From an optimization exercise on the open Yosys and OpenROAD flow, aimed at small area, a short achievable clock period and few clock cycles; shortcuts taken in it are not production practice.
Only simulation tests tie the RTL to the original design; equivalence was not proved.
The series may have gaps, and a smaller design here may also do less where the tests do not look.
No activity file was given, so power comes from the tool's default toggle rates.

File: design/flow/design.v
`timescale 1ns / 1ps
module decoder#(
    parameter input_width = 2,
    parameter output_width = 2**input_width
    )(
    input [input_width - 1:0] data_in,
    output [output_width - 1:0] data_out
    );
    genvar i;
    generate
        for (i=0;i<output_width;i=i+1) begin: one_hot
                assign data_out[i] = (data_in==i);
        end
    endgenerate
endmodule
`timescale 1ns / 1ps
module StoreMask(
    input memwrite,
    input [1:0] addr,
    input [2:0] funct3,
    output [3:0] mask
    );
    wire [3:0] mask_Byte;
    wire [3:0] mask_Half = addr[1]? 4'b1100 : 4'b0011;
    decoder d2_4(.data_in(addr), .data_out(mask_Byte));
    assign mask = memwrite ? (
        (funct3 == 3'b000) ? mask_Byte :  
        (funct3 == 3'b001) ? mask_Half :  
        4'b1111) : 4'b0000;  
endmodule
`timescale 1ns / 1ps
module LoadMask(
    input [31:0] mem_data_raw,
    input [1:0] addr,
    input [2:0] funct3,
    output reg [31:0] mem_data
    );
    wire [7:0] byte_data = 
        (addr == 2'b00)? mem_data_raw[7:0] :
        (addr == 2'b01)? mem_data_raw[15:8] :
        (addr == 2'b10)? mem_data_raw[23:16] : mem_data_raw[31:24];
    wire [15:0] half_data = addr[1] ? mem_data_raw[31:16] : mem_data_raw[15:0];
    always@ (*) begin
        case (funct3)
            3'b000: mem_data = {{24{byte_data[7]}}, byte_data};
            3'b001: mem_data = {{16{half_data[15]}}, half_data};
            3'b100: mem_data = {24'b0, byte_data};
            3'b101: mem_data = {16'b0, half_data};
            default: mem_data = mem_data_raw;
        endcase
    end
endmodule
`timescale 1ns / 1ps
module ProgramCounter(
    input clk,
    input reset,
    input stall,
    input j_br,
    input [31:0]bta,
    output reg [31:0] PC_IF,
    output [31:0] PC_next
    );
    assign PC_next = j_br? bta : (stall||reset)? PC_IF : (PC_IF+4);
    always@(posedge clk or posedge reset) begin
        if (reset) begin
            PC_IF <= 32'b0;
        end else begin
            PC_IF <= PC_next;
        end
    end
endmodule
`timescale 1ns / 1ps
module IF_ID_stage(
    input clk,
    input reset,
    input stall,
    input flush,
    input [31:0] PC_IF,
    input [31:0] Instr_IF,
    output reg [31:0] PC_ID,
    output reg [31:0] Instr_ID,
    output reg WBFF
    );
    always@(posedge clk) begin
        if (~stall) begin
            PC_ID <= PC_IF;
            Instr_ID <= Instr_IF;
        end
    end
    always@(posedge clk or posedge reset) begin
        if (reset) begin
            WBFF <= 1;
        end else begin
            if (flush) begin
                WBFF <= 1;
            end else begin
                WBFF <= 0;
            end
        end
    end
endmodule
`timescale 1ns / 1ps
module DecodingUnit(
    input [31:0]Instr_ID,
    output DU_rs1_valid,
    output DU_rs2_valid,
    output [4:0]DU_rs1,
    output [4:0]DU_rs2,
    output [4:0]DU_rd,
    output DU_memread,
    output DU_memwrite,
    output DU_regwrite,
    output DU_j,
    output DU_br,
    output DU_jalr,
    output DU_sub,
    output DU_sra,
    output DU_shdir,
    output DU_Asrc,
    output DU_Bsrc,
    output [2:0]DU_funct3,
    output [2:0]DU_ALUOP,
    output reg [31:0]DU_imm
    );
    reg raw_regwrite;
    wire[6:0] opcode = Instr_ID[6:0];
    wire[6:0] funct7 = Instr_ID[31:25];
    wire[2:0] funct3 = Instr_ID[14:12];
    wire LUI = opcode == 7'b0110111;
    wire AUIPC = opcode == 7'b0010111;
    wire JAL = opcode == 7'b1101111;
    wire JALR = opcode == 7'b1100111;
    wire B_type = opcode == 7'b1100011;
    wire R_type = opcode == 7'b0110011;
    wire I_type = opcode == 7'b0010011;  
    wire L_type = opcode == 7'b0000011;
    wire S_type = opcode == 7'b0100011;
    assign DU_ALUOP[2:0] = (I_type || R_type)? funct3 : 3'b0;  
    assign DU_rd = Instr_ID[11:7];
    assign DU_rs1 = LUI? 5'b0 : Instr_ID[19:15];
    assign DU_rs2 = Instr_ID[24:20];
    assign DU_rs1_valid = ~(LUI || AUIPC || JAL);
    assign DU_rs2_valid = (B_type || S_type || R_type);
    assign DU_sra = funct7 == 7'b0100000;
    assign DU_shdir = funct3 == 3'b001;  
    assign DU_sub = (funct7 == 7'b0100000) & R_type;
    assign DU_memread = L_type;
    assign DU_memwrite = S_type;
    assign DU_j = JAL || JALR;
    assign DU_jalr = JALR;
    assign DU_br = B_type;
    assign DU_regwrite = raw_regwrite && (DU_rd != 5'b0);
    assign DU_Asrc = AUIPC || JAL || JALR;  
    assign DU_Bsrc = ~(R_type || B_type);  
    assign DU_funct3 = funct3;
    always@(*) begin
        raw_regwrite = 0;
        DU_imm = {Instr_ID[31:12], 12'b0};
        if (LUI || AUIPC) begin  
            raw_regwrite = 1;
        end else if (JAL) begin  
            raw_regwrite = 1;
            DU_imm = {{12{Instr_ID[31]}}, Instr_ID[19:12], Instr_ID[20], Instr_ID[30:25], Instr_ID[24:21], 1'b0};
        end else if (B_type) begin  
            DU_imm = {{20{Instr_ID[31]}}, Instr_ID[7], Instr_ID[30:25], Instr_ID[11:8], 1'b0};
        end else if (S_type) begin  
            DU_imm = {{20{Instr_ID[31]}}, Instr_ID[31:25], Instr_ID[11:7]};
        end else if (L_type || I_type || JALR) begin  
            raw_regwrite = 1;
            DU_imm = {{20{Instr_ID[31]}}, Instr_ID[31:20]};
        end else if (R_type) begin  
            raw_regwrite = 1;
        end
    end
endmodule
`timescale 1ns / 1ps
module RegFile(
    input clk,
    input [4:0] rs1,
    input [4:0] rs2,
    input [4:0] rd,
    input [4:0] addr_e,
    input regwrite,
    input [31:0] rd_data,
    output [31:0] rs1_data,
    output [31:0] rs2_data,
    output [31:0] data_e
    );
    reg [31:0] regs [1:31];
    assign rs1_data = (rs1 == 5'b0)? 32'b0 : ((rd == rs1) && regwrite) ? rd_data : regs[rs1];
    assign rs2_data = (rs2 == 5'b0)? 32'b0 : ((rd == rs2) && regwrite) ? rd_data : regs[rs2];
    assign data_e = (addr_e == 5'b0)? 32'b0 : regs[addr_e];
    always@(posedge clk) begin
        if (regwrite)
            regs[rd] <= rd_data;
    end
endmodule
`timescale 1ns / 1ps
module HDU(
    input [4:0] rs1_ID,
    input [4:0] rs2_ID,
    input rs1_valid,
    input rs2_valid,
    input [4:0] rd_EX,
    input memread_EX,
    input regwrite_EX,
    output stall
    );
    assign stall = 
    ( memread_EX && regwrite_EX && rs1_valid && (rs1_ID == rd_EX) )
    ||
    ( memread_EX && regwrite_EX && rs2_valid && (rs2_ID == rd_EX) );
endmodule
`timescale 1ns / 1ps
module ID_EX_stage(
    input clk,
    input reset,
    input stall,
    input flush,
    input WBFF,
    input memread_ID,
    input memwrite_ID,
    input regwrite_ID,
    input j_ID,
    input br_ID,
    input [31:0] PC_ID,
    input [4:0] rs1_ID,
    input [4:0] rs2_ID,
    input [4:0] rd_ID,
    input [31:0] rs1_data_ID,
    input [31:0] rs2_data_ID,
    input jalr_ID,
    input sub_ID,
    input sra_ID,
    input shdir_ID,
    input [2:0] funct3_ID,
    input Asrc_ID,
    input Bsrc_ID,
    input [2:0] ALUOP_ID,
    input [31:0] imm_ID,
    output reg memread_EX,
    output reg memwrite_EX,
    output reg regwrite_EX,
    output reg j_EX,
    output reg br_EX,
    output reg [31:0] PC_EX,
    output reg [4:0] rs1_EX,
    output reg [4:0] rs2_EX,
    output reg [4:0] rd_EX,
    output reg [31:0] rs1_data_EX,
    output reg [31:0] rs2_data_EX,
    output reg jalr_EX,
    output reg sub_EX,
    output reg sra_EX,
    output reg shdir_EX,
    output reg [2:0] funct3_EX,
    output reg Asrc_EX,
    output reg Bsrc_EX,
    output reg [2:0] ALUOP_EX,
    output reg [31:0] imm_EX
    );
    always@(posedge clk or posedge reset) begin
        if (reset) begin
            memread_EX <= 0;
            memwrite_EX <= 0;
            regwrite_EX <= 0;
            j_EX <= 0;
            br_EX <= 0;
        end else begin
            if (flush || WBFF || stall) begin
                memread_EX <= 0;
                memwrite_EX <= 0;
                regwrite_EX <= 0;
                j_EX <= 0;
                br_EX <= 0;
            end else begin
                memread_EX <= memread_ID;
                memwrite_EX <= memwrite_ID;
                regwrite_EX <= regwrite_ID;
                j_EX <= j_ID;
                br_EX <= br_ID;
            end
        end
    end
    always@(posedge clk) begin
        if (~stall) begin
            PC_EX <= PC_ID;
            rs1_EX <= rs1_ID;
            rs2_EX <= rs2_ID;
            rd_EX <= rd_ID;
            rs1_data_EX <= rs1_data_ID;
            rs2_data_EX <= rs2_data_ID;
            jalr_EX <= jalr_ID;
            sub_EX <= sub_ID;
            sra_EX <= sra_ID;
            shdir_EX <= shdir_ID;
            Asrc_EX <= Asrc_ID;
            Bsrc_EX <= Bsrc_ID;
            funct3_EX <= funct3_ID;
            ALUOP_EX <= ALUOP_ID;
            imm_EX <= imm_ID;
        end
    end
endmodule
`timescale 1ns / 1ps
module FU(
    input [4:0] rs1_EX,
    input [4:0] rs2_EX,
    input [31:0] rs1_data_raw,
    input [31:0] rs2_data_raw,
    input regwrite_MEM,
    input regwrite_WB,
    input [4:0] rd_MEM,
    input [4:0] rd_WB,
    input [31:0] rd_data_MEM,
    input [31:0] rd_data_WB,
    output reg [31:0] rs1_data_EX,
    output reg [31:0] rs2_data_EX
    );
    always@ (*) begin
        if (regwrite_MEM && (rs1_EX == rd_MEM)) begin
            rs1_data_EX = rd_data_MEM;
        end else if (regwrite_WB && (rs1_EX == rd_WB)) begin
            rs1_data_EX = rd_data_WB;
        end else begin
            rs1_data_EX = rs1_data_raw;
        end
        if (regwrite_MEM && (rs2_EX == rd_MEM)) begin
            rs2_data_EX = rd_data_MEM;
        end else if (regwrite_WB && (rs2_EX == rd_WB)) begin
            rs2_data_EX = rd_data_WB;
        end else begin
            rs2_data_EX = rs2_data_raw;
        end
    end
endmodule
`timescale 1ns / 1ps
module ALU(
    input [31:0] rs1_data,
    input [31:0] rs2_data,
    input [31:0] PC,
    input [31:0] imm,
    input [2:0] ALUOP,
    input Asrc,
    input Bsrc,
    input sra,
    input shdir,
    input sub,
    input jalr,
    input j,
    input memwrite,
    input memread,
    output [31:0] BTA,
    output EQ,
    output LT,
    output LTU,
    output reg[31:0] Z
    );
    wire [31:0] A_in_PC, B_in_PC, A_in, B_in, Z_add_sub, Z_shift, Z_and, Z_or, Z_xor, Z_slt, Z_sltu;
    assign EQ = A_in == B_in;
    assign LT = $signed(A_in) < $signed(B_in);
    assign LTU = A_in < B_in;
    assign A_in = Asrc? PC : rs1_data;
    assign B_in = j? 32'h4 : Bsrc? imm : rs2_data;
    assign Z_add_sub = sub? (A_in - B_in) : (A_in + B_in);
    assign Z_shift = shdir? (rs1_data << B_in[4:0]) : sra? $signed($signed(rs1_data) >>> B_in[4:0]) : (rs1_data >> B_in[4:0]);
    assign Z_and = A_in & B_in;
    assign Z_or = A_in | B_in;
    assign Z_xor = A_in ^ B_in;
    assign Z_slt = LT? 32'b1 : 32'b0;
    assign Z_sltu = LTU? 32'b1 : 32'b0;
    assign A_in_PC = (jalr||memwrite||memread)? rs1_data : PC;
    assign B_in_PC = imm;
    assign BTA = (A_in_PC + B_in_PC) & {{31{1'b1}}, ~jalr};
    always@(*)begin
        case (ALUOP)
            3'b000: Z = Z_add_sub;
            3'b001: Z = Z_shift;
            3'b010: Z = Z_slt;
            3'b011: Z = Z_sltu;
            3'b100: Z = Z_xor;
            3'b101: Z = Z_shift; 
            3'b110: Z = Z_or;
            3'b111: Z = Z_and;
        endcase 
    end
endmodule
`timescale 1ns / 1ps
module BranchUnit(
    input j,
    input br,
    input [2:0] funct3,
    input EQ,
    input LT,
    input LTU,
    output reg j_br
    );
    always@ (*) begin
        j_br = 0;
        if (j) 
            j_br = 1;
        else if (br) begin
            case (funct3)
                3'b000: j_br = EQ;  
                3'b001: j_br = ~EQ;  
                3'b100: j_br = LT;  
                3'b101: j_br = ~LT;  
                3'b110: j_br = LTU;  
                3'b111: j_br = ~LTU;  
                default: j_br = 0; 
            endcase 
        end
    end
endmodule
`timescale 1ns / 1ps
module EX_MEM_stage(
    input clk,
    input reset,
    input memread_EX,
    input regwrite_EX,
    input [2:0] funct3_EX,
    input [4:0] rd_EX,
    input [31:0] ALU_data_EX,
    output reg memread_MEM,
    output reg regwrite_MEM,
    output reg [2:0] funct3_MEM,
    output reg [4:0] rd_MEM,
    output reg [31:0] ALU_data_MEM
    );
    always@(posedge clk or posedge reset) begin
        if (reset) begin
            memread_MEM <= 0;
            regwrite_MEM <= 0;
        end else begin
            memread_MEM <= memread_EX;
            regwrite_MEM <= regwrite_EX;
        end
    end
    always@(posedge clk) begin
        funct3_MEM <= funct3_EX;
        rd_MEM <= rd_EX;
        ALU_data_MEM <= ALU_data_EX;
    end
endmodule
`timescale 1ns / 1ps
module MEM_WB_stage(
    input clk,
    input reset,
    input regwrite_MEM,
    input [4:0] rd_MEM,
    input memread_MEM,
    input [31:0] ALU_data_MEM,
    input [31:0] mem_data_MEM,
    output reg regwrite_WB,
    output reg [4:0] rd_WB,
    output reg memread_WB, 
    output reg [31:0] mem_data_WB,
    output reg [31:0] ALU_data_WB
    );
    always@(posedge clk or posedge reset) begin
        if (reset) begin
            regwrite_WB <= 0;
        end else begin
            regwrite_WB <= regwrite_MEM;
        end
    end
    always@(posedge clk) begin
        rd_WB <= rd_MEM;
        memread_WB <= memread_MEM;
        ALU_data_WB <= ALU_data_MEM;
        mem_data_WB <= mem_data_MEM;
    end
endmodule
`timescale 1ns / 1ps
module CPU_top(
    input clk,
    input reset,
    output [29:0] imem_waddr,
    input [31:0] imem_rdata,
    output dmem_en,
    output [3:0] dmem_we,
    output [29:0] dmem_waddr,
    output [31:0] dmem_wdata,
    input [31:0] dmem_rdata,
    input [4:0] dbg_addr,
    output [31:0] dbg_data
    );
    wire [31:0] PC_next, PC_IF, Instr_IF;
    wire stall, WBFF, rs1_valid, rs2_valid, memread_ID, memwrite_ID, regwrite_ID;
    wire j_ID, br_ID, jalr_ID, sub_ID, sra_ID, shdir_ID, Asrc_ID, Bsrc_ID;
    wire [2:0] funct3_ID, ALUOP_ID;
    wire [4:0] rs1_ID, rs2_ID, rd_ID;
    wire [31:0] PC_ID, Instr_ID, rs1_data_ID, rs2_data_ID, imm_ID;
    wire j_br, memread_EX, memwrite_EX, regwrite_EX, j_EX, br_EX;
    wire jalr_EX, sub_EX, sra_EX, shdir_EX, Asrc_EX, Bsrc_EX, EQ, LT, LTU;
    wire [2:0] funct3_EX, ALUOP_EX;
    wire [3:0] mask_EX;
    wire [4:0] rs1_EX, rs2_EX, rd_EX;
    wire [31:0] PC_EX, rs1_data_EX_raw, rs2_data_EX_raw, rs1_data_EX, rs2_data_EX, imm_EX, BTA, ALU_data_EX;
    wire memread_MEM, regwrite_MEM;
    wire [2:0] funct3_MEM;
    wire [4:0] rd_MEM;
    wire [31:0] mem_data_raw, ALU_data_MEM, mem_data_MEM;
    wire regwrite_WB, memread_WB;
    wire [4:0] rd_WB;
    wire [31:0] mem_data_WB, ALU_data_WB, rd_data_WB;
    ProgramCounter PC_0 (
    .clk(clk),
    .reset(reset),
    .stall(stall),
    .j_br(j_br),
    .bta(BTA),
    .PC_IF(PC_IF),
    .PC_next(PC_next)
    );
    assign imem_waddr = PC_next[31:2];
    assign Instr_IF = imem_rdata;
    IF_ID_stage IF_ID_stage_0 (
    .clk(clk),
    .reset(reset),
    .stall(stall),
    .flush(j_br),
    .PC_IF(PC_IF),
    .Instr_IF(Instr_IF),
    .PC_ID(PC_ID),
    .Instr_ID(Instr_ID),
    .WBFF(WBFF)
    );
    DecodingUnit DU_0 (
    .Instr_ID(Instr_ID),
    .DU_rs1_valid(rs1_valid),
    .DU_rs2_valid(rs2_valid),
    .DU_rs1(rs1_ID),
    .DU_rs2(rs2_ID),
    .DU_rd(rd_ID),
    .DU_memread(memread_ID),
    .DU_memwrite(memwrite_ID),
    .DU_regwrite(regwrite_ID),
    .DU_j(j_ID),
    .DU_br(br_ID),
    .DU_jalr(jalr_ID),
    .DU_sub(sub_ID),
    .DU_sra(sra_ID),
    .DU_shdir(shdir_ID),
    .DU_funct3(funct3_ID),
    .DU_Asrc(Asrc_ID),
    .DU_Bsrc(Bsrc_ID),
    .DU_ALUOP(ALUOP_ID),
    .DU_imm(imm_ID)
    );
    RegFile RegFile_0 (
        .clk(clk),
        .rs1(rs1_ID),
        .rs2(rs2_ID),
        .rd(rd_WB),
        .addr_e(dbg_addr),
        .regwrite(regwrite_WB),
        .rd_data(rd_data_WB),
        .rs1_data(rs1_data_ID),
        .rs2_data(rs2_data_ID),
        .data_e(dbg_data)
    );
    HDU HDU_0 (
    .rs1_ID(rs1_ID),
    .rs2_ID(rs2_ID),
    .rs1_valid(rs1_valid),
    .rs2_valid(rs2_valid),
    .rd_EX(rd_EX),
    .memread_EX(memread_EX),
    .regwrite_EX(regwrite_EX),
    .stall(stall)
    );
    ID_EX_stage ID_EX_stage_0 (
    .clk(clk),
    .reset(reset),
    .stall(stall),
    .flush(j_br),
    .WBFF(WBFF),
    .memread_ID(memread_ID),
    .memwrite_ID(memwrite_ID),
    .regwrite_ID(regwrite_ID),
    .j_ID(j_ID),
    .br_ID(br_ID),
    .PC_ID(PC_ID),
    .rs1_ID(rs1_ID),
    .rs2_ID(rs2_ID),
    .rd_ID(rd_ID),
    .rs1_data_ID(rs1_data_ID),
    .rs2_data_ID(rs2_data_ID),
    .jalr_ID(jalr_ID),
    .sub_ID(sub_ID),
    .sra_ID(sra_ID),
    .shdir_ID(shdir_ID),
    .funct3_ID(funct3_ID),
    .Asrc_ID(Asrc_ID),
    .Bsrc_ID(Bsrc_ID),
    .ALUOP_ID(ALUOP_ID),
    .imm_ID(imm_ID),
    .memread_EX(memread_EX),
    .memwrite_EX(memwrite_EX),
    .regwrite_EX(regwrite_EX),
    .j_EX(j_EX),
    .br_EX(br_EX),
    .PC_EX(PC_EX),
    .rs1_EX(rs1_EX),
    .rs2_EX(rs2_EX),
    .rd_EX(rd_EX),
    .rs1_data_EX(rs1_data_EX_raw),
    .rs2_data_EX(rs2_data_EX_raw),
    .jalr_EX(jalr_EX),
    .sub_EX(sub_EX),
    .sra_EX(sra_EX),
    .shdir_EX(shdir_EX),
    .funct3_EX(funct3_EX),
    .Asrc_EX(Asrc_EX),
    .Bsrc_EX(Bsrc_EX),
    .ALUOP_EX(ALUOP_EX),
    .imm_EX(imm_EX)
    );
    FU FU_0 (
    .rs1_EX(rs1_EX),
    .rs2_EX(rs2_EX),
    .rs1_data_raw(rs1_data_EX_raw),
    .rs2_data_raw(rs2_data_EX_raw),
    .regwrite_MEM(regwrite_MEM),
    .regwrite_WB(regwrite_WB),
    .rd_MEM(rd_MEM),
    .rd_WB(rd_WB),
    .rd_data_MEM(ALU_data_MEM),
    .rd_data_WB(rd_data_WB),
    .rs1_data_EX(rs1_data_EX),
    .rs2_data_EX(rs2_data_EX)
    );
    ALU ALU_0 (
    .rs1_data(rs1_data_EX),
    .rs2_data(rs2_data_EX),
    .PC(PC_EX),
    .imm(imm_EX),
    .ALUOP(ALUOP_EX),
    .Asrc(Asrc_EX),
    .Bsrc(Bsrc_EX),
    .sra(sra_EX),
    .shdir(shdir_EX),
    .sub(sub_EX),
    .jalr(jalr_EX),
    .j(j_EX),
    .memwrite(memwrite_EX),
    .memread(memread_EX),
    .BTA(BTA),
    .EQ(EQ),
    .LT(LT),
    .LTU(LTU),
    .Z(ALU_data_EX)
    );
    BranchUnit BU_0 (
    .j(j_EX),
    .br(br_EX),
    .funct3(funct3_EX),
    .EQ(EQ),
    .LT(LT),
    .LTU(LTU),
    .j_br(j_br)
    );
    StoreMask StoreMask_0 (
    .memwrite(memwrite_EX),
    .addr(BTA[1:0]),
    .funct3(funct3_EX),
    .mask(mask_EX)
    );
    EX_MEM_stage EX_MEM_stage_0 (
    .clk(clk),
    .reset(reset),
    .memread_EX(memread_EX),
    .regwrite_EX(regwrite_EX),
    .funct3_EX(funct3_EX),
    .rd_EX(rd_EX),
    .ALU_data_EX(ALU_data_EX),
    .memread_MEM(memread_MEM),
    .regwrite_MEM(regwrite_MEM),
    .funct3_MEM(funct3_MEM),
    .rd_MEM(rd_MEM),
    .ALU_data_MEM(ALU_data_MEM)
    );
    assign dmem_en = memread_EX || memwrite_EX;
    assign dmem_we = mask_EX;
    assign dmem_waddr = BTA[31:2];
    assign dmem_wdata = (funct3_EX[1:0] == 2'b00) ? {4{rs2_data_EX[7:0]}} :
                        (funct3_EX[1:0] == 2'b01) ? {2{rs2_data_EX[15:0]}} : rs2_data_EX;
    assign mem_data_raw = dmem_rdata;
    LoadMask LoadMask_0 (
    .mem_data_raw(mem_data_raw),
    .addr(ALU_data_MEM[1:0]),
    .funct3(funct3_MEM),
    .mem_data(mem_data_MEM)
    );
    MEM_WB_stage MEM_WB_stage_0 (
    .clk(clk),
    .reset(reset),
    .regwrite_MEM(regwrite_MEM),
    .rd_MEM(rd_MEM),
    .memread_MEM(memread_MEM),
    .ALU_data_MEM(ALU_data_MEM),
    .mem_data_MEM(mem_data_MEM),
    .regwrite_WB(regwrite_WB),
    .rd_WB(rd_WB),
    .memread_WB(memread_WB),
    .ALU_data_WB(ALU_data_WB),
    .mem_data_WB(mem_data_WB)
    );
    assign rd_data_WB = memread_WB? mem_data_WB : ALU_data_WB;
endmodule
File: design/flow/run.sh
#!/bin/bash
# synth_recipe.tcl (not shown) runs the flow's synth.tcl, then flattens the netlist and writes it again
# the make line also repeats each setting of config.mk as NAME=value (left out here)
make -C /OpenROAD-flow-scripts/flow DESIGN_CONFIG=/design/flow/config.mk WORK_HOME=/design/flow/orfs CLKGATE_MAP_FILE= SYNTH_SCRIPT=/design/flow/synth_recipe.tcl finish
File: design/flow/config.mk
export PLATFORM = sky130hd
export DESIGN_NAME = CPU_top
export DESIGN_NICKNAME = CPU_top
export VERILOG_FILES = /design/flow/design.v
export SDC_FILE = /design/flow/constraint.sdc
export NUM_CORES = 4
export LEC_CHECK = 0
export CAP_MARGIN = 20
export CORE_MARGIN = 2
export CORE_UTILIZATION = 40
export SLEW_MARGIN = 20
File: design/flow/constraint.sdc
create_clock -name core_clock -period 10.5 [get_ports {clk}]
set_input_delay 2.1000 -clock core_clock [delete_from_list [all_inputs] [get_ports {clk}]]
set_output_delay 2.1000 -clock core_clock [all_outputs]
set_load 0.01 [all_outputs]
==> flow_summary.json, run 1 <==
{
  "async_flop_share_pct": 3.01,
  "viasPerCell": 6.89,
  "overflow": 0,
  "synth_seq_area_share_pct": 48.9,
  "end_kind": "output port",
  "dp.cells": 9637,
  "initial_core_util_pct": 40.1,
  "fillCellCount": 18300,
  "cp-start-kind": "flip-flop",
  "nNetsFinal": 7324,
  "drive_above_1_share_pct": 16.3,
  "netSwitchingFraction_pct": 32.4,
  "placed_area_um2": 85800,
  "outcome": "finished clean",
  "die_height_um": 454,
  "p_seq_share_pct": 41.7,
  "synth_cell_type_count": 102,
  "maxCapViolCount": 0,
  "yosys.area.top_type": "edfxtp_1",
  "yosys_register_bits": 1362,
  "worst_slew_pin_slew_ns": 1.27,
  "syn_area_per_cell_um2": 11.3,
  "clk_latency_ns": 0.83,
  "netlist_instances": 7188,
  "design.core.area_um2": 202000,
  "powerDensity_nw_per_um2": 185,
  "cts_buffer_depth": 3,
  "ys_warn_count": 11,
  "totalWireLength_mm": 363,
  "synth_top_cell_area_share_pct": 44.9,
  "dr_total_vias": 68400,
  "drcViolationCount": 0,
  "synth_edf_count": 1211,
  "synth_common_cells": "edfxtp_1, nand2_1, a21oi_1",
  "whs_ns": 0.382,
  "clkSinkCount": 1362,
  "p_comb_share_pct": 24.6,
  "min_period_ns": 10.04,
  "grt_pass1_vias": 65600,
  "cts_setup_buffers": 0,
  "p_leak_nw": 31.3,
  "report.final.setup_viol": 0,
  "root_buffer": "clkbuf_16",
  "gp_congestion": 1.02,
  "crit_path_max_fanout": 35,
  "cp.required_ns": 8.40,
  "finalCritPeriodShare_pct": 95.6,
  "maxSlewHeadroom_pct": 14.5,
  "cp.arrival_ns": 7.94,
  "cts_tree": "done",
  "grt_pass1_wl_mm": 501,
  "io_buffers": 199,
  "instances_no_fill": 9929,
  "final_area_um2": 91200,
  "htree_levels": 4,
  "final.setup_skew_ns": 0.0393,
  "dr.pass1.iters": 8,
  "switchingPower_w": 0.00546,
  "cts-resized-gates": 0,
  "synth.most_common_cell": "edfxtp_1",
  "std_cell_rows": 165,
  "antenna_left": 0,
  "fin_tns_setup_ns": 0,
  "min_path_type": "reg2reg",
  "clkSlewWorstSetupHoldPaths_ns": 0.06,
  "hold_violations": 0,
  "hold_buffers": 0,
  "vdd_drop_max_mv": 0.131,
  "synth_nets": 7390,
  "io_pins": 200,
  "internal_power_w": 0.0114,
  "antenna_found_initial": 19,
  "die_x_um": 454,
  "grt_max_degree": 158,
  "syn_area_um2": 80900,
  "ys.flop_type": "edfxtp_1",
  "grt_usage_pct": 34.2,
  "synth_area_leaders": "edfxtp_1, mux4_2, mux2i_1",
  "crit_type": "reg2out",
  "initialDrtViolationCount": 10300,
  "fmax_ghz": 0.0996,
  "syn2layout_area_growth_pct": 12.7,
  "rsz0062_at_grt": "false",
  "p_clk_share_pct": 33.7,
  "dieArea_um2": 206000,
  "place.detailed.hpwl_mm": 233,
  "drv_slew": 0
}
Testbench counts for the RTL of run 1, summed over its fixed seeds: cycles 137,665.
[run 1: layer usage]
metal / share of wire, % / wire length (um) / up-vias / track usage, %
li1: - / - / 28000 / -
met3: 12 / 43000 / 1437 / 8.26
met4: 8.4 / 30600 / 20 / 24.0
met1: 36 / 132000 / 33600 / 43.4
met2: 43 / 157000 / 5337 / 51.5
met5: 0.035 / 127 / - / 0
[run 1: final timing paths]
check | start | endpoint | slack (ns) | cells after the start
worst max-delay path | MEM_WB_stage_0.memread_WB | imem_waddr[20] | 0.46 | 20
min in group asynchronous | reset | PC_0.PC_IF[12] | 1.87 | 2
worst min register to register | EX_MEM_stage_0.rd_MEM[3] | MEM_WB_stage_0.rd_WB[3] | 0.38 | 0
max in group asynchronous | reset | EX_MEM_stage_0.memread_MEM | 8.00 | 2
worst min-delay path | EX_MEM_stage_0.rd_MEM[3] | MEM_WB_stage_0.rd_WB[3] | 0.38 | 0
worst max register to register | MEM_WB_stage_0.memread_WB | EX_MEM_stage_0.ALU_data_MEM[31] | 2.61 | 17
[run 1: metrics by stage]
stage	setup WS, ns	power, W
floorplan	3.09	0.00918
global placement	1.57	0.0111
detailed placement	1.39	0.0111
CTS	0.515	0.0168
global route	0.194	0.0173
finish	0.464	0.0169
[run 1: sequential cells by signal (all words and copies together) (netlist names), 32 cells and up]
name	count
RegFile_0.regs	992
EX_MEM_stage_0.ALU_data_MEM	32
ID_EX_stage_0.PC_EX	32
ID_EX_stage_0.imm_EX	32
ID_EX_stage_0.rs1_data_EX	32
ID_EX_stage_0.rs2_data_EX	32
IF_ID_stage_0.Instr_ID	32
IF_ID_stage_0.PC_ID	32
MEM_WB_stage_0.ALU_data_WB	32
MEM_WB_stage_0.mem_data_WB	32
PC_0.PC_IF	32
[run 1: worst max-delay path: stages (launching register included)]
cell	delay, ns
dfxtp_2	0.59
buf_4	0.42
mux2_2	0.78
mux2i_1	0.17
o21ai_0	0.88
mux2i_1	0.36
or2_2	0.41
ha_1	0.42
o21ai_1	0.18
nand2b_1	0.07
a31o_2	0.30
a2111oi_4	0.44
o31ai_2	0.08
buf_4	0.18
a21oi_2	0.20
xnor2_1	0.14
nand3_1	0.10
nand3_2	0.15
buf_4	0.32
mux2_2	0.39
clkdlybuf4s50_1	0.49
[run 1: area by class of cell]
type / instances / area, um2 / area share [%]
Antenna cell: 6 / 15.0 / 0.0165
Clock buffer: 186 / 4110 / 4.51
Clock inverter: 98 / 1190 / 1.31
Inverter: 151 / 589 / 0.646
Multi-Input combinational cell: 5031 / 38500 / 42.2
Sequential cell: 1362 / 39600 / 43.4
Tap cell: 2672 / 3340 / 3.67
Timing Repair Buffer: 423 / 3840 / 4.22
[run 1: power groups by stage]
stage	clock network, W	registers (W)	logic, W
finish	0.00570	0.00704	0.00415
floorplan	0	0.00689	0.00229
detailed placement	0	0.00714	0.00400
global route	0.00592	0.00705	0.00432
global placement	0	0.00715	0.00399
CTS	0.00571	0.00704	0.00402
[run 1: kinds of logic (layout without fill, tap and decap cells)]
group | after synthesis | in the layout | share of synthesized area [%]
xor gates and xnor gates | 126 | 126 | 1.36
adders and majority gates | 131 | 131 | 2.05
and+or+nand+nor | 1745 | 1745 | 9.63
muxes | 932 | 932 | 17.3
DFF | 1362 | 1362 | 48.9
other | 0 | 6 | 0
AOI/OAI and AO/OA | 2097 | 2097 | 16.7
buffers and inverters | 795 | 858 | 4.03
[run 1: cells in the final DEF, fill, tap and decap left out, drive strengths merged, types with 40 or more instances in the layout]
cell	netlist	layout
edfxtp	1211	1211
nand2	772	772
a21oi	558	558
o21ai	427	427
mux2i	382	382
nor2	370	370
mux4	353	353
nor3	252	252
o22ai	249	249
buf	209	226
mux2	197	197
clkdlybuf4s50	0	195
clkbuf	435	188
a211oi	167	167
o221ai	160	160
inv	147	149
ha	128	128
a31oi	120	120
dfxtp	110	110
xnor2	85	85
nand3	81	81
and3	79	79
clkinv	4	70
a311oi	69	69
a221oi	63	63
o31ai	62	62
nor2b	47	47
xor2	41	41
dfrtp	40	40
run_1/registers.png
The bar under the picture is 100 um long. Other sequential cells in the stronger gray, the rest of the logic in the fainter gray.
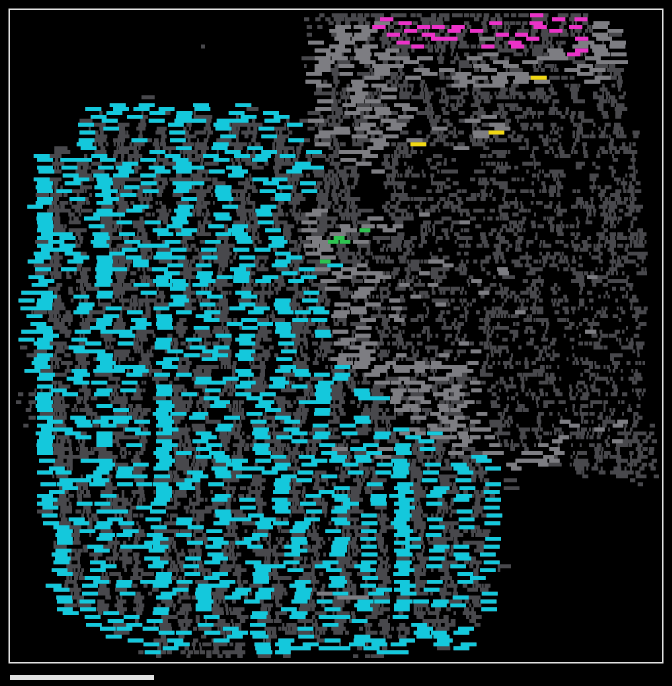
netlist name	color	sequential cells
PC_0.PC_IF	magenta	32
ID_EX_stage_0.funct3_EX	yellow	3
RegFile_0.regs	cyan	992
EX_MEM_stage_0.rd_MEM	green	5
not colored	330

run_1/clock_map.png
The bar under the picture is 100 um long.
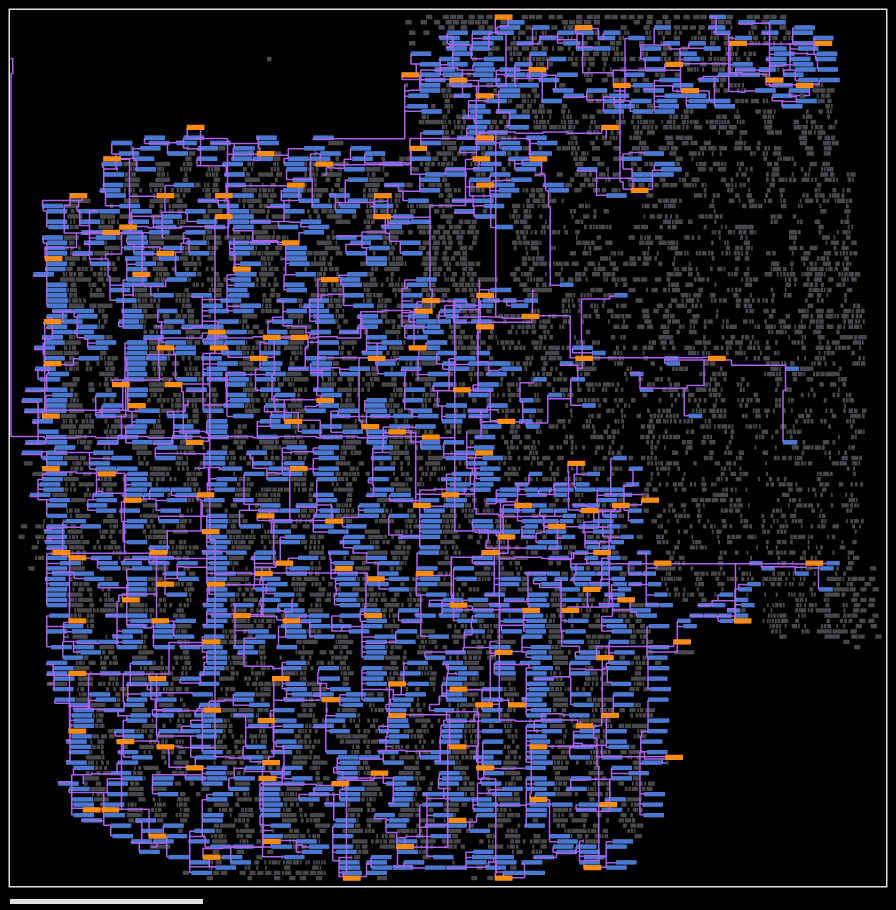
[flip-flops] blue | count: 1362
[clock wires] purple | length: 17600 um
[cells driving clock nets] orange | count: 153
routed clock nets	154

run_1/final_congestion.png
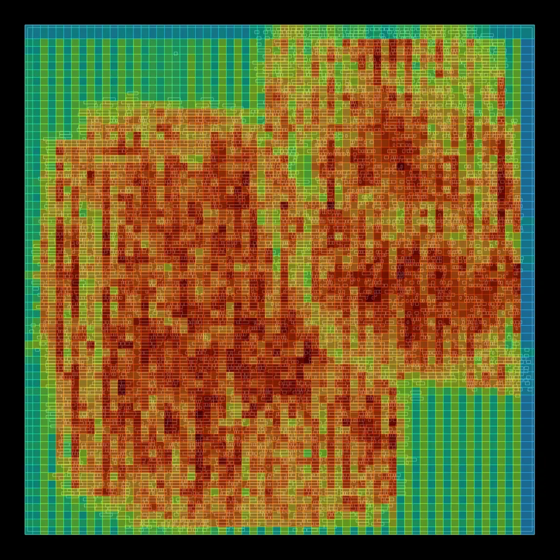
post-layout util: 45.2%
routed len/inst: 36.5 um

run_1/final_clocks.png
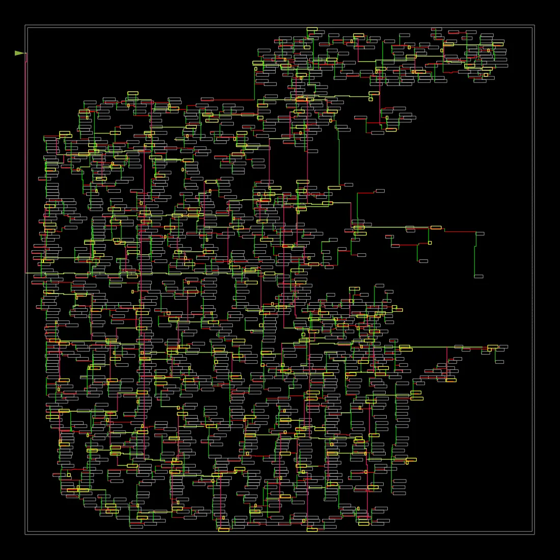
seq_cells: 1362
Num CTS Buffers: 153

--- run 2 (changed files replaced; the others as in run 1) ---
==> design/flow/design.v <==
module StoreMask(
    input [1:0] f3,
    input [1:0] addr,
    input [31:0] data,
    output [3:0] mask,
    output [31:0] wdata
    );
    assign mask = f3[1] ? 4'b1111 :
                  f3[0] ? (addr[1] ? 4'b1100 : 4'b0011) :
                  (4'b0001 << addr);
    assign wdata = f3[1] ? data : f3[0] ? {2{data[15:0]}} : {4{data[7:0]}};
endmodule
module LoadMask(
    input [31:0] raw,
    input [1:0] addr,
    input [2:0] f3,
    output [31:0] data
    );
    wire [15:0] half = addr[1] ? raw[31:16] : raw[15:0];
    wire [7:0]  bt = addr[0] ? half[15:8] : half[7:0];
    assign data = f3[1] ? raw :
                  f3[0] ? {{16{half[15] & ~f3[2]}}, half} :
                          {{24{bt[7] & ~f3[2]}}, bt};
endmodule
module RegFile(
    input clk,
    input [4:0] ra1,
    input [4:0] ra2,
    input [4:0] ra3,
    input we,
    input [4:0] wa,
    input [31:0] wd,
    output [31:0] rd1,
    output [31:0] rd2,
    output [31:0] rd3
    );
    reg [31:0] regs [1:31];
    always @(posedge clk) begin
        if (we)
            regs[wa] <= wd;
    end
    wire [31:1] sel1, sel2, sel3;
    wire [31:0] t1 [0:31];
    wire [31:0] t2 [0:31];
    wire [31:0] t3 [0:31];
    assign t1[0] = 32'd0;
    assign t2[0] = 32'd0;
    assign t3[0] = 32'd0;
    genvar i;
    generate
        for (i = 1; i < 32; i = i + 1) begin : rd
            assign sel1[i] = ra1 == i;
            assign sel2[i] = ra2 == i;
            assign sel3[i] = ra3 == i;
            assign t1[i] = t1[i-1] | ({32{sel1[i]}} & regs[i]);
            assign t2[i] = t2[i-1] | ({32{sel2[i]}} & regs[i]);
            assign t3[i] = t3[i-1] | ({32{sel3[i]}} & regs[i]);
        end
    endgenerate
    assign rd1 = t1[31];
    assign rd2 = t2[31];
    assign rd3 = t3[31];
endmodule
module ALU(
    input [31:0] a,
    input [31:0] b,
    input [31:0] link,
    input sub,
    input sra,
    input s_add, s_slt, s_sltu, s_xor, s_or, s_and, s_sll, s_sr, s_link,
    output [31:0] res
    );
    wire [31:0] sum;
    wire co;
    assign {co, sum} = {1'b0, a} + {1'b0, b ^ {32{sub}}} + {32'd0, sub};
    wire ltu = ~co;
    wire lt  = (a[31] ^ b[31]) ? a[31] : sum[31];
    wire [31:0] sll = a << b[4:0];
    wire [31:0] sr  = $signed({sra & a[31], a}) >>> b[4:0];
    assign res = ({32{s_add}} & sum) |
                 ({32{s_slt}} & {31'd0, lt}) |
                 ({32{s_sltu}} & {31'd0, ltu}) |
                 ({32{s_xor}} & (a ^ b)) |
                 ({32{s_or}} & (a | b)) |
                 ({32{s_and}} & (a & b)) |
                 ({32{s_sll}} & sll) |
                 ({32{s_sr}} & sr) |
                 ({32{s_link}} & link);
endmodule
module BranchUnit(
    input [31:0] a,
    input [31:0] b,
    input k_eq,
    input k_lt,
    input k_ltu,
    output cond
    );
    wire eq = a == b;
    wire ltu = a < b;
    wire lt  = $signed(a) < $signed(b);
    assign cond = (k_eq & eq) | (k_lt & lt) | (k_ltu & ltu);
endmodule
module CPU_top(
    input clk,
    input reset,
    output [29:0] imem_waddr,
    input [31:0] imem_rdata,
    output dmem_en,
    output [3:0] dmem_we,
    output [29:0] dmem_waddr,
    output [31:0] dmem_wdata,
    input [31:0] dmem_rdata,
    input [4:0] dbg_addr,
    output [31:0] dbg_data
    );
    reg  [29:0] pc_d;       
    wire [31:0] ins = imem_rdata;
    wire [4:0] op  = ins[6:2];
    wire [2:0] f3  = ins[14:12];
    wire [4:0] rd  = ins[11:7];
    wire [4:0] rs1 = ins[19:15];
    wire [4:0] rs2 = ins[24:20];
    wire is_lui   = op == 5'b01101;
    wire is_auipc = op == 5'b00101;
    wire is_jal   = op == 5'b11011;
    wire is_jalr  = op == 5'b11001;
    wire is_br    = op == 5'b11000;
    wire is_load  = op == 5'b00000;
    wire is_store = op == 5'b01000;
    wire is_opi   = op == 5'b00100;
    wire is_op    = op == 5'b01100;
    wire use1 = is_jalr | is_br | is_load | is_store | is_opi | is_op;
    wire use2 = is_br | is_store | is_op;
    wire wr   = (is_lui | is_auipc | is_jal | is_jalr | is_load | is_opi | is_op) & (rd != 5'd0);
    wire early1 = is_jalr | is_br | is_load | is_store;
    wire early2 = is_br | is_store;
    reg        e_we, e_load, e_store, e_br, e_jalr;
    reg  [4:0] e_rd;
    reg        m_we, m_load;
    reg  [4:0] m_rd;
    wire m1e = rs1 == e_rd, m2e = rs2 == e_rd;
    wire m1m = rs1 == m_rd, m2m = rs2 == m_rd;
    wire e_ldw = e_we & e_load;
    wire stall = e_ldw & ((early1 & m1e) | (early2 & m2e));
    wire redirect;
    wire [29:0] rtarget;
    wire [31:0] rf1, rf2;
    wire [31:0] wdata;
    RegFile RF (
        .clk(clk),
        .ra1(rs1), .ra2(rs2), .ra3(dbg_addr),
        .we(m_we), .wa(m_rd), .wd(wdata),
        .rd1(rf1), .rd2(rf2), .rd3(dbg_data)
    );
    wire [31:0] r1 = (m_we & m1m) ? wdata : rf1;
    wire [31:0] r2 = (m_we & m2m) ? wdata : rf2;
    wire [31:0] imm_i = {{20{ins[31]}}, ins[31:20]};
    wire [31:0] imm_s = {{20{ins[31]}}, ins[31:25], ins[11:7]};
    wire [31:0] imm_u = {ins[31:12], 12'b0};
    wire [31:0] imm   = (is_lui | is_auipc) ? imm_u : is_store ? imm_s : imm_i;
    wire pred_b = is_br & ins[31];
    wire pred   = is_jal | pred_b;
    wire [10:0] boff = {ins[31], ins[7], ins[30:25], ins[11:9]};
    wire [10:0] blo;
    wire        bc;
    assign {bc, blo} = pc_d[10:0] + boff;
    wire [18:0] bhi_m1 = pc_d[29:11] - 19'd1;
    wire [29:0] btarget = {({19{bc}} & pc_d[29:11]) | ({19{~bc}} & bhi_m1), blo};
    wire [18:0] joff = {ins[31], ins[19:12], ins[20], ins[30:22]};
    wire [18:0] jlo;
    wire        jc;
    assign {jc, jlo} = pc_d[18:0] + joff;
    wire [10:0] jhi_p1 = pc_d[29:19] + 11'd1;
    wire [10:0] jhi_m1 = pc_d[29:19] - 11'd1;
    wire [29:0] jtarget = {({11{jc ^~ ins[31]}} & pc_d[29:19]) | ({11{jc & ~ins[31]}} & jhi_p1) |
                           ({11{~jc & ins[31]}} & jhi_m1), jlo};
    wire [29:0] pc_inc = pc_d + 30'd1;
    wire n_r = ~reset & redirect;
    wire n_s = ~reset & ~redirect & stall;
    wire n_b = ~reset & ~redirect & ~stall & pred_b;
    wire n_j = ~reset & ~redirect & is_jal;
    wire n_i = ~reset & ~redirect & ~stall & ~pred;
    wire [29:0] npc = ({30{n_r}} & rtarget) | ({30{n_s}} & pc_d) | ({30{n_b}} & btarget) |
                      ({30{n_j}} & jtarget) | ({30{n_i}} & pc_inc);
    assign imem_waddr = npc;
    always @(posedge clk or posedge reset) begin
        if (reset) pc_d <= 30'd0;
        else       pc_d <= npc;
    end
    wire alu_op = is_op | is_opi;
    wire sub_d  = (alu_op & (f3 == 3'b010 | f3 == 3'b011)) | (is_op & f3 == 3'b000 & ins[30]);
    reg [31:0] ea, eb, es;
    reg        e_sub, e_sra;
    reg        s_add, s_slt, s_sltu, s_xor, s_or, s_and, s_sll, s_sr, s_link;
    reg        k_eq, k_lt, k_ltu, k_inv;
    reg [1:0]  e_sz;
    reg        e_lu;
    reg        fa, fb, fs;
    wire mv = ~stall & ~redirect;
    always @(posedge clk or posedge reset) begin
        if (reset) begin
            e_we <= 1'b0; e_load <= 1'b0; e_store <= 1'b0; e_br <= 1'b0; e_jalr <= 1'b0;
        end else begin
            e_we    <= mv & wr;
            e_load  <= mv & is_load;
            e_store <= mv & is_store;
            e_br    <= mv & is_br;
            e_jalr  <= mv & is_jalr;
        end
    end
    always @(posedge clk) begin
        e_rd   <= rd;
        e_sz   <= f3[1:0];
        e_lu   <= f3[2];
        k_eq   <= ~f3[2];
        k_lt   <= f3[2] & ~f3[1];
        k_ltu  <= f3[2] & f3[1];
        k_inv  <= f3[0] ^ ins[31];
        e_sub  <= sub_d;
        e_sra  <= ins[30];
        s_add  <= alu_op ? f3 == 3'b000 : ~(is_jal | is_jalr);
        s_slt  <= alu_op & f3 == 3'b010;
        s_sltu <= alu_op & f3 == 3'b011;
        s_xor  <= alu_op & f3 == 3'b100;
        s_or   <= alu_op & f3 == 3'b110;
        s_and  <= alu_op & f3 == 3'b111;
        s_sll  <= alu_op & f3 == 3'b001;
        s_sr   <= alu_op & f3 == 3'b101;
        s_link <= is_jal | is_jalr;
        ea <= use1 ? r1 : is_auipc ? {pc_d, 2'b00} : 32'd0;
        eb <= (is_op | is_br) ? r2 : imm;
        es <= is_store ? r2 : (is_jal | is_jalr | pred_b) ? {pc_inc, 2'b00} : {btarget_fwd, 2'b00};
        fa <= use1 & e_we & m1e;
        fb <= (is_op | is_br) & e_we & m2e;
        fs <= is_store & e_we & m2e;
    end
    wire [18:0] fhi_p1 = pc_d[29:11] + 19'd1;
    wire [29:0] btarget_fwd = {bc ? fhi_p1 : pc_d[29:11], blo};
    reg  [31:0] m_res;
    wire [31:0] ae = fa ? m_res : ea;
    wire [31:0] be = fb ? m_res : eb;
    wire [31:0] se = fs ? m_res : es;
    wire [31:0] al = fa ? wdata : ea;
    wire [31:0] bl = fb ? wdata : eb;
    wire [31:0] res;
    ALU ALU0 (
        .a(al), .b(bl), .link(es), .sub(e_sub), .sra(e_sra),
        .s_add(s_add), .s_slt(s_slt), .s_sltu(s_sltu), .s_xor(s_xor), .s_or(s_or),
        .s_and(s_and), .s_sll(s_sll), .s_sr(s_sr), .s_link(s_link),
        .res(res)
    );
    wire [31:0] addr;
    assign addr = ae + eb;
    wire cond;
    BranchUnit BU (.a(ae), .b(be), .k_eq(k_eq), .k_lt(k_lt), .k_ltu(k_ltu), .cond(cond));
    assign redirect = e_jalr | (e_br & (cond ^ k_inv));
    assign rtarget  = e_jalr ? addr[31:2] : es[31:2];
    wire [3:0]  st_mask;
    wire [31:0] st_data;
    StoreMask SM (.f3(e_sz), .addr(addr[1:0]), .data(se), .mask(st_mask), .wdata(st_data));
    assign dmem_en    = e_load | e_store;
    assign dmem_we    = e_store ? st_mask : 4'd0;
    assign dmem_waddr = addr[31:2];
    assign dmem_wdata = st_data;
    reg [1:0]  m_sz;
    reg        m_lu;
    always @(posedge clk or posedge reset) begin
        if (reset) begin
            m_we <= 1'b0; m_load <= 1'b0;
        end else begin
            m_we   <= e_we;
            m_load <= e_load;
        end
    end
    always @(posedge clk) begin
        m_res <= res;
        m_rd  <= e_rd;
        m_sz  <= e_sz;
        m_lu  <= e_lu;
    end
    wire [31:0] ld_data;
    LoadMask LM (.raw(dmem_rdata), .addr(m_res[1:0]), .f3({m_lu, m_sz}), .data(ld_data));
    assign wdata = m_load ? ld_data : m_res;
endmodule
==> design/flow/config.mk <==
export PLATFORM = sky130hd
export DESIGN_NAME = CPU_top
export DESIGN_NICKNAME = CPU_top
export VERILOG_FILES = /design/flow/design.v
export SDC_FILE = /design/flow/constraint.sdc
export NUM_CORES = 4
export LEC_CHECK = 0
export ABC_AREA = 1
export CAP_MARGIN = 20
export CORE_MARGIN = 2
export CORE_UTILIZATION = 40
export SETUP_SLACK_MARGIN = 3
export SLEW_MARGIN = 20
==> run 2 against run 1 <==
Still clean on timing, DRC and antenna; sequential share of layout area decreased by 3.7 points; worst hold slack got worse by 0.030 ns; cell count increased by 16%.
==> flow_summary.json, run 2 <==
{
  "netSwitchingFraction_pct": 33.6,
  "synth.most_common_cell": "nand2_1",
  "synth_area_leaders": "edfxtp_1, nand2_1, inv_1",
  "cts_buffers": 142,
  "dieArea_um2": 185000,
  "rsz0062_at_grt": "true",
  "p_clk_share_pct": 37.5,
  "r2r-end": "m_res[18]",
  "totalWireLength_mm": 455,
  "grt_max_degree": 70,
  "met3RoutedLength_mm": 73.1,
  "htree_levels": 4,
  "nNetsFinal": 9249,
  "dp.cells": 11100,
  "drv_slew": 0,
  "antenna_left": 0,
  "die_height_um": 430,
  "worstHoldEndpoint": "m_lu",
  "cp-start-kind": "input pin",
  "cp.required_ns": 8.40,
  "dr_wl_met2_mm": 175,
  "route.top_layer_used": "met5",
  "synth_cell_type_count": 72,
  "syn2layout_area_growth_pct": 17.7,
  "gp_congestion": 1.08,
  "min_period_ns": 7.73,
  "place.detailed.hpwl_mm": 328,
  "maxSlewHeadroom_pct": 3.58,
  "multi_input_area_um2": 33600,
  "p_comb_share_pct": 20.7,
  "die_x_um": 430,
  "dr_total_vias": 79900,
  "fillCellCount": 17500,
  "syn_area_um2": 72700,
  "synth_top_cell_area_share_pct": 40.9,
  "instances_no_fill": 11500,
  "crit_path_max_fanout": 8,
  "hold_violations": 0,
  "cp.arrival_ns": 5.63,
  "final_area_um2": 85600,
  "async_flop_share_pct": 3.11,
  "overflow": 0,
  "drt-met1-wl_mm": 168,
  "worst-r2r-setup-slack_ns": 4.19,
  "min_path_type": "reg2reg",
  "crit_type": "in2out",
  "initialDrtViolationCount": 16300,
  "synth_edf_count": 992,
  "outcome": "finished clean",
  "grt_pass1_wl_mm": 601,
  "syn_area_per_cell_um2": 8.40,
  "design.core.area_um2": 181000,
  "seq_area_um2": 34000,
  "synth_seq_area_share_pct": 46.7,
  "reg2reg_depth": 19,
  "reg2reg_from": "m_load",
  "viasPerCell": 6.93,
  "std_cell_rows": 156,
  "finalCritPeriodShare_pct": 73.7,
  "report.final.setup_viol": 0,
  "fin_tns_setup_ns": 0,
  "antenna_found_initial": 60,
  "largest_reg_flops": 992,
  "min_from": "e_lu",
  "worst_slew_pin_slew_ns": 1.43,
  "placed_area_um2": 78900,
  "powerDensity_nw_per_um2": 156,
  "initial_core_util_pct": 40.2,
  "yosys_register_bits": 1191,
  "maxCapViolCount": 0,
  "clkSlewWorstSetupHoldPaths_ns": 0.06,
  "root_buffer": "clkbuf_16",
  "clkSinkCount": 1191,
  "p_seq_share_pct": 41.8,
  "dr.pass1.iters": 10,
  "end_kind": "output port",
  "io_pins": 200,
  "final.setup.worst_slack_ns": 2.77,
  "ys.flop_type": "edfxtp_1",
  "worstHoldPathCells": 0,
  "drcViolationCount": 0,
  "cts_buffer_depth": 3,
  "cts_tree": "done",
  "switchingPower_w": 0.00449,
  "yosys.area.top_type": "edfxtp_1"
}
Testbench counts for the RTL of run 2, summed over its fixed seeds: cycles 104,565.
[run 2: cell types whose count changed in the layout (fill, tap and decap cells not counted), moves of 122 or more]
cell / previous run / this run
nand2_1: 765 / 1629
edfxtp_1: 1211 / 992
a221oi_1: 63 / 201
mux2i_1: 382 / 9
nand3_1: 80 / 554
mux2_2: 196 / 0
nor3_1: 239 / 69
inv_1: 128 / 1160
nand4_1: 14 / 159
o22ai_1: 249 / 629
nor2_1: 337 / 459
buf_4: 212 / 371
mux4_2: 353 / 0
[run 2: critical path, cell delays in order]
cell             delay [ns]
clkdlybuf4s50_1        0.53
inv_1                  0.15
nor2_1                 0.07
nand2_1                0.12
nor2_1                 0.09
buf_4                  0.22
inv_1                  0.11
buf_4                  0.26
o22ai_1                0.11
a21oi_1                0.13
o221ai_1               0.12
a21oi_1                0.14
o21ai_0                0.22
nor3_1                 0.22
nand4_1                0.40
clkdlybuf4s50_1        0.65
[run 2: cell type report]
type,count,area share [%]
clock inverters,80,0.890
diodes,56,0.164
clock buffers,184,4.46
repair inverters,2,0.0175
well taps,2370,3.46
flip-flops and latches,1191,39.7
repair buffers,612,6.50
inverters,1236,5.55
multi-input cells,5799,39.3
[run 2: power groups by stage]
stage / Combinational, W / Sequential [W] / Clock (W)
2_1_floorplan: 0.00125 / 0.00558 / 0
3_3_place_gp: 0.00256 / 0.00567 / 0
3_5_place_dp: 0.00256 / 0.00566 / 0
4_1_cts: 0.00260 / 0.00557 / 0.00498
5_1_grt: 0.00282 / 0.00558 / 0.00516
6_report: 0.00277 / 0.00559 / 0.00501
[run 2: worst max-delay path by stage]
stage	depth (start not counted)	slack, ns	to
2_1_floorplan	16	3.89	imem_waddr[25]
3_3_place_gp	16	1.81	imem_waddr[26]
3_5_place_dp	16	1.80	imem_waddr[26]
4_1_cts	22	2.88	imem_waddr[8]
5_1_grt	16	2.82	dbg_data[5]
6_report	16	2.77	dbg_data[5]
[run 2: metrics by stage]
| stage | util, % | hold WS, ns | total power (W) |
|---|---|---|---|
| detailed placement | 43.7 | 0.331 | 0.00823 |
| global placement | 43.6 | 0.315 | 0.00823 |
| CTS | 46.9 | 0.355 | 0.0132 |
| floorplan | - | 0.310 | 0.00682 |
| finish | 47.4 | 0.352 | 0.0134 |
| global route | 47.3 | 0.355 | 0.0136 |
[run 2: logic make-up after synthesis]
group,count (synthesis),share of synthesized area [%]
AO/OA/AOI/OAI,2332,20.7
XOR/XNOR,147,1.77
adder cells (fa/ha/maj),194,3.38
buffers and inverters,1672,8.90
flip-flops,1191,46.7
multiplexers,9,0.124
AND/OR/NAND/NOR,3116,18.4
[run 2: timing repair]
item                                   4_1_cts  5_1_grt
buffers inserted                            49       26
hold buffers                                 0        0
gates cloned                                 7        1
endpoints found under the hold margin        0        0
gates resized for setup                    292      120
pin swaps                                   18       22
setup endpoints to repair                   63       60
[run 2: layer usage]
layer / global-route usage [%] / vias to the layer above
li1: - / 31900
met1: 62.2 / 38400
met2: 63.4 / 7758
met3: 18.8 / 1794
met4: 31.7 / 38
met5: 0 / -
run_2/registers.png
The bar under the picture is 100 um long. Other sequential cells in the stronger gray, the rest of the logic in the fainter gray.
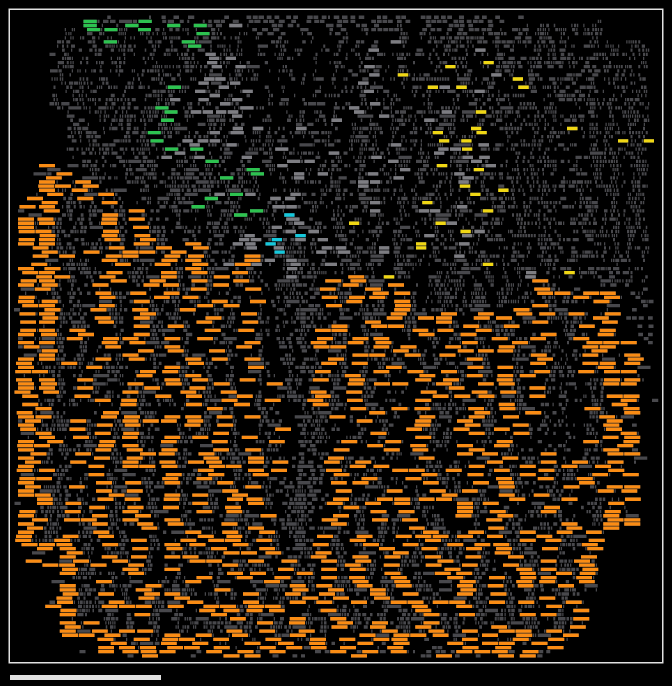
netlist name	color	sequential cells
m_res	yellow	32
e_rd	cyan	5
RF.regs	orange	992
pc_d	green	30

run_2/final_clocks.png
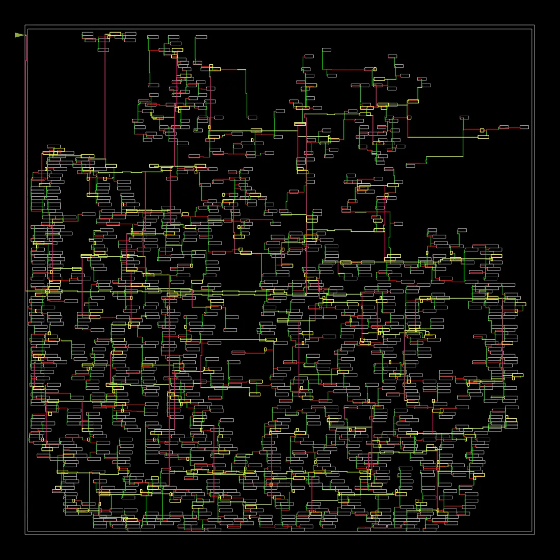
seq_cells: 1191
clock latency on the worst-skew pair: 0.87 ns
clk_skew: 0.0535 ns

run_2/final_congestion.png
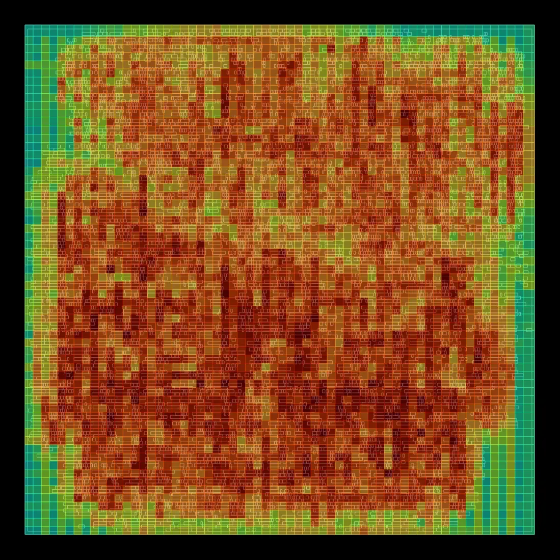
GR met2 Demand/Resource: 63.4%
gr usage total: 47.3%
layer with the highest usage: met2
routed len/inst: 39.5 um
post-layout util: 47.4%

==> run 3, diff against run 2 <==
--- a/design/flow/design.v
+++ b/design/flow/design.v
@@ -77,4 +77,13 @@
     wire lt  = (a[31] ^ b[31]) ? a[31] : sum[31];
-    wire [31:0] sll = a << b[4:0];
-    wire [31:0] sr  = $signed({sra & a[31], a}) >>> b[4:0];
+    wire [31:0] ar, sr, srr;
+    genvar k;
+    generate
+        for (k = 0; k < 32; k = k + 1) begin : rv
+            assign ar[k]  = a[31-k];
+            assign srr[k] = sr[31-k];
+        end
+    endgenerate
+    wire [31:0] sin = s_sll ? ar : a;
+    assign sr = $signed({sra & a[31] & ~s_sll, sin}) >>> b[4:0];
+    wire [31:0] sll = srr;
     assign res = ({32{s_add}} & sum) |
@@ -92,11 +101,9 @@
     input [31:0] b,
-    input k_eq,
-    input k_lt,
-    input k_ltu,
-    output cond
-    );
-    wire eq = a == b;
-    wire ltu = a < b;
-    wire lt  = $signed(a) < $signed(b);
-    assign cond = (k_eq & eq) | (k_lt & lt) | (k_ltu & ltu);
+    output eq,
+    output lt,
+    output ltu
+    );
+    assign eq  = a == b;
+    assign ltu = a < b;
+    assign lt  = $signed(a) < $signed(b);
 endmodule
@@ -136,3 +143,3 @@
     wire early2 = is_br | is_store;
-    reg        e_we, e_load, e_store, e_br, e_jalr;
+    reg        e_we, e_load, e_store, e_br, e_jalr, e_jl;
     reg  [4:0] e_rd;
@@ -160,4 +167,5 @@
     wire [31:0] imm   = (is_lui | is_auipc) ? imm_u : is_store ? imm_s : imm_i;
-    wire pred_b = is_br & ins[31];
-    wire pred   = is_jal | pred_b;
+    wire [18:0] hi    = pc_d[29:11];
+    wire [18:0] hi_p1 = pc_d[29:11] + 19'd1;
+    wire [18:0] hi_m1 = pc_d[29:11] - 19'd1;
     wire [10:0] boff = {ins[31], ins[7], ins[30:25], ins[11:9]};
@@ -166,12 +174,16 @@
     assign {bc, blo} = pc_d[10:0] + boff;
-    wire [18:0] bhi_m1 = pc_d[29:11] - 19'd1;
-    wire [29:0] btarget = {({19{bc}} & pc_d[29:11]) | ({19{~bc}} & bhi_m1), blo};
+    wire [29:0] btarget = {({19{bc}} & hi) | ({19{~bc}} & hi_m1), blo};
+    wire [29:0] btarget_fwd = {({19{bc}} & hi_p1) | ({19{~bc}} & hi), blo};
     wire [18:0] joff = {ins[31], ins[19:12], ins[20], ins[30:22]};
-    wire [18:0] jlo;
+    wire jshort = (ins[31] & (&ins[19:12])) | (~ins[31] & ~(|ins[19:12]));
+    wire [10:0] jlo;
     wire        jc;
-    assign {jc, jlo} = pc_d[18:0] + joff;
-    wire [10:0] jhi_p1 = pc_d[29:19] + 11'd1;
-    wire [10:0] jhi_m1 = pc_d[29:19] - 11'd1;
-    wire [29:0] jtarget = {({11{jc ^~ ins[31]}} & pc_d[29:19]) | ({11{jc & ~ins[31]}} & jhi_p1) |
-                           ({11{~jc & ins[31]}} & jhi_m1), jlo};
+    assign {jc, jlo} = pc_d[10:0] + joff[10:0];
+    wire [29:0] jtarget_s = {({19{jc ^~ ins[31]}} & hi) | ({19{jc & ~ins[31]}} & hi_p1) |
+                             ({19{~jc & ins[31]}} & hi_m1), jlo};
+    wire [29:0] jtarget = pc_d + {{11{ins[31]}}, joff};
+    wire pred_b = is_br & ins[31];
+    wire pred_j = is_jal & jshort;
+    wire pred   = pred_j | pred_b;
+    wire jlong  = is_jal & ~jshort;
     wire [29:0] pc_inc = pc_d + 30'd1;
@@ -180,6 +192,6 @@
     wire n_b = ~reset & ~redirect & ~stall & pred_b;
-    wire n_j = ~reset & ~redirect & is_jal;
+    wire n_j = ~reset & ~redirect & pred_j;
     wire n_i = ~reset & ~redirect & ~stall & ~pred;
     wire [29:0] npc = ({30{n_r}} & rtarget) | ({30{n_s}} & pc_d) | ({30{n_b}} & btarget) |
-                      ({30{n_j}} & jtarget) | ({30{n_i}} & pc_inc);
+                      ({30{n_j}} & jtarget_s) | ({30{n_i}} & pc_inc);
     assign imem_waddr = npc;
@@ -198,2 +210,5 @@
     reg        fa, fb, fs;
+    reg        f_ee, f_me, f_em;
+    wire fa_d = use1 & e_we & m1e;
+    wire fb_d = (is_op | is_br) & e_we & m2e;
     wire mv = ~stall & ~redirect;
@@ -201,3 +216,3 @@
         if (reset) begin
-            e_we <= 1'b0; e_load <= 1'b0; e_store <= 1'b0; e_br <= 1'b0; e_jalr <= 1'b0;
+            e_we <= 1'b0; e_load <= 1'b0; e_store <= 1'b0; e_br <= 1'b0; e_jalr <= 1'b0; e_jl <= 1'b0;
         end else begin
@@ -208,2 +223,3 @@
             e_jalr  <= mv & is_jalr;
+            e_jl    <= mv & jlong;
         end
@@ -220,3 +236,3 @@
         e_sra  <= ins[30];
-        s_add  <= alu_op ? f3 == 3'b000 : ~(is_jal | is_jalr);
+        s_add  <= alu_op ? f3 == 3'b000 : ~(pred_j | is_jalr);
         s_slt  <= alu_op & f3 == 3'b010;
@@ -228,15 +244,14 @@
         s_sr   <= alu_op & f3 == 3'b101;
-        s_link <= is_jal | is_jalr;
-        ea <= use1 ? r1 : is_auipc ? {pc_d, 2'b00} : 32'd0;
-        eb <= (is_op | is_br) ? r2 : imm;
-        es <= is_store ? r2 : (is_jal | is_jalr | pred_b) ? {pc_inc, 2'b00} : {btarget_fwd, 2'b00};
-        fa <= use1 & e_we & m1e;
-        fb <= (is_op | is_br) & e_we & m2e;
+        s_link <= pred_j | is_jalr;
+        ea <= use1 ? r1 : (is_auipc | jlong) ? {pc_d, 2'b00} : 32'd0;
+        eb <= (is_op | is_br) ? r2 : jlong ? 32'd4 : imm;
+        es <= is_store ? r2 : (pred_j | is_jalr | pred_b) ? {pc_inc, 2'b00} : jlong ? {jtarget, 2'b00} : {btarget_fwd, 2'b00};
+        f_ee <= ~fa_d & ~fb_d;
+        f_me <= fa_d & ~fb_d;
+        f_em <= ~fa_d & fb_d;
+        fa <= fa_d;
+        fb <= fb_d;
         fs <= is_store & e_we & m2e;
     end
-    wire [18:0] fhi_p1 = pc_d[29:11] + 19'd1;
-    wire [29:0] btarget_fwd = {bc ? fhi_p1 : pc_d[29:11], blo};
     reg  [31:0] m_res;
-    wire [31:0] ae = fa ? m_res : ea;
-    wire [31:0] be = fb ? m_res : eb;
     wire [31:0] se = fs ? m_res : es;
@@ -251,7 +266,14 @@
     );
-    wire [31:0] addr;
-    assign addr = ae + eb;
-    wire cond;
-    BranchUnit BU (.a(ae), .b(be), .k_eq(k_eq), .k_lt(k_lt), .k_ltu(k_ltu), .cond(cond));
-    assign redirect = e_jalr | (e_br & (cond ^ k_inv));
+    wire [31:0] addr_e = ea + eb;
+    wire [31:0] addr_m = m_res + eb;
+    wire [31:0] addr = fa ? addr_m : addr_e;
+    wire eq_ee, lt_ee, ltu_ee, eq_me, lt_me, ltu_me, eq_em, lt_em, ltu_em;
+    BranchUnit c_ee (.a(ea), .b(eb), .eq(eq_ee), .lt(lt_ee), .ltu(ltu_ee));
+    BranchUnit c_me (.a(m_res), .b(eb), .eq(eq_me), .lt(lt_me), .ltu(ltu_me));
+    BranchUnit c_em (.a(ea), .b(m_res), .eq(eq_em), .lt(lt_em), .ltu(ltu_em));
+    wire eq  = (f_ee & eq_ee) | (f_me & eq_me) | (f_em & eq_em) | (fa & fb);
+    wire lt  = (f_ee & lt_ee) | (f_me & lt_me) | (f_em & lt_em);
+    wire ltu = (f_ee & ltu_ee) | (f_me & ltu_me) | (f_em & ltu_em);
+    wire cond = (k_eq & eq) | (k_lt & lt) | (k_ltu & ltu);
+    assign redirect = e_jalr | e_jl | (e_br & (cond ^ k_inv));
     assign rtarget  = e_jalr ? addr[31:2] : es[31:2];
==> design/flow/flow/run.sh (new file) <==
#!/bin/bash
set -euo pipefail
export BUFFER_PORTS_ARGS="-buffer_cell sky130_fd_sc_hd__buf_4"
bash standard.sh > standard.log 2>&1
==> design/flow/standard.sh (new file) <==
#!/bin/bash
# synth_recipe.tcl (not shown) runs the flow's synth.tcl, then flattens the netlist and writes it again
# the make line also repeats each setting of config.mk as NAME=value (left out here)
make -C /OpenROAD-flow-scripts/flow DESIGN_CONFIG=/design/flow/config.mk WORK_HOME=/design/flow/orfs CLKGATE_MAP_FILE= SYNTH_SCRIPT=/design/flow/synth_recipe.tcl "${@:-finish}"
--- a/design/flow/config.mk
+++ b/design/flow/config.mk
@@ -11,3 +11,3 @@
 export CORE_UTILIZATION = 40
-export SETUP_SLACK_MARGIN = 3
+export SETUP_SLACK_MARGIN = 4
 export SLEW_MARGIN = 20
removed: design/flow/run.sh
==> run 3 against run 2 <==
The layout now fails its checks (max-capacitance violations, max-slew violations); critical path type unchanged; highest routed layer unchanged; global-route usage rose by 4.6 points; sequential share of layout area shrank 2.2 points; critical path depth decreased by 5; wire length is 11% higher; non-clock buffer count up 175; largest cell class is now multi-input combinational cells; largest power group unchanged.
==> flow_summary.json, run 3 <==
{
  "synth_cell_type_count": 74,
  "fmax_ghz": 0.140,
  "cp.required_ns": 8.40,
  "cts_tree": "done",
  "gp_congestion": 1.13,
  "powerDensity_nw_per_um2": 157,
  "syn_area_um2": 74000,
  "cp.arrival_ns": 5.05,
  "path_cells": "buf_16 > buf_4 > buf_12 > nor2_2 > buf_12 > clkinvlp_4 > buf_12 > o21ai_0 > nor4_4 > nand4_1 > buf_4",
  "slowest_stage": "nor4_4",
  "die_x_um": 434,
  "drt-met1-wl_mm": 164,
  "placed_area_um2": 79900,
  "rsz0062_at_grt": "true",
  "synth_edf_count": 992,
  "grt_pass1_vias": 73800,
  "crit_path_max_fanout": 9,
  "report.final.setup_viol": 0,
  "hold_violations": 0,
  "hold_buffers": 0,
  "clkSinkCount": 1195,
  "std_cell_rows": 157,
  "met3RoutedLength_mm": 72.8,
  "drive_above_1_share_pct": 17.5,
  "slowest_delay_ns": 0.92,
  "drv_slew": 3,
  "end_kind": "output port",
  "ys_warn_count": 2,
  "yosys_register_bits": 1195,
  "r2r-end": "m_res[25]",
  "dieArea_um2": 189000,
  "viasPerCell": 6.97,
  "check.faults": "max-capacitance violations, max-slew violations",
  "crit_type": "in2out",
  "initial_core_util_pct": 40.3,
  "cts_buffer_depth": 3,
  "netlist_instances": 8736,
  "root_buffer": "clkbuf_16",
  "dp.cells": 11300,
  "max_flop_register": "RF.regs",
  "crit_top_cell": "buf_12",
  "worstHoldEndpoint": "m_lu",
  "htree_levels": 4,
  "wire_per_inst_um": 42.7,
  "crit_cells": 11,
  "worstHoldPathCells": 0,
  "initialDrtViolationCount": 14900,
  "cts_buffers": 145,
  "synth_common_cells": "nand2_1, inv_1, edfxtp_1",
  "yosys.area.top_type": "edfxtp_1",
  "io_buffers": 197,
  "largest_reg_flops": 992,
  "die_height_um": 434,
  "antenna_found_initial": 73,
  "fin_util_pct": 49.6,
  "reg2reg_from": "m_sz[1]",
  "clk_latency_ns": 0.87,
  "cp.buffers_inverters": 7,
  "min_path_type": "reg2reg",
  "worst-r2r-setup-slack_ns": 4.33,
  "io_pins": 200,
  "maxSlewHeadroom_pct": -13.9,
  "design.core.area_um2": 183000,
  "nNetsFinal": 9576,
  "route.top_layer_used": "met5",
  "dr.pass1.iters": 17,
  "crit_family": "simple AND/OR/NAND/NOR gates",
  "synth_nets": 9072,
  "synth_top_cell_area_share_pct": 40.2,
  "finalCritPeriodShare_pct": 68.1,
  "clkSlewWorstSetupHoldPaths_ns": 0.07,
  "pre_cts_ws_ns": 2.17,
  "antenna_left": 0,
  "drcViolationCount": 0,
  "instances_no_fill": 11900,
  "final.setup.worst_slack_ns": 3.35,
  "ys.flop_type": "edfxtp_1",
  "worst_slew_pin_slew_ns": 1.70,
  "grt_usage_pct": 51.9,
  "vdd_drop_max_mv": 0.156,
  "fin_tns_setup_ns": 0,
  "synth_area_leaders": "edfxtp_1, nand2_1, inv_1",
  "grt_max_degree": 65,
  "overflow": 0,
  "final_area_um2": 91000,
  "final_common_cell": "nand2_1",
  "synth_seq_area_share_pct": 46.0,
  "outcome": "finished with violations",
  "place.detailed.hpwl_mm": 349,
  "dr_total_vias": 82700,
  "reg2reg_depth": 18,
  "syn2layout_area_growth_pct": 22.9,
  "min_period_ns": 7.15,
  "layout_common_cells": "nand2_1, inv_1, edfxtp_1",
  "cp-start-kind": "input pin",
  "synth.most_common_cell": "nand2_1",
  "maxCapViolCount": 2,
  "dr_wl_met2_mm": 204,
  "min_from": "e_lu",
  "async_flop_share_pct": 3.18,
  "totalWireLength_mm": 506,
  "syn_area_per_cell_um2": 8.47,
  "grt_pass1_wl_mm": 657,
  "p_leak_nw": 36.8
}
Testbench counts for the RTL of run 3, summed over its fixed seeds: cycles 104,565.
run 3: cell types whose count changed after synthesis, moves of 17 or more:
cell / previous run / this run
o21ai_0: 463 / 539
nand2_1: 1653 / 1608
a21oi_1: 457 / 421
inv_2: 23 / 40
a221oi_1: 214 / 239
o221ai_1: 134 / 180
o22ai_1: 629 / 565
nor2_1: 509 / 453
a2111oi_0: 76 / 113
a211oi_1: 56 / 35
nor4_1: 75 / 57
nand3_1: 564 / 623
inv_1: 1187 / 1167
ha_1: 190 / 261
run 3: worst register-to-register path, delay by kind of cell, from the launching register on:
kind	cells	cell delay [ns]
AOI/OAI and AO/OA	6	2.24
xor gates and xnor gates	1	0.25
adders and majority gates	1	0.41
buffers and inverters	3	1.01
DFF	1	0.61
and+or+nand+nor	7	1.43
run 3: per-stage QoR:
step / total power, W / hold WS, ns
floorplan: 0.00696 / 0.310
global placement: 0.00859 / 0.319
detailed placement: 0.00860 / 0.323
CTS: 0.0139 / 0.334
global route: 0.0144 / 0.334
finish: 0.0143 / 0.336
run 3: cell families (layout without fill, tap and decap cells):
kind of cell | after synthesis | count (layout) | synth area share, %
AO/OA/AOI/OAI | 2392 | 2392 | 21.1
multiplexers | 1 | 1 | 0.0135
buffers and inverters | 1669 | 2284 | 8.72
XOR/XNOR | 145 | 145 | 1.72
flip-flops | 1195 | 1195 | 46.0
other | 0 | 42 | 0
adder cells (fa/ha/maj) | 265 | 265 | 4.52
AND/OR/NAND/NOR | 3069 | 3070 | 18.0
run 3: cell type report:
class / instances / area (um2)
antenna: 42 / 105
clock buffer: 169 / 3800
clock inverter: 90 / 1090
fill: 17700 / 92500
inverter: 1236 / 4800
multi-input combinational: 5873 / 36500
sequential: 1195 / 34100
tap: 2464 / 3080
timing repair buffer: 787 / 7430
timing repair inverter: 2 / 13.8
run 3: what timing repair did:
item,4_1_cts,5_1_grt
resized for setup,468,311
setup buffers,118,103
cloned,14,9
setup endpoints to repair,86,72
pin swaps,74,159
run 3: worst max-delay path by stage:
stage | startpoint | endpoint | slack [ns]
6_report | dbg_addr[4] | dbg_data[17] | 3.35
5_1_grt | dbg_addr[4] | dbg_data[17] | 3.59
4_1_cts | dbg_addr[0] | dbg_data[27] | 3.77
3_5_place_dp | dbg_addr[4] | dbg_data[0] | 2.17
3_3_place_gp | dbg_addr[4] | dbg_data[0] | 2.25
2_1_floorplan | imem_rdata[26] | imem_waddr[26] | 4.04
run 3: power breakdown:
part | switching, W | internal (W)
Combinational | 0.00243 | 0.000828
Clock | 0.00232 | 0.00302
Sequential | 0.000220 | 0.00547
Total | 0.00497 | 0.00932
run 3: layer usage:
layer	global-route usage (%)	vias to the layer above
met5	1.74	-
met4	50.6	54
met3	22.6	2657
met2	73.9	7740
met1	57.0	39500
li1	-	32700
run_3/clock_map.png
The bar under the picture is 100 um long.
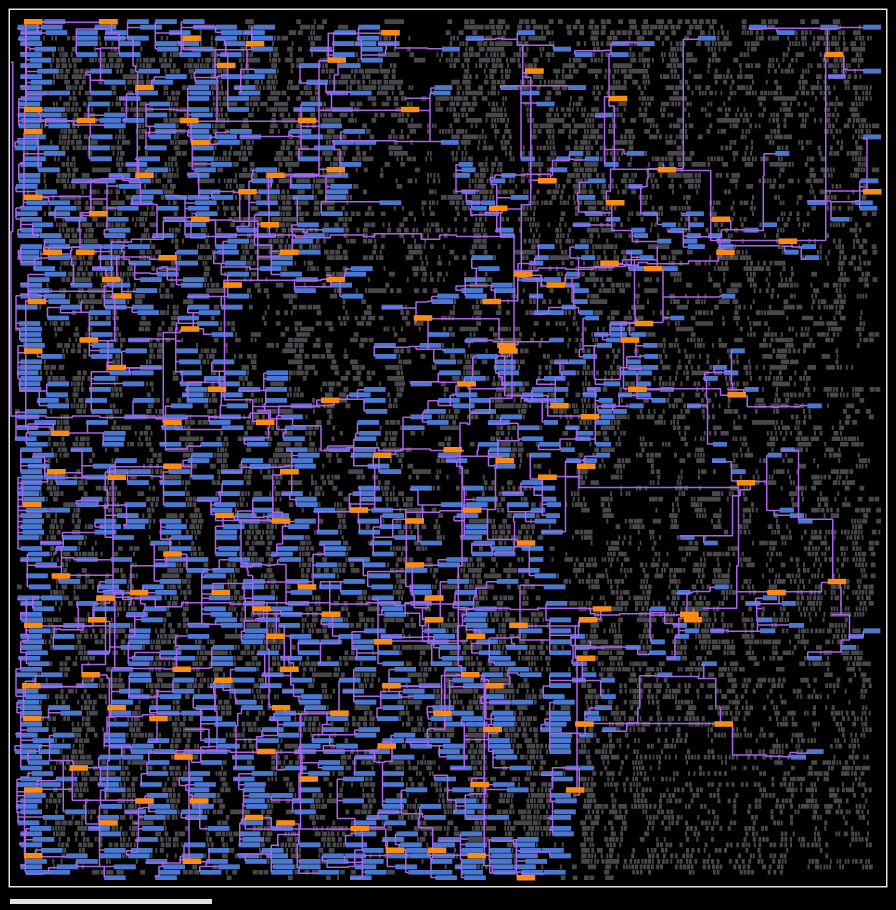
[cells driving clock nets] orange | count: 145
[clock wires] purple | length: 17700 um
[flip-flops] blue | count: 1195
flops lie	spread over the die

run_3/final_clocks.png
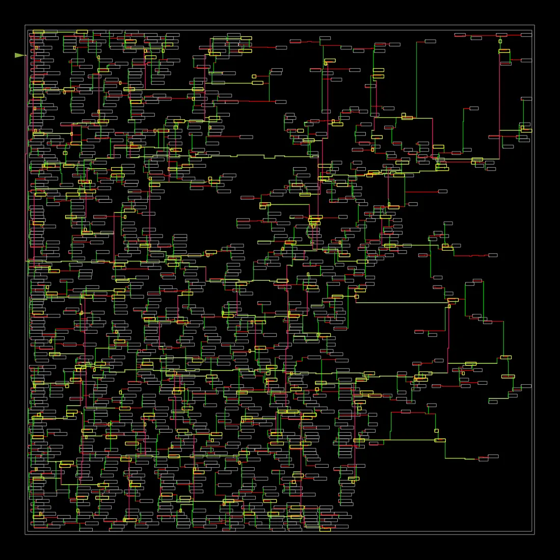
clk_skew: 0.0758 ns
Clock Power: 0.00534 W
seq_cells: 1195
CLK BUF: 169

run_3/met3.png
Cells faint in the background.
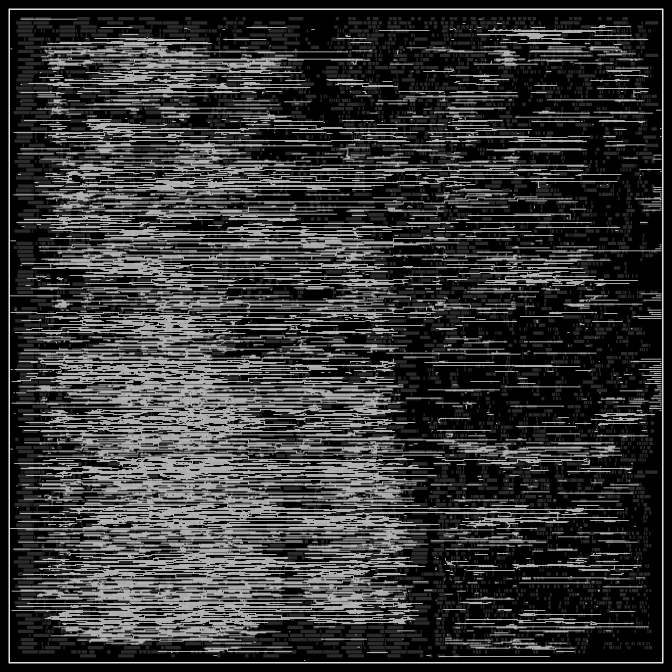
share of all routed wire	14%
main direction	horizontal
wire length on this layer	72.8 mm
nets with wire on the layer	1723

==> run 4, diff against run 3 <==
--- a/design/flow/design.v
+++ b/design/flow/design.v
@@ -56,3 +56,2 @@
             assign t2[i] = t2[i-1] | ({32{sel2[i]}} & regs[i]);
-            assign t3[i] = t3[i-1] | ({32{sel3[i]}} & regs[i]);
         end
@@ -61,3 +60,17 @@
     assign rd2 = t2[31];
-    assign rd3 = t3[31];
+    wire [31:0] r [0:31];
+    assign r[0] = 32'd0;
+    wire [31:0] grp [0:7];
+    wire [31:0] acc [0:8];
+    assign acc[0] = 32'd0;
+    generate
+        for (i = 1; i < 32; i = i + 1) begin : rr
+            assign r[i] = regs[i];
+        end
+        for (i = 0; i < 8; i = i + 1) begin : gp
+            assign grp[i] = ra3[1] ? (ra3[0] ? r[4*i+3] : r[4*i+2]) : (ra3[0] ? r[4*i+1] : r[4*i]);
+            assign acc[i+1] = acc[i] | ({32{ra3[4:2] == i}} & grp[i]);
+        end
+    endgenerate
+    assign rd3 = acc[8];
 endmodule
@@ -105,5 +118,6 @@
     );
+    wire [32:0] d = {1'b0, a} + {1'b0, ~b} + 33'd1;
     assign eq  = a == b;
-    assign ltu = a < b;
-    assign lt  = $signed(a) < $signed(b);
+    assign ltu = ~d[32];
+    assign lt  = (a[31] ^ b[31]) ? a[31] : ltu;
 endmodule
@@ -167,20 +181,25 @@
     wire [31:0] imm   = (is_lui | is_auipc) ? imm_u : is_store ? imm_s : imm_i;
-    wire [18:0] hi    = pc_d[29:11];
-    wire [18:0] hi_p1 = pc_d[29:11] + 19'd1;
-    wire [18:0] hi_m1 = pc_d[29:11] - 19'd1;
+    wire [22:0] hi    = pc_d[29:7];
+    wire [22:0] hi_p1 = pc_d[29:7] + 23'd1;
+    wire [22:0] hi_m1 = pc_d[29:7] - 23'd1;
+    wire [22:0] up_c1_s1 = hi,    up_c1_s0 = hi_p1;
+    wire [22:0] up_c0_s1 = hi_m1, up_c0_s0 = hi;
     wire [10:0] boff = {ins[31], ins[7], ins[30:25], ins[11:9]};
-    wire [10:0] blo;
+    wire bshort = &boff[10:6];                      
+    wire [6:0]  blo;
     wire        bc;
-    assign {bc, blo} = pc_d[10:0] + boff;
-    wire [29:0] btarget = {({19{bc}} & hi) | ({19{~bc}} & hi_m1), blo};
-    wire [29:0] btarget_fwd = {({19{bc}} & hi_p1) | ({19{~bc}} & hi), blo};
+    assign {bc, blo} = pc_d[6:0] + boff[6:0];
+    wire [22:0] bup = ({23{bc}} & up_c1_s1) | ({23{~bc}} & up_c0_s1);
+    wire [29:0] btarget = {bup, blo};
+    wire [29:0] btarget_full = pc_d + {{19{boff[10]}}, boff};
     wire [18:0] joff = {ins[31], ins[19:12], ins[20], ins[30:22]};
-    wire jshort = (ins[31] & (&ins[19:12])) | (~ins[31] & ~(|ins[19:12]));
-    wire [10:0] jlo;
+    wire jshort = (ins[31] & (&joff[17:6])) | (~ins[31] & ~(|joff[17:6]));
+    wire [6:0]  jlo;
     wire        jc;
-    assign {jc, jlo} = pc_d[10:0] + joff[10:0];
-    wire [29:0] jtarget_s = {({19{jc ^~ ins[31]}} & hi) | ({19{jc & ~ins[31]}} & hi_p1) |
-                             ({19{~jc & ins[31]}} & hi_m1), jlo};
-    wire [29:0] jtarget = pc_d + {{11{ins[31]}}, joff};
-    wire pred_b = is_br & ins[31];
+    assign {jc, jlo} = pc_d[6:0] + joff[6:0];
+    wire [22:0] jup1 = ({23{ins[31]}} & up_c1_s1) | ({23{~ins[31]}} & up_c1_s0);
+    wire [22:0] jup0 = ({23{ins[31]}} & up_c0_s1) | ({23{~ins[31]}} & up_c0_s0);
+    wire [22:0] jup  = ({23{jc}} & jup1) | ({23{~jc}} & jup0);
+    wire [29:0] jtarget_s = {jup, jlo};
+    wire pred_b = is_br & bshort;
     wire pred_j = is_jal & jshort;
@@ -233,6 +252,6 @@
         k_ltu  <= f3[2] & f3[1];
-        k_inv  <= f3[0] ^ ins[31];
+        k_inv  <= f3[0] ^ bshort;
         e_sub  <= sub_d;
         e_sra  <= ins[30];
-        s_add  <= alu_op ? f3 == 3'b000 : ~(pred_j | is_jalr);
+        s_add  <= alu_op ? f3 == 3'b000 : ~(is_jal | is_jalr);
         s_slt  <= alu_op & f3 == 3'b010;
@@ -244,6 +263,6 @@
         s_sr   <= alu_op & f3 == 3'b101;
-        s_link <= pred_j | is_jalr;
+        s_link <= is_jal | is_jalr;
         ea <= use1 ? r1 : (is_auipc | jlong) ? {pc_d, 2'b00} : 32'd0;
-        eb <= (is_op | is_br) ? r2 : jlong ? 32'd4 : imm;
-        es <= is_store ? r2 : (pred_j | is_jalr | pred_b) ? {pc_inc, 2'b00} : jlong ? {jtarget, 2'b00} : {btarget_fwd, 2'b00};
+        eb <= (is_op | is_br) ? r2 : jlong ? {{11{ins[31]}}, joff, 2'b00} : imm;
+        es <= is_store ? r2 : (is_jal | is_jalr | pred_b) ? {pc_inc, 2'b00} : {btarget_full, 2'b00};
         f_ee <= ~fa_d & ~fb_d;
@@ -278,3 +297,3 @@
     assign redirect = e_jalr | e_jl | (e_br & (cond ^ k_inv));
-    assign rtarget  = e_jalr ? addr[31:2] : es[31:2];
+    assign rtarget  = (e_jalr | e_jl) ? addr[31:2] : es[31:2];
     wire [3:0]  st_mask;
--- a/design/flow/config.mk
+++ b/design/flow/config.mk
@@ -11,2 +11,4 @@
 export CORE_UTILIZATION = 40
+export CTS_CLUSTER_DIAMETER = 80
+export CTS_CLUSTER_SIZE = 18
 export SETUP_SLACK_MARGIN = 4
==> run 4 against run 3 <==
The run now finishes clean; non-clock buffer count shrank 178; synthesized area grew 3.0%; cell area shrank 2.9%; clock power shrank 25%; utilization shrank 3.0 points; count of clock-buffer cells in the layout shrank 63; total power shrank 9.2%; first-iteration DRC count shrank 2.8%; combinational power grew 2%.
==> flow_summary.json, run 4 <==
{
  "outcome": "finished clean",
  "min_path_type": "reg2reg",
  "end_kind": "flip-flop",
  "gp_congestion": 1.08,
  "synth_top_cell_area_share_pct": 39.1,
  "hold_buffers": 0,
  "synth_common_cells": "nand2_1, inv_1, o21ai_0",
  "rsz0062_at_grt": "true",
  "antenna_left": 0,
  "yosys.area.top_type": "edfxtp_1",
  "crit_path_max_fanout": 25,
  "cts_buffers": 97,
  "cp.arrival_ns": 7.44,
  "worstHoldEndpoint": "m_lu",
  "drive_above_1_share_pct": 12.2,
  "syn_area_um2": 76300,
  "drcViolationCount": 0,
  "die_height_um": 441,
  "nNetsFinal": 9936,
  "dieArea_um2": 194000,
  "antenna_found_initial": 41,
  "layout_common_cells": "nand2_1, inv_1, o21ai_0",
  "drv_slew": 0,
  "maxSlewHeadroom_pct": 4.29,
  "netlist_instances": 9423,
  "overflow": 0,
  "path_cells": "buf_16 > inv_1 > nand3_1 > inv_2 > a221oi_1 > nand3_1 > nor4_1 > nand4_1 > o21ai_0 > o21ai_0",
  "min_from": "e_lu",
  "io_pins": 200,
  "report.final.setup_viol": 0,
  "synth_nets": 9755,
  "synth_cell_type_count": 66,
  "grt_max_degree": 80,
  "vdd_drop_max_mv": 0.146,
  "io_buffers": 197,
  "pre_cts_ws_ns": 2.64,
  "critPathLaunch": "imem_rdata[24]",
  "synth_seq_area_share_pct": 44.6,
  "powerDensity_nw_per_um2": 147,
  "cts_tree": "done",
  "async_flop_share_pct": 3.18,
  "hold_violations": 0,
  "p_leak_nw": 35.6,
  "clkSlewWorstSetupHoldPaths_ns": 0.08,
  "fmax_ghz": 0.148,
  "dr.pass1.iters": 10,
  "syn2layout_area_growth_pct": 15.8,
  "crit_family": "simple AND/OR/NAND/NOR gates",
  "worst_slew_pin_slew_ns": 1.42,
  "crit_type": "in2reg",
  "totalWireLength_mm": 451,
  "place.detailed.hpwl_mm": 298,
  "root_buffer": "clkbuf_16",
  "grt_pass1_vias": 74500,
  "grt_pass1_wl_mm": 600,
  "worstHoldPathCells": 0,
  "multi_input_area_um2": 37500,
  "r2r-end": "m_res[17]",
  "final_common_cell": "nand2_1",
  "initialDrtViolationCount": 14500,
  "synth_area_leaders": "edfxtp_1, nand2_1, o21ai_0",
  "cp-start-kind": "input pin",
  "viasPerCell": 6.74,
  "reg2reg_depth": 24,
  "fillCellCount": 18400,
  "cp.buffers_inverters": 3,
  "worst-r2r-setup-slack_ns": 4.46,
  "die_x_um": 441,
  "cp.required_ns": 11.16,
  "cts_buffer_depth": 3,
  "slowest_delay_ns": 0.98,
  "htree_levels": 3,
  "seq_area_um2": 34100,
  "final.setup.worst_slack_ns": 3.73,
  "whs_ns": 0.346,
  "final_area_um2": 88300,
  "max_flop_register": "RF.regs",
  "ys_warn_count": 2,
  "ys.flop_type": "edfxtp_1",
  "placed_area_um2": 81600,
  "synth.most_common_cell": "nand2_1",
  "reg2reg_from": "m_res[0]",
  "yosys_register_bits": 1195,
  "power_w": 0.0130,
  "dr_total_vias": 82200,
  "std_cell_rows": 160,
  "fin_tns_setup_ns": 0,
  "syn_area_per_cell_um2": 8.09,
  "maxCapViolCount": 0,
  "final.setup_skew_ns": 0.0874,
  "finalCritPeriodShare_pct": 64.5,
  "design.core.area_um2": 190000,
  "initial_core_util_pct": 40.2,
  "slowest_stage": "nand3_1",
  "synth_edf_count": 992,
  "min_period_ns": 6.77,
  "largest_reg_flops": 992,
  "grt_usage_pct": 44.7
}
Testbench counts for the RTL of run 4, summed over its fixed seeds: cycles 104,565.
run 4: cell types whose count changed in the layout (fill, tap and decap cells not counted), sizes merged, moves of 50 or more:
cell,before,now
o21ai,569,1106
a21oi,424,874
o22ai,565,353
buf,765,589
o221ai,180,90
a2111oi,113,40
clkbuf,184,111
inv,1202,1152
run 4: power breakdown:
part,total (W),switching [W],internal [W]
clock,0.00399,0.00207,0.00192
sequential,0.00567,0.000200,0.00547
combinational,0.00332,0.00244,0.000874
total,0.0130,0.00471,0.00826
run 4: final cells by class:
cell class	instances	area share, %
Multi-Input combinational cell	6530	42.4
Sequential cell	1195	38.6
Timing Repair Buffer	609	6.46
Inverter	1165	5.09
Tap cell	2511	3.56
Clock buffer	106	2.81
Clock inverter	55	0.891
Timing Repair inverter	6	0.0581
Antenna cell	19	0.0538
run 4: worst register-to-register path: cells and delay by family (launching register included):
family	cells	cell delay, ns
compound gates	5	1.46
xor+xnor	1	0.17
fa+ha+maj	1	0.39
buf+inv	5	1.03
flops	1	0.54
simple gates	12	2.28
run 4: through the flow:
stage,utilization [%],instances
after global routing,46.5,12200
after CTS,45.8,12100
after floorplan,-,9423
final,46.5,12200
after detailed placement,43.0,11900
after global placement,43.0,11900
run 4: routing by layer:
layer / wire length (um) / part of all wire (%) / vias up / track usage (%)
met5: 271 / 0.060 / - / 0.620
met4: 52800 / 12 / 14 / 41.1
met3: 62600 / 14 / 1972 / 14.3
met2: 185000 / 41 / 7320 / 65.1
met1: 150000 / 33 / 39000 / 52.2
li1: - / - / 34000 / -
run 4: how the worst max path moves through the flow:
stage                           to  slack (ns)  depth (start not counted)
floorplan           imem_waddr[18]        4.16                          7
CTS                 imem_waddr[26]        3.88                         19
finish                       eb[4]        3.73                         10
detailed placement     dbg_data[0]        2.64                         11
global placement      dbg_data[25]        2.60                          8
global route          dbg_data[12]        3.95                         10
run 4: cell families (layout without fill, tap and decap cells):
logic type	Yosys count	in the layout	share of synthesized area, %
buffers and inverters	1701	1941	8.51
and+or+nand+nor	3095	3097	17.3
AOI/OAI and AO/OA	2984	2985	23.0
DFF	1195	1195	44.6
other	0	19	0
muxes	20	20	0.263
xor gates and xnor gates	167	167	1.92
adders and majority gates	261	261	4.32
run 4: what timing repair did:
| item | 4_1_cts | 5_1_grt |
|---|---|---|
| gates resized for setup | 220 | 231 |
| pin swaps | 30 | 70 |
| setup buffers | 38 | 48 |
| gates cloned | 29 | 5 |
| setup endpoints to repair | 90 | 53 |
run_4/final_clocks.png
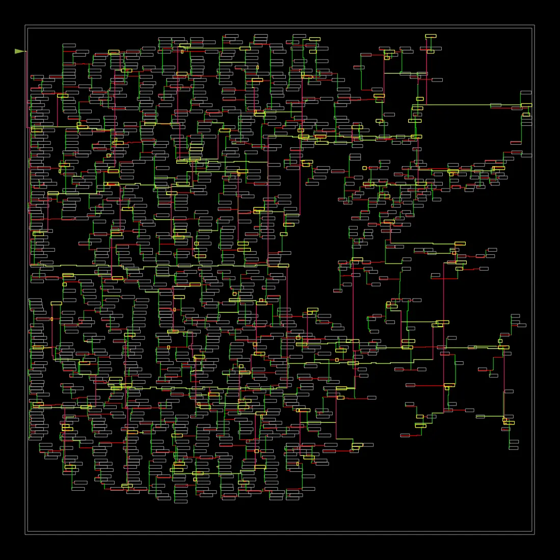
Clock Power: 0.00399 W
CLK BUF: 106
TritonCTS Sinks: 1195
clock latency on the worst-skew pair: 0.84 ns

run_4/final_congestion.png
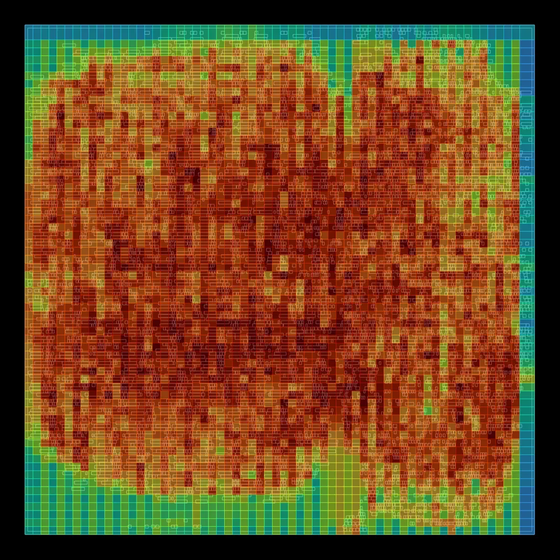
GR met2 Demand/Resource: 65.1%
post-layout util: 46.5%
global routing usage on met1: 52.2%
routed len/inst: 37.0 um

run_4/met3.png
Cells faint in the background.
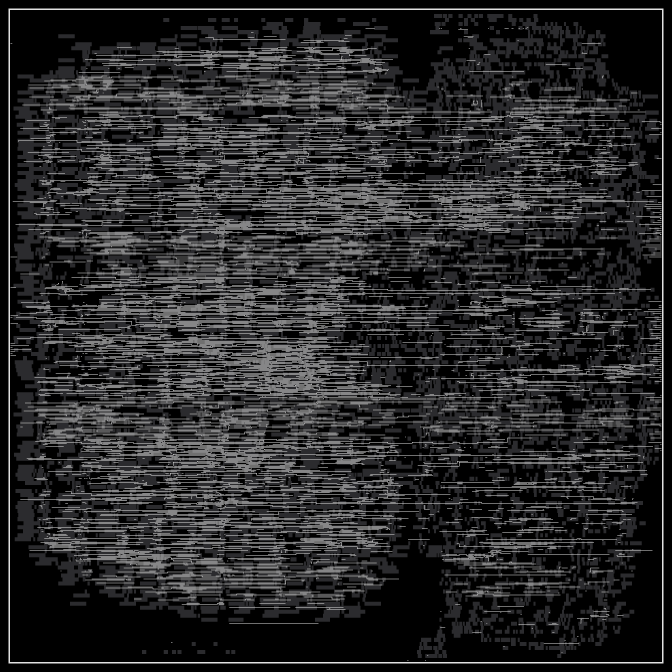
longest straight run	281 um
share of all routed wire	14%
main direction	horizontal
wire length on this layer	62.6 mm

==> run 5, diff against run 4 <==
--- a/design/flow/design.v
+++ b/design/flow/design.v
@@ -207,3 +207,3 @@
     wire jlong  = is_jal & ~jshort;
-    wire [29:0] pc_inc = pc_d + 30'd1;
+    wire [29:0] pc_inc = {(&pc_d[6:0]) ? hi_p1 : hi, pc_d[6:0] + 7'd1};
     wire n_r = ~reset & redirect;
@@ -229,5 +229,6 @@
     reg        fa, fb, fs;
-    reg        f_ee, f_me, f_em;
+    reg        f_ee, f_me, k_lts, k_ltus;
     wire fa_d = use1 & e_we & m1e;
     wire fb_d = (is_op | is_br) & e_we & m2e;
+    wire swap = is_br & fb_d & ~fa_d;
     wire mv = ~stall & ~redirect;
@@ -250,4 +251,6 @@
         k_eq   <= ~f3[2];
-        k_lt   <= f3[2] & ~f3[1];
-        k_ltu  <= f3[2] & f3[1];
+        k_lt   <= f3[2] & ~f3[1] & ~swap;
+        k_ltu  <= f3[2] & f3[1] & ~swap;
+        k_lts  <= f3[2] & ~f3[1] & swap;
+        k_ltus <= f3[2] & f3[1] & swap;
         k_inv  <= f3[0] ^ bshort;
@@ -265,7 +268,6 @@
         ea <= use1 ? r1 : (is_auipc | jlong) ? {pc_d, 2'b00} : 32'd0;
-        eb <= (is_op | is_br) ? r2 : jlong ? {{11{ins[31]}}, joff, 2'b00} : imm;
+        eb <= is_op ? r2 : is_br ? (swap ? r1 : r2) : jlong ? {{11{ins[31]}}, joff, 2'b00} : imm;
         es <= is_store ? r2 : (is_jal | is_jalr | pred_b) ? {pc_inc, 2'b00} : {btarget_full, 2'b00};
         f_ee <= ~fa_d & ~fb_d;
-        f_me <= fa_d & ~fb_d;
-        f_em <= ~fa_d & fb_d;
+        f_me <= fa_d ^ fb_d;
         fa <= fa_d;
@@ -288,10 +290,10 @@
     wire [31:0] addr = fa ? addr_m : addr_e;
-    wire eq_ee, lt_ee, ltu_ee, eq_me, lt_me, ltu_me, eq_em, lt_em, ltu_em;
+    wire eq_ee, lt_ee, ltu_ee, eq_me, lt_me, ltu_me;
     BranchUnit c_ee (.a(ea), .b(eb), .eq(eq_ee), .lt(lt_ee), .ltu(ltu_ee));
     BranchUnit c_me (.a(m_res), .b(eb), .eq(eq_me), .lt(lt_me), .ltu(ltu_me));
-    BranchUnit c_em (.a(ea), .b(m_res), .eq(eq_em), .lt(lt_em), .ltu(ltu_em));
-    wire eq  = (f_ee & eq_ee) | (f_me & eq_me) | (f_em & eq_em) | (fa & fb);
-    wire lt  = (f_ee & lt_ee) | (f_me & lt_me) | (f_em & lt_em);
-    wire ltu = (f_ee & ltu_ee) | (f_me & ltu_me) | (f_em & ltu_em);
-    wire cond = (k_eq & eq) | (k_lt & lt) | (k_ltu & ltu);
+    wire eq  = (f_ee & eq_ee) | (f_me & eq_me) | (fa & fb);
+    wire lt  = (f_ee & lt_ee) | (f_me & lt_me);
+    wire ltu = (f_ee & ltu_ee) | (f_me & ltu_me);
+    wire cond = (k_eq & eq) | (k_lt & lt) | (k_ltu & ltu) |
+                (k_lts & ~lt & ~eq) | (k_ltus & ~ltu & ~eq);
     assign redirect = e_jalr | e_jl | (e_br & (cond ^ k_inv));
--- a/design/flow/config.mk
+++ b/design/flow/config.mk
@@ -8,3 +8,3 @@
 export ABC_AREA = 1
-export CAP_MARGIN = 20
+export CAP_MARGIN = 30
 export CORE_MARGIN = 2
@@ -14,2 +14,2 @@
 export SETUP_SLACK_MARGIN = 4
-export SLEW_MARGIN = 20
+export SLEW_MARGIN = 30
==> run 5 against run 4 <==
Synthesized area down 0.15%; critical path depth is 1 lower; sequential share of layout area rose by 0.40 points; cell count down 0.26%; flip-flop and latch count increased by 1; highest routed layer unchanged; clock power is 3% lower; worst setup slack gained 0.15 ns; non-clock buffer count is 45 lower.
==> flow_summary.json, run 5 <==
{
  "async_flop_share_pct": 3.18,
  "wire_per_inst_um": 36.3,
  "cp.arrival_ns": 4.53,
  "min_path_type": "reg2reg",
  "design.core.area_um2": 190000,
  "die_x_um": 440,
  "min_period_ns": 6.63,
  "gp_congestion": 1.06,
  "slowest_stage": "buf_4",
  "powerDensity_nw_per_um2": 145,
  "crit_top_cell": "buf_4",
  "final.setup_skew_ns": 0.114,
  "final_common_cell": "nand2_1",
  "grt_pass1_wl_mm": 592,
  "crit_type": "in2out",
  "drive_above_1_share_pct": 11.2,
  "rsz0062_at_grt": "true",
  "maxSlewHeadroom_pct": 16.3,
  "antenna_left": 0,
  "initialDrtViolationCount": 14500,
  "syn_area_per_cell_um2": 8.05,
  "ys.flop_type": "edfxtp_1",
  "synth_nets": 9760,
  "outcome": "finished clean",
  "dr.pass1.iters": 13,
  "io_pins": 200,
  "fin_tns_setup_ns": 0,
  "synth.most_common_cell": "nand2_1",
  "crit_path_max_fanout": 32,
  "synth_seq_area_share_pct": 44.7,
  "synth_common_cells": "nand2_1, inv_1, o21ai_0",
  "hold_violations": 0,
  "placed_area_um2": 81300,
  "drcViolationCount": 0,
  "cts_buffers": 94,
  "fmax_ghz": 0.151,
  "root_buffer": "clkbuf_16",
  "overflow": 0,
  "syn_area_um2": 76100,
  "die_height_um": 440,
  "viasPerCell": 6.77,
  "clkSlewWorstSetupHoldPaths_ns": 0.07,
  "fillCellCount": 18400,
  "crit_family": "buffers and inverters",
  "final.setup.worst_slack_ns": 3.87,
  "final_area_um2": 87300,
  "grt_pass1_vias": 74400,
  "drv_slew": 0,
  "htree_levels": 3,
  "place.detailed.hpwl_mm": 296,
  "syn2layout_area_growth_pct": 14.7,
  "cts_tree": "done",
  "slowest_delay_ns": 0.77,
  "totalWireLength_mm": 442,
  "path_cells": "buf_4 > clkinvlp_4 > nor3_2 > buf_4 > nand2_1 > nand3_4 > a221oi_2 > nand4_1 > buf_4",
  "antenna_found_initial": 39,
  "synth_cell_type_count": 66,
  "end_kind": "output port",
  "grt_usage_pct": 43.7,
  "cp.required_ns": 8.40,
  "cp.buffers_inverters": 4,
  "ys_warn_count": 2,
  "vdd_drop_max_mv": 0.150,
  "worst_slew_pin_slew_ns": 1.26,
  "finalCritPeriodShare_pct": 63.1,
  "cp-start-kind": "input pin",
  "dieArea_um2": 194000,
  "nNetsFinal": 9866,
  "std_cell_rows": 160,
  "largest_reg_flops": 992,
  "dr_total_vias": 82300,
  "io_buffers": 197,
  "yosys.area.top_type": "edfxtp_1",
  "cts_buffer_depth": 3,
  "synth_area_leaders": "edfxtp_1, nand2_1, o21ai_0",
  "report.final.setup_viol": 0,
  "layout_common_cells": "nand2_1, inv_1, o21ai_0",
  "pre_cts_ws_ns": 2.99,
  "synth_edf_count": 992,
  "maxCapViolCount": 0,
  "netlist_instances": 9459,
  "initial_core_util_pct": 40.2
}
Testbench counts for the RTL of run 5, summed over its fixed seeds: cycles 104,565.
[run 5: cell types whose count changed in the layout (fill, tap and decap cells not counted), sizes merged, moves of 31 or more]
cell | before | now
a21oi | 874 | 803
nand2 | 1668 | 1747
nand3 | 605 | 642
ha | 257 | 226
o21ai | 1106 | 1145
buf | 589 | 536
[run 5: per-stage QoR]
stage	util, %	hold slack, ns	power, W	cells
2_1_floorplan	-	0.310	0.00709	9459
3_3_place_gp	42.8	0.362	0.00850	11900
3_5_place_dp	42.9	0.367	0.00853	11900
4_1_cts	45.4	0.383	0.0124	12100
5_1_grt	46.0	0.410	0.0129	12200
6_report	46.1	0.383	0.0127	12200
[run 5: repair_timing]
item,4_1_cts,5_1_grt
pin swaps,21,30
setup buffers,25,24
setup endpoints to repair,95,60
hold endpoints to repair,0,0
hold buffers,0,0
gates cloned,27,10
resized for setup,175,167
[run 5: area by class of cell]
| cell class | instances | area, um2 | area share, % |
|---|---|---|---|
| well taps | 2511 | 3140 | 3.60 |
| diodes | 24 | 60.1 | 0.0688 |
| repair inverters | 7 | 56.3 | 0.0645 |
| repair buffers | 564 | 5420 | 6.20 |
| flip-flops and latches | 1196 | 34100 | 39.0 |
| clock buffers | 113 | 2520 | 2.88 |
| clock inverters | 47 | 589 | 0.675 |
| inverters | 1165 | 4510 | 5.16 |
| multi-input cells | 6537 | 37000 | 42.3 |
[run 5: power by group]
group / switching, W / internal, W / total, W / leakage, nW
combinational: 0.00232 / 0.000813 / 0.00313 / 22.9
sequential: 0.000186 / 0.00547 / 0.00565 / 10.9
clock: 0.00203 / 0.00185 / 0.00387 / 1.48
total: 0.00453 / 0.00813 / 0.0127 / 35.2
[run 5: cells by family (layout without fill, tap and decap cells)]
logic type | count (synthesis) | count (layout) | share of synthesized area, %
other | 0 | 24 | 0
AND/OR/NAND/NOR | 3195 | 3195 | 17.9
buffers and inverters | 1726 | 1896 | 8.80
XOR/XNOR | 138 | 138 | 1.59
flip-flops | 1196 | 1196 | 44.7
adder cells (fa/ha/maj) | 230 | 230 | 3.82
multiplexers | 11 | 11 | 0.145
AO/OA/AOI/OAI | 2963 | 2963 | 23.0
[run 5: metal layers]
metal	global-route usage (%)	wire length, um
met1	52.2	151000
met2	62.1	177000
met3	16.5	67000
met4	35.9	46200
met5	1.99	667
[run 5: worst paths after layout]
path / startpoint / to / slack (ns) / cells past startpoint
worst max-delay path: dbg_addr[2] / dbg_data[3] / 3.87 / 9
worst min-delay path: e_load / m_load / 0.38 / 0
worst max register to register: m_load / m_res[26] / 4.39 / 24
worst min register to register: e_load / m_load / 0.38 / 0
max in group asynchronous: reset / pc_d[28] / 8.26 / 3
min in group asynchronous: reset / e_we / 1.38 / 2
run_5/registers.png
The bar under the picture is 100 um long. Other sequential cells in the stronger gray, the rest of the logic in the fainter gray.
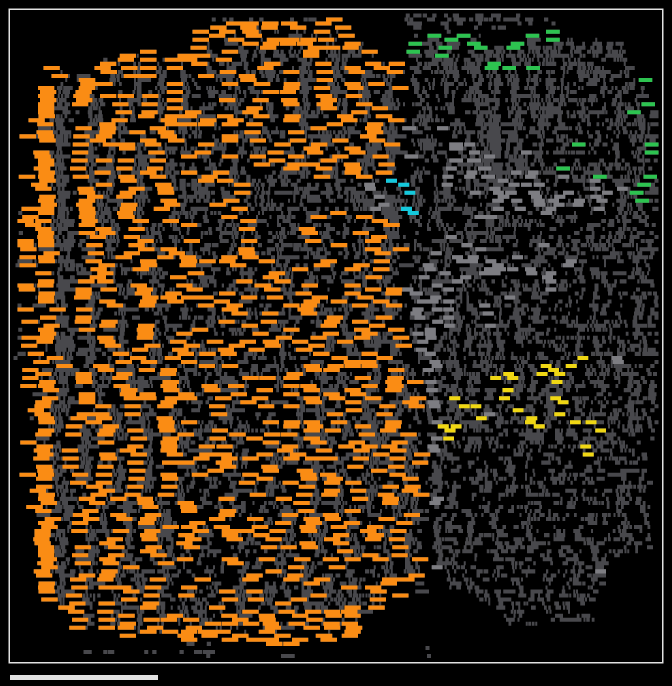
netlist name	color	sequential cells
RF.regs	orange	992
pc_d	green	30
m_res	yellow	32
e_rd	cyan	5
not colored	137

run_5/final_clocks.png
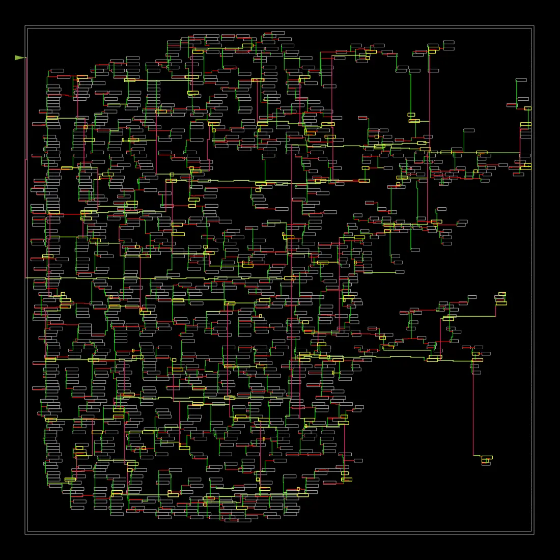
CLK BUF: 113
clock latency on the worst-skew pair: 0.82 ns
TritonCTS Sinks: 1196
seq_cells: 1196

run_5/clock_map.png
The bar under the picture is 100 um long.
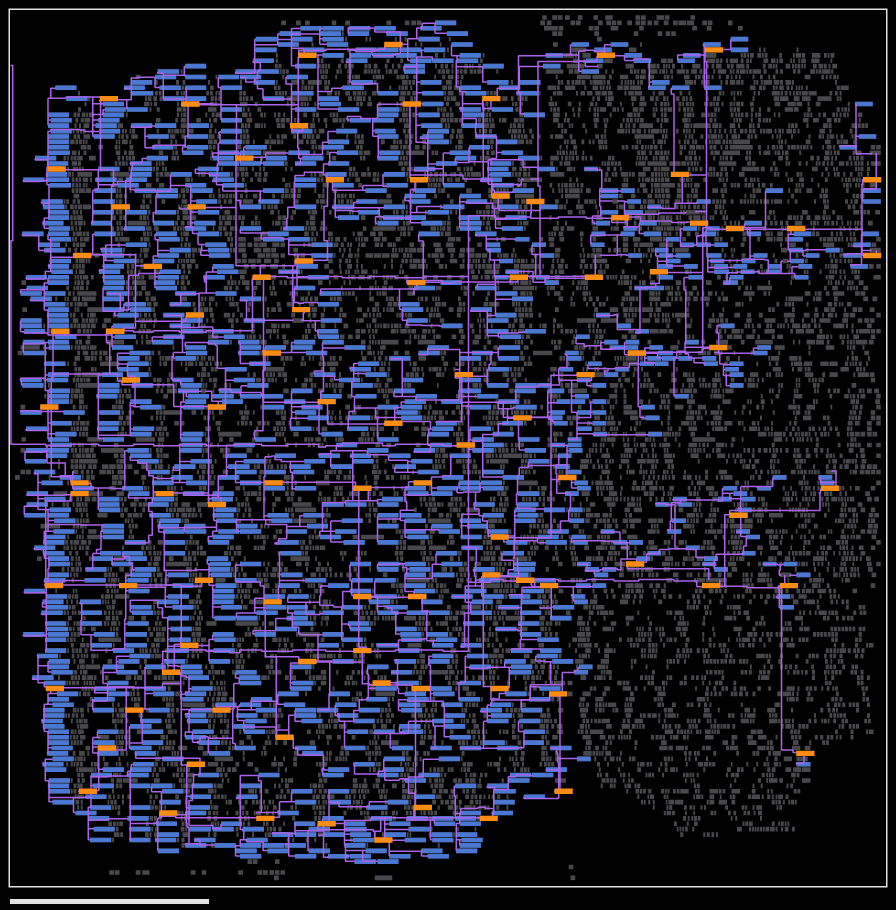
[clock wires] purple | length: 16100 um
[flip-flops] blue | count: 1196
[cells driving clock nets] orange | count: 94
flops lie	spread over the die
routed clock nets	95

port drivers added, routing unchanged:
The flow's constraints put no driver on any port. The routed layouts listed below were extracted and timed again, unchanged, in two steps.
Step 1 assumes that a clkbuf_16 drives the clock port and a buf_2 every other input.
Step 2, shift: input delay + t, output delay - t, t = (earliest + latest rising clock arrival at the registers) / 2. This alone moves slack from input paths to output paths.
a / b / c = ideal ports / drivers / drivers and shift; a / b = the first two.
run | t (ns) | setup slack, ns | worst setup path after step 2 | clock arrival spread, ns | worst slew at a driven data input, ns
run 1 | 0.893 | 0.464 / 0.382 / 1.275 | register to output | 0.042 / 0.042 | 0.07
run 2 | 0.932 | 2.767 / 2.540 / 2.540 | input to output | 0.056 / 0.056 | 0.31
run 3 | 0.927 | 3.351 / 3.266 / 2.947 | input to register | 0.077 / 0.077 | 0.09
run 4 | 0.891 | 3.726 / 3.551 / 2.818 | input to register | 0.087 / 0.088 | 0.34
run 5 | 0.853 | 3.872 / 3.695 / 3.106 | input to register | 0.115 / 0.115 | 0.42
The setup slack of run 4, which loses most, moves by -0.175 ns with the drivers and by -0.908 ns with both steps.
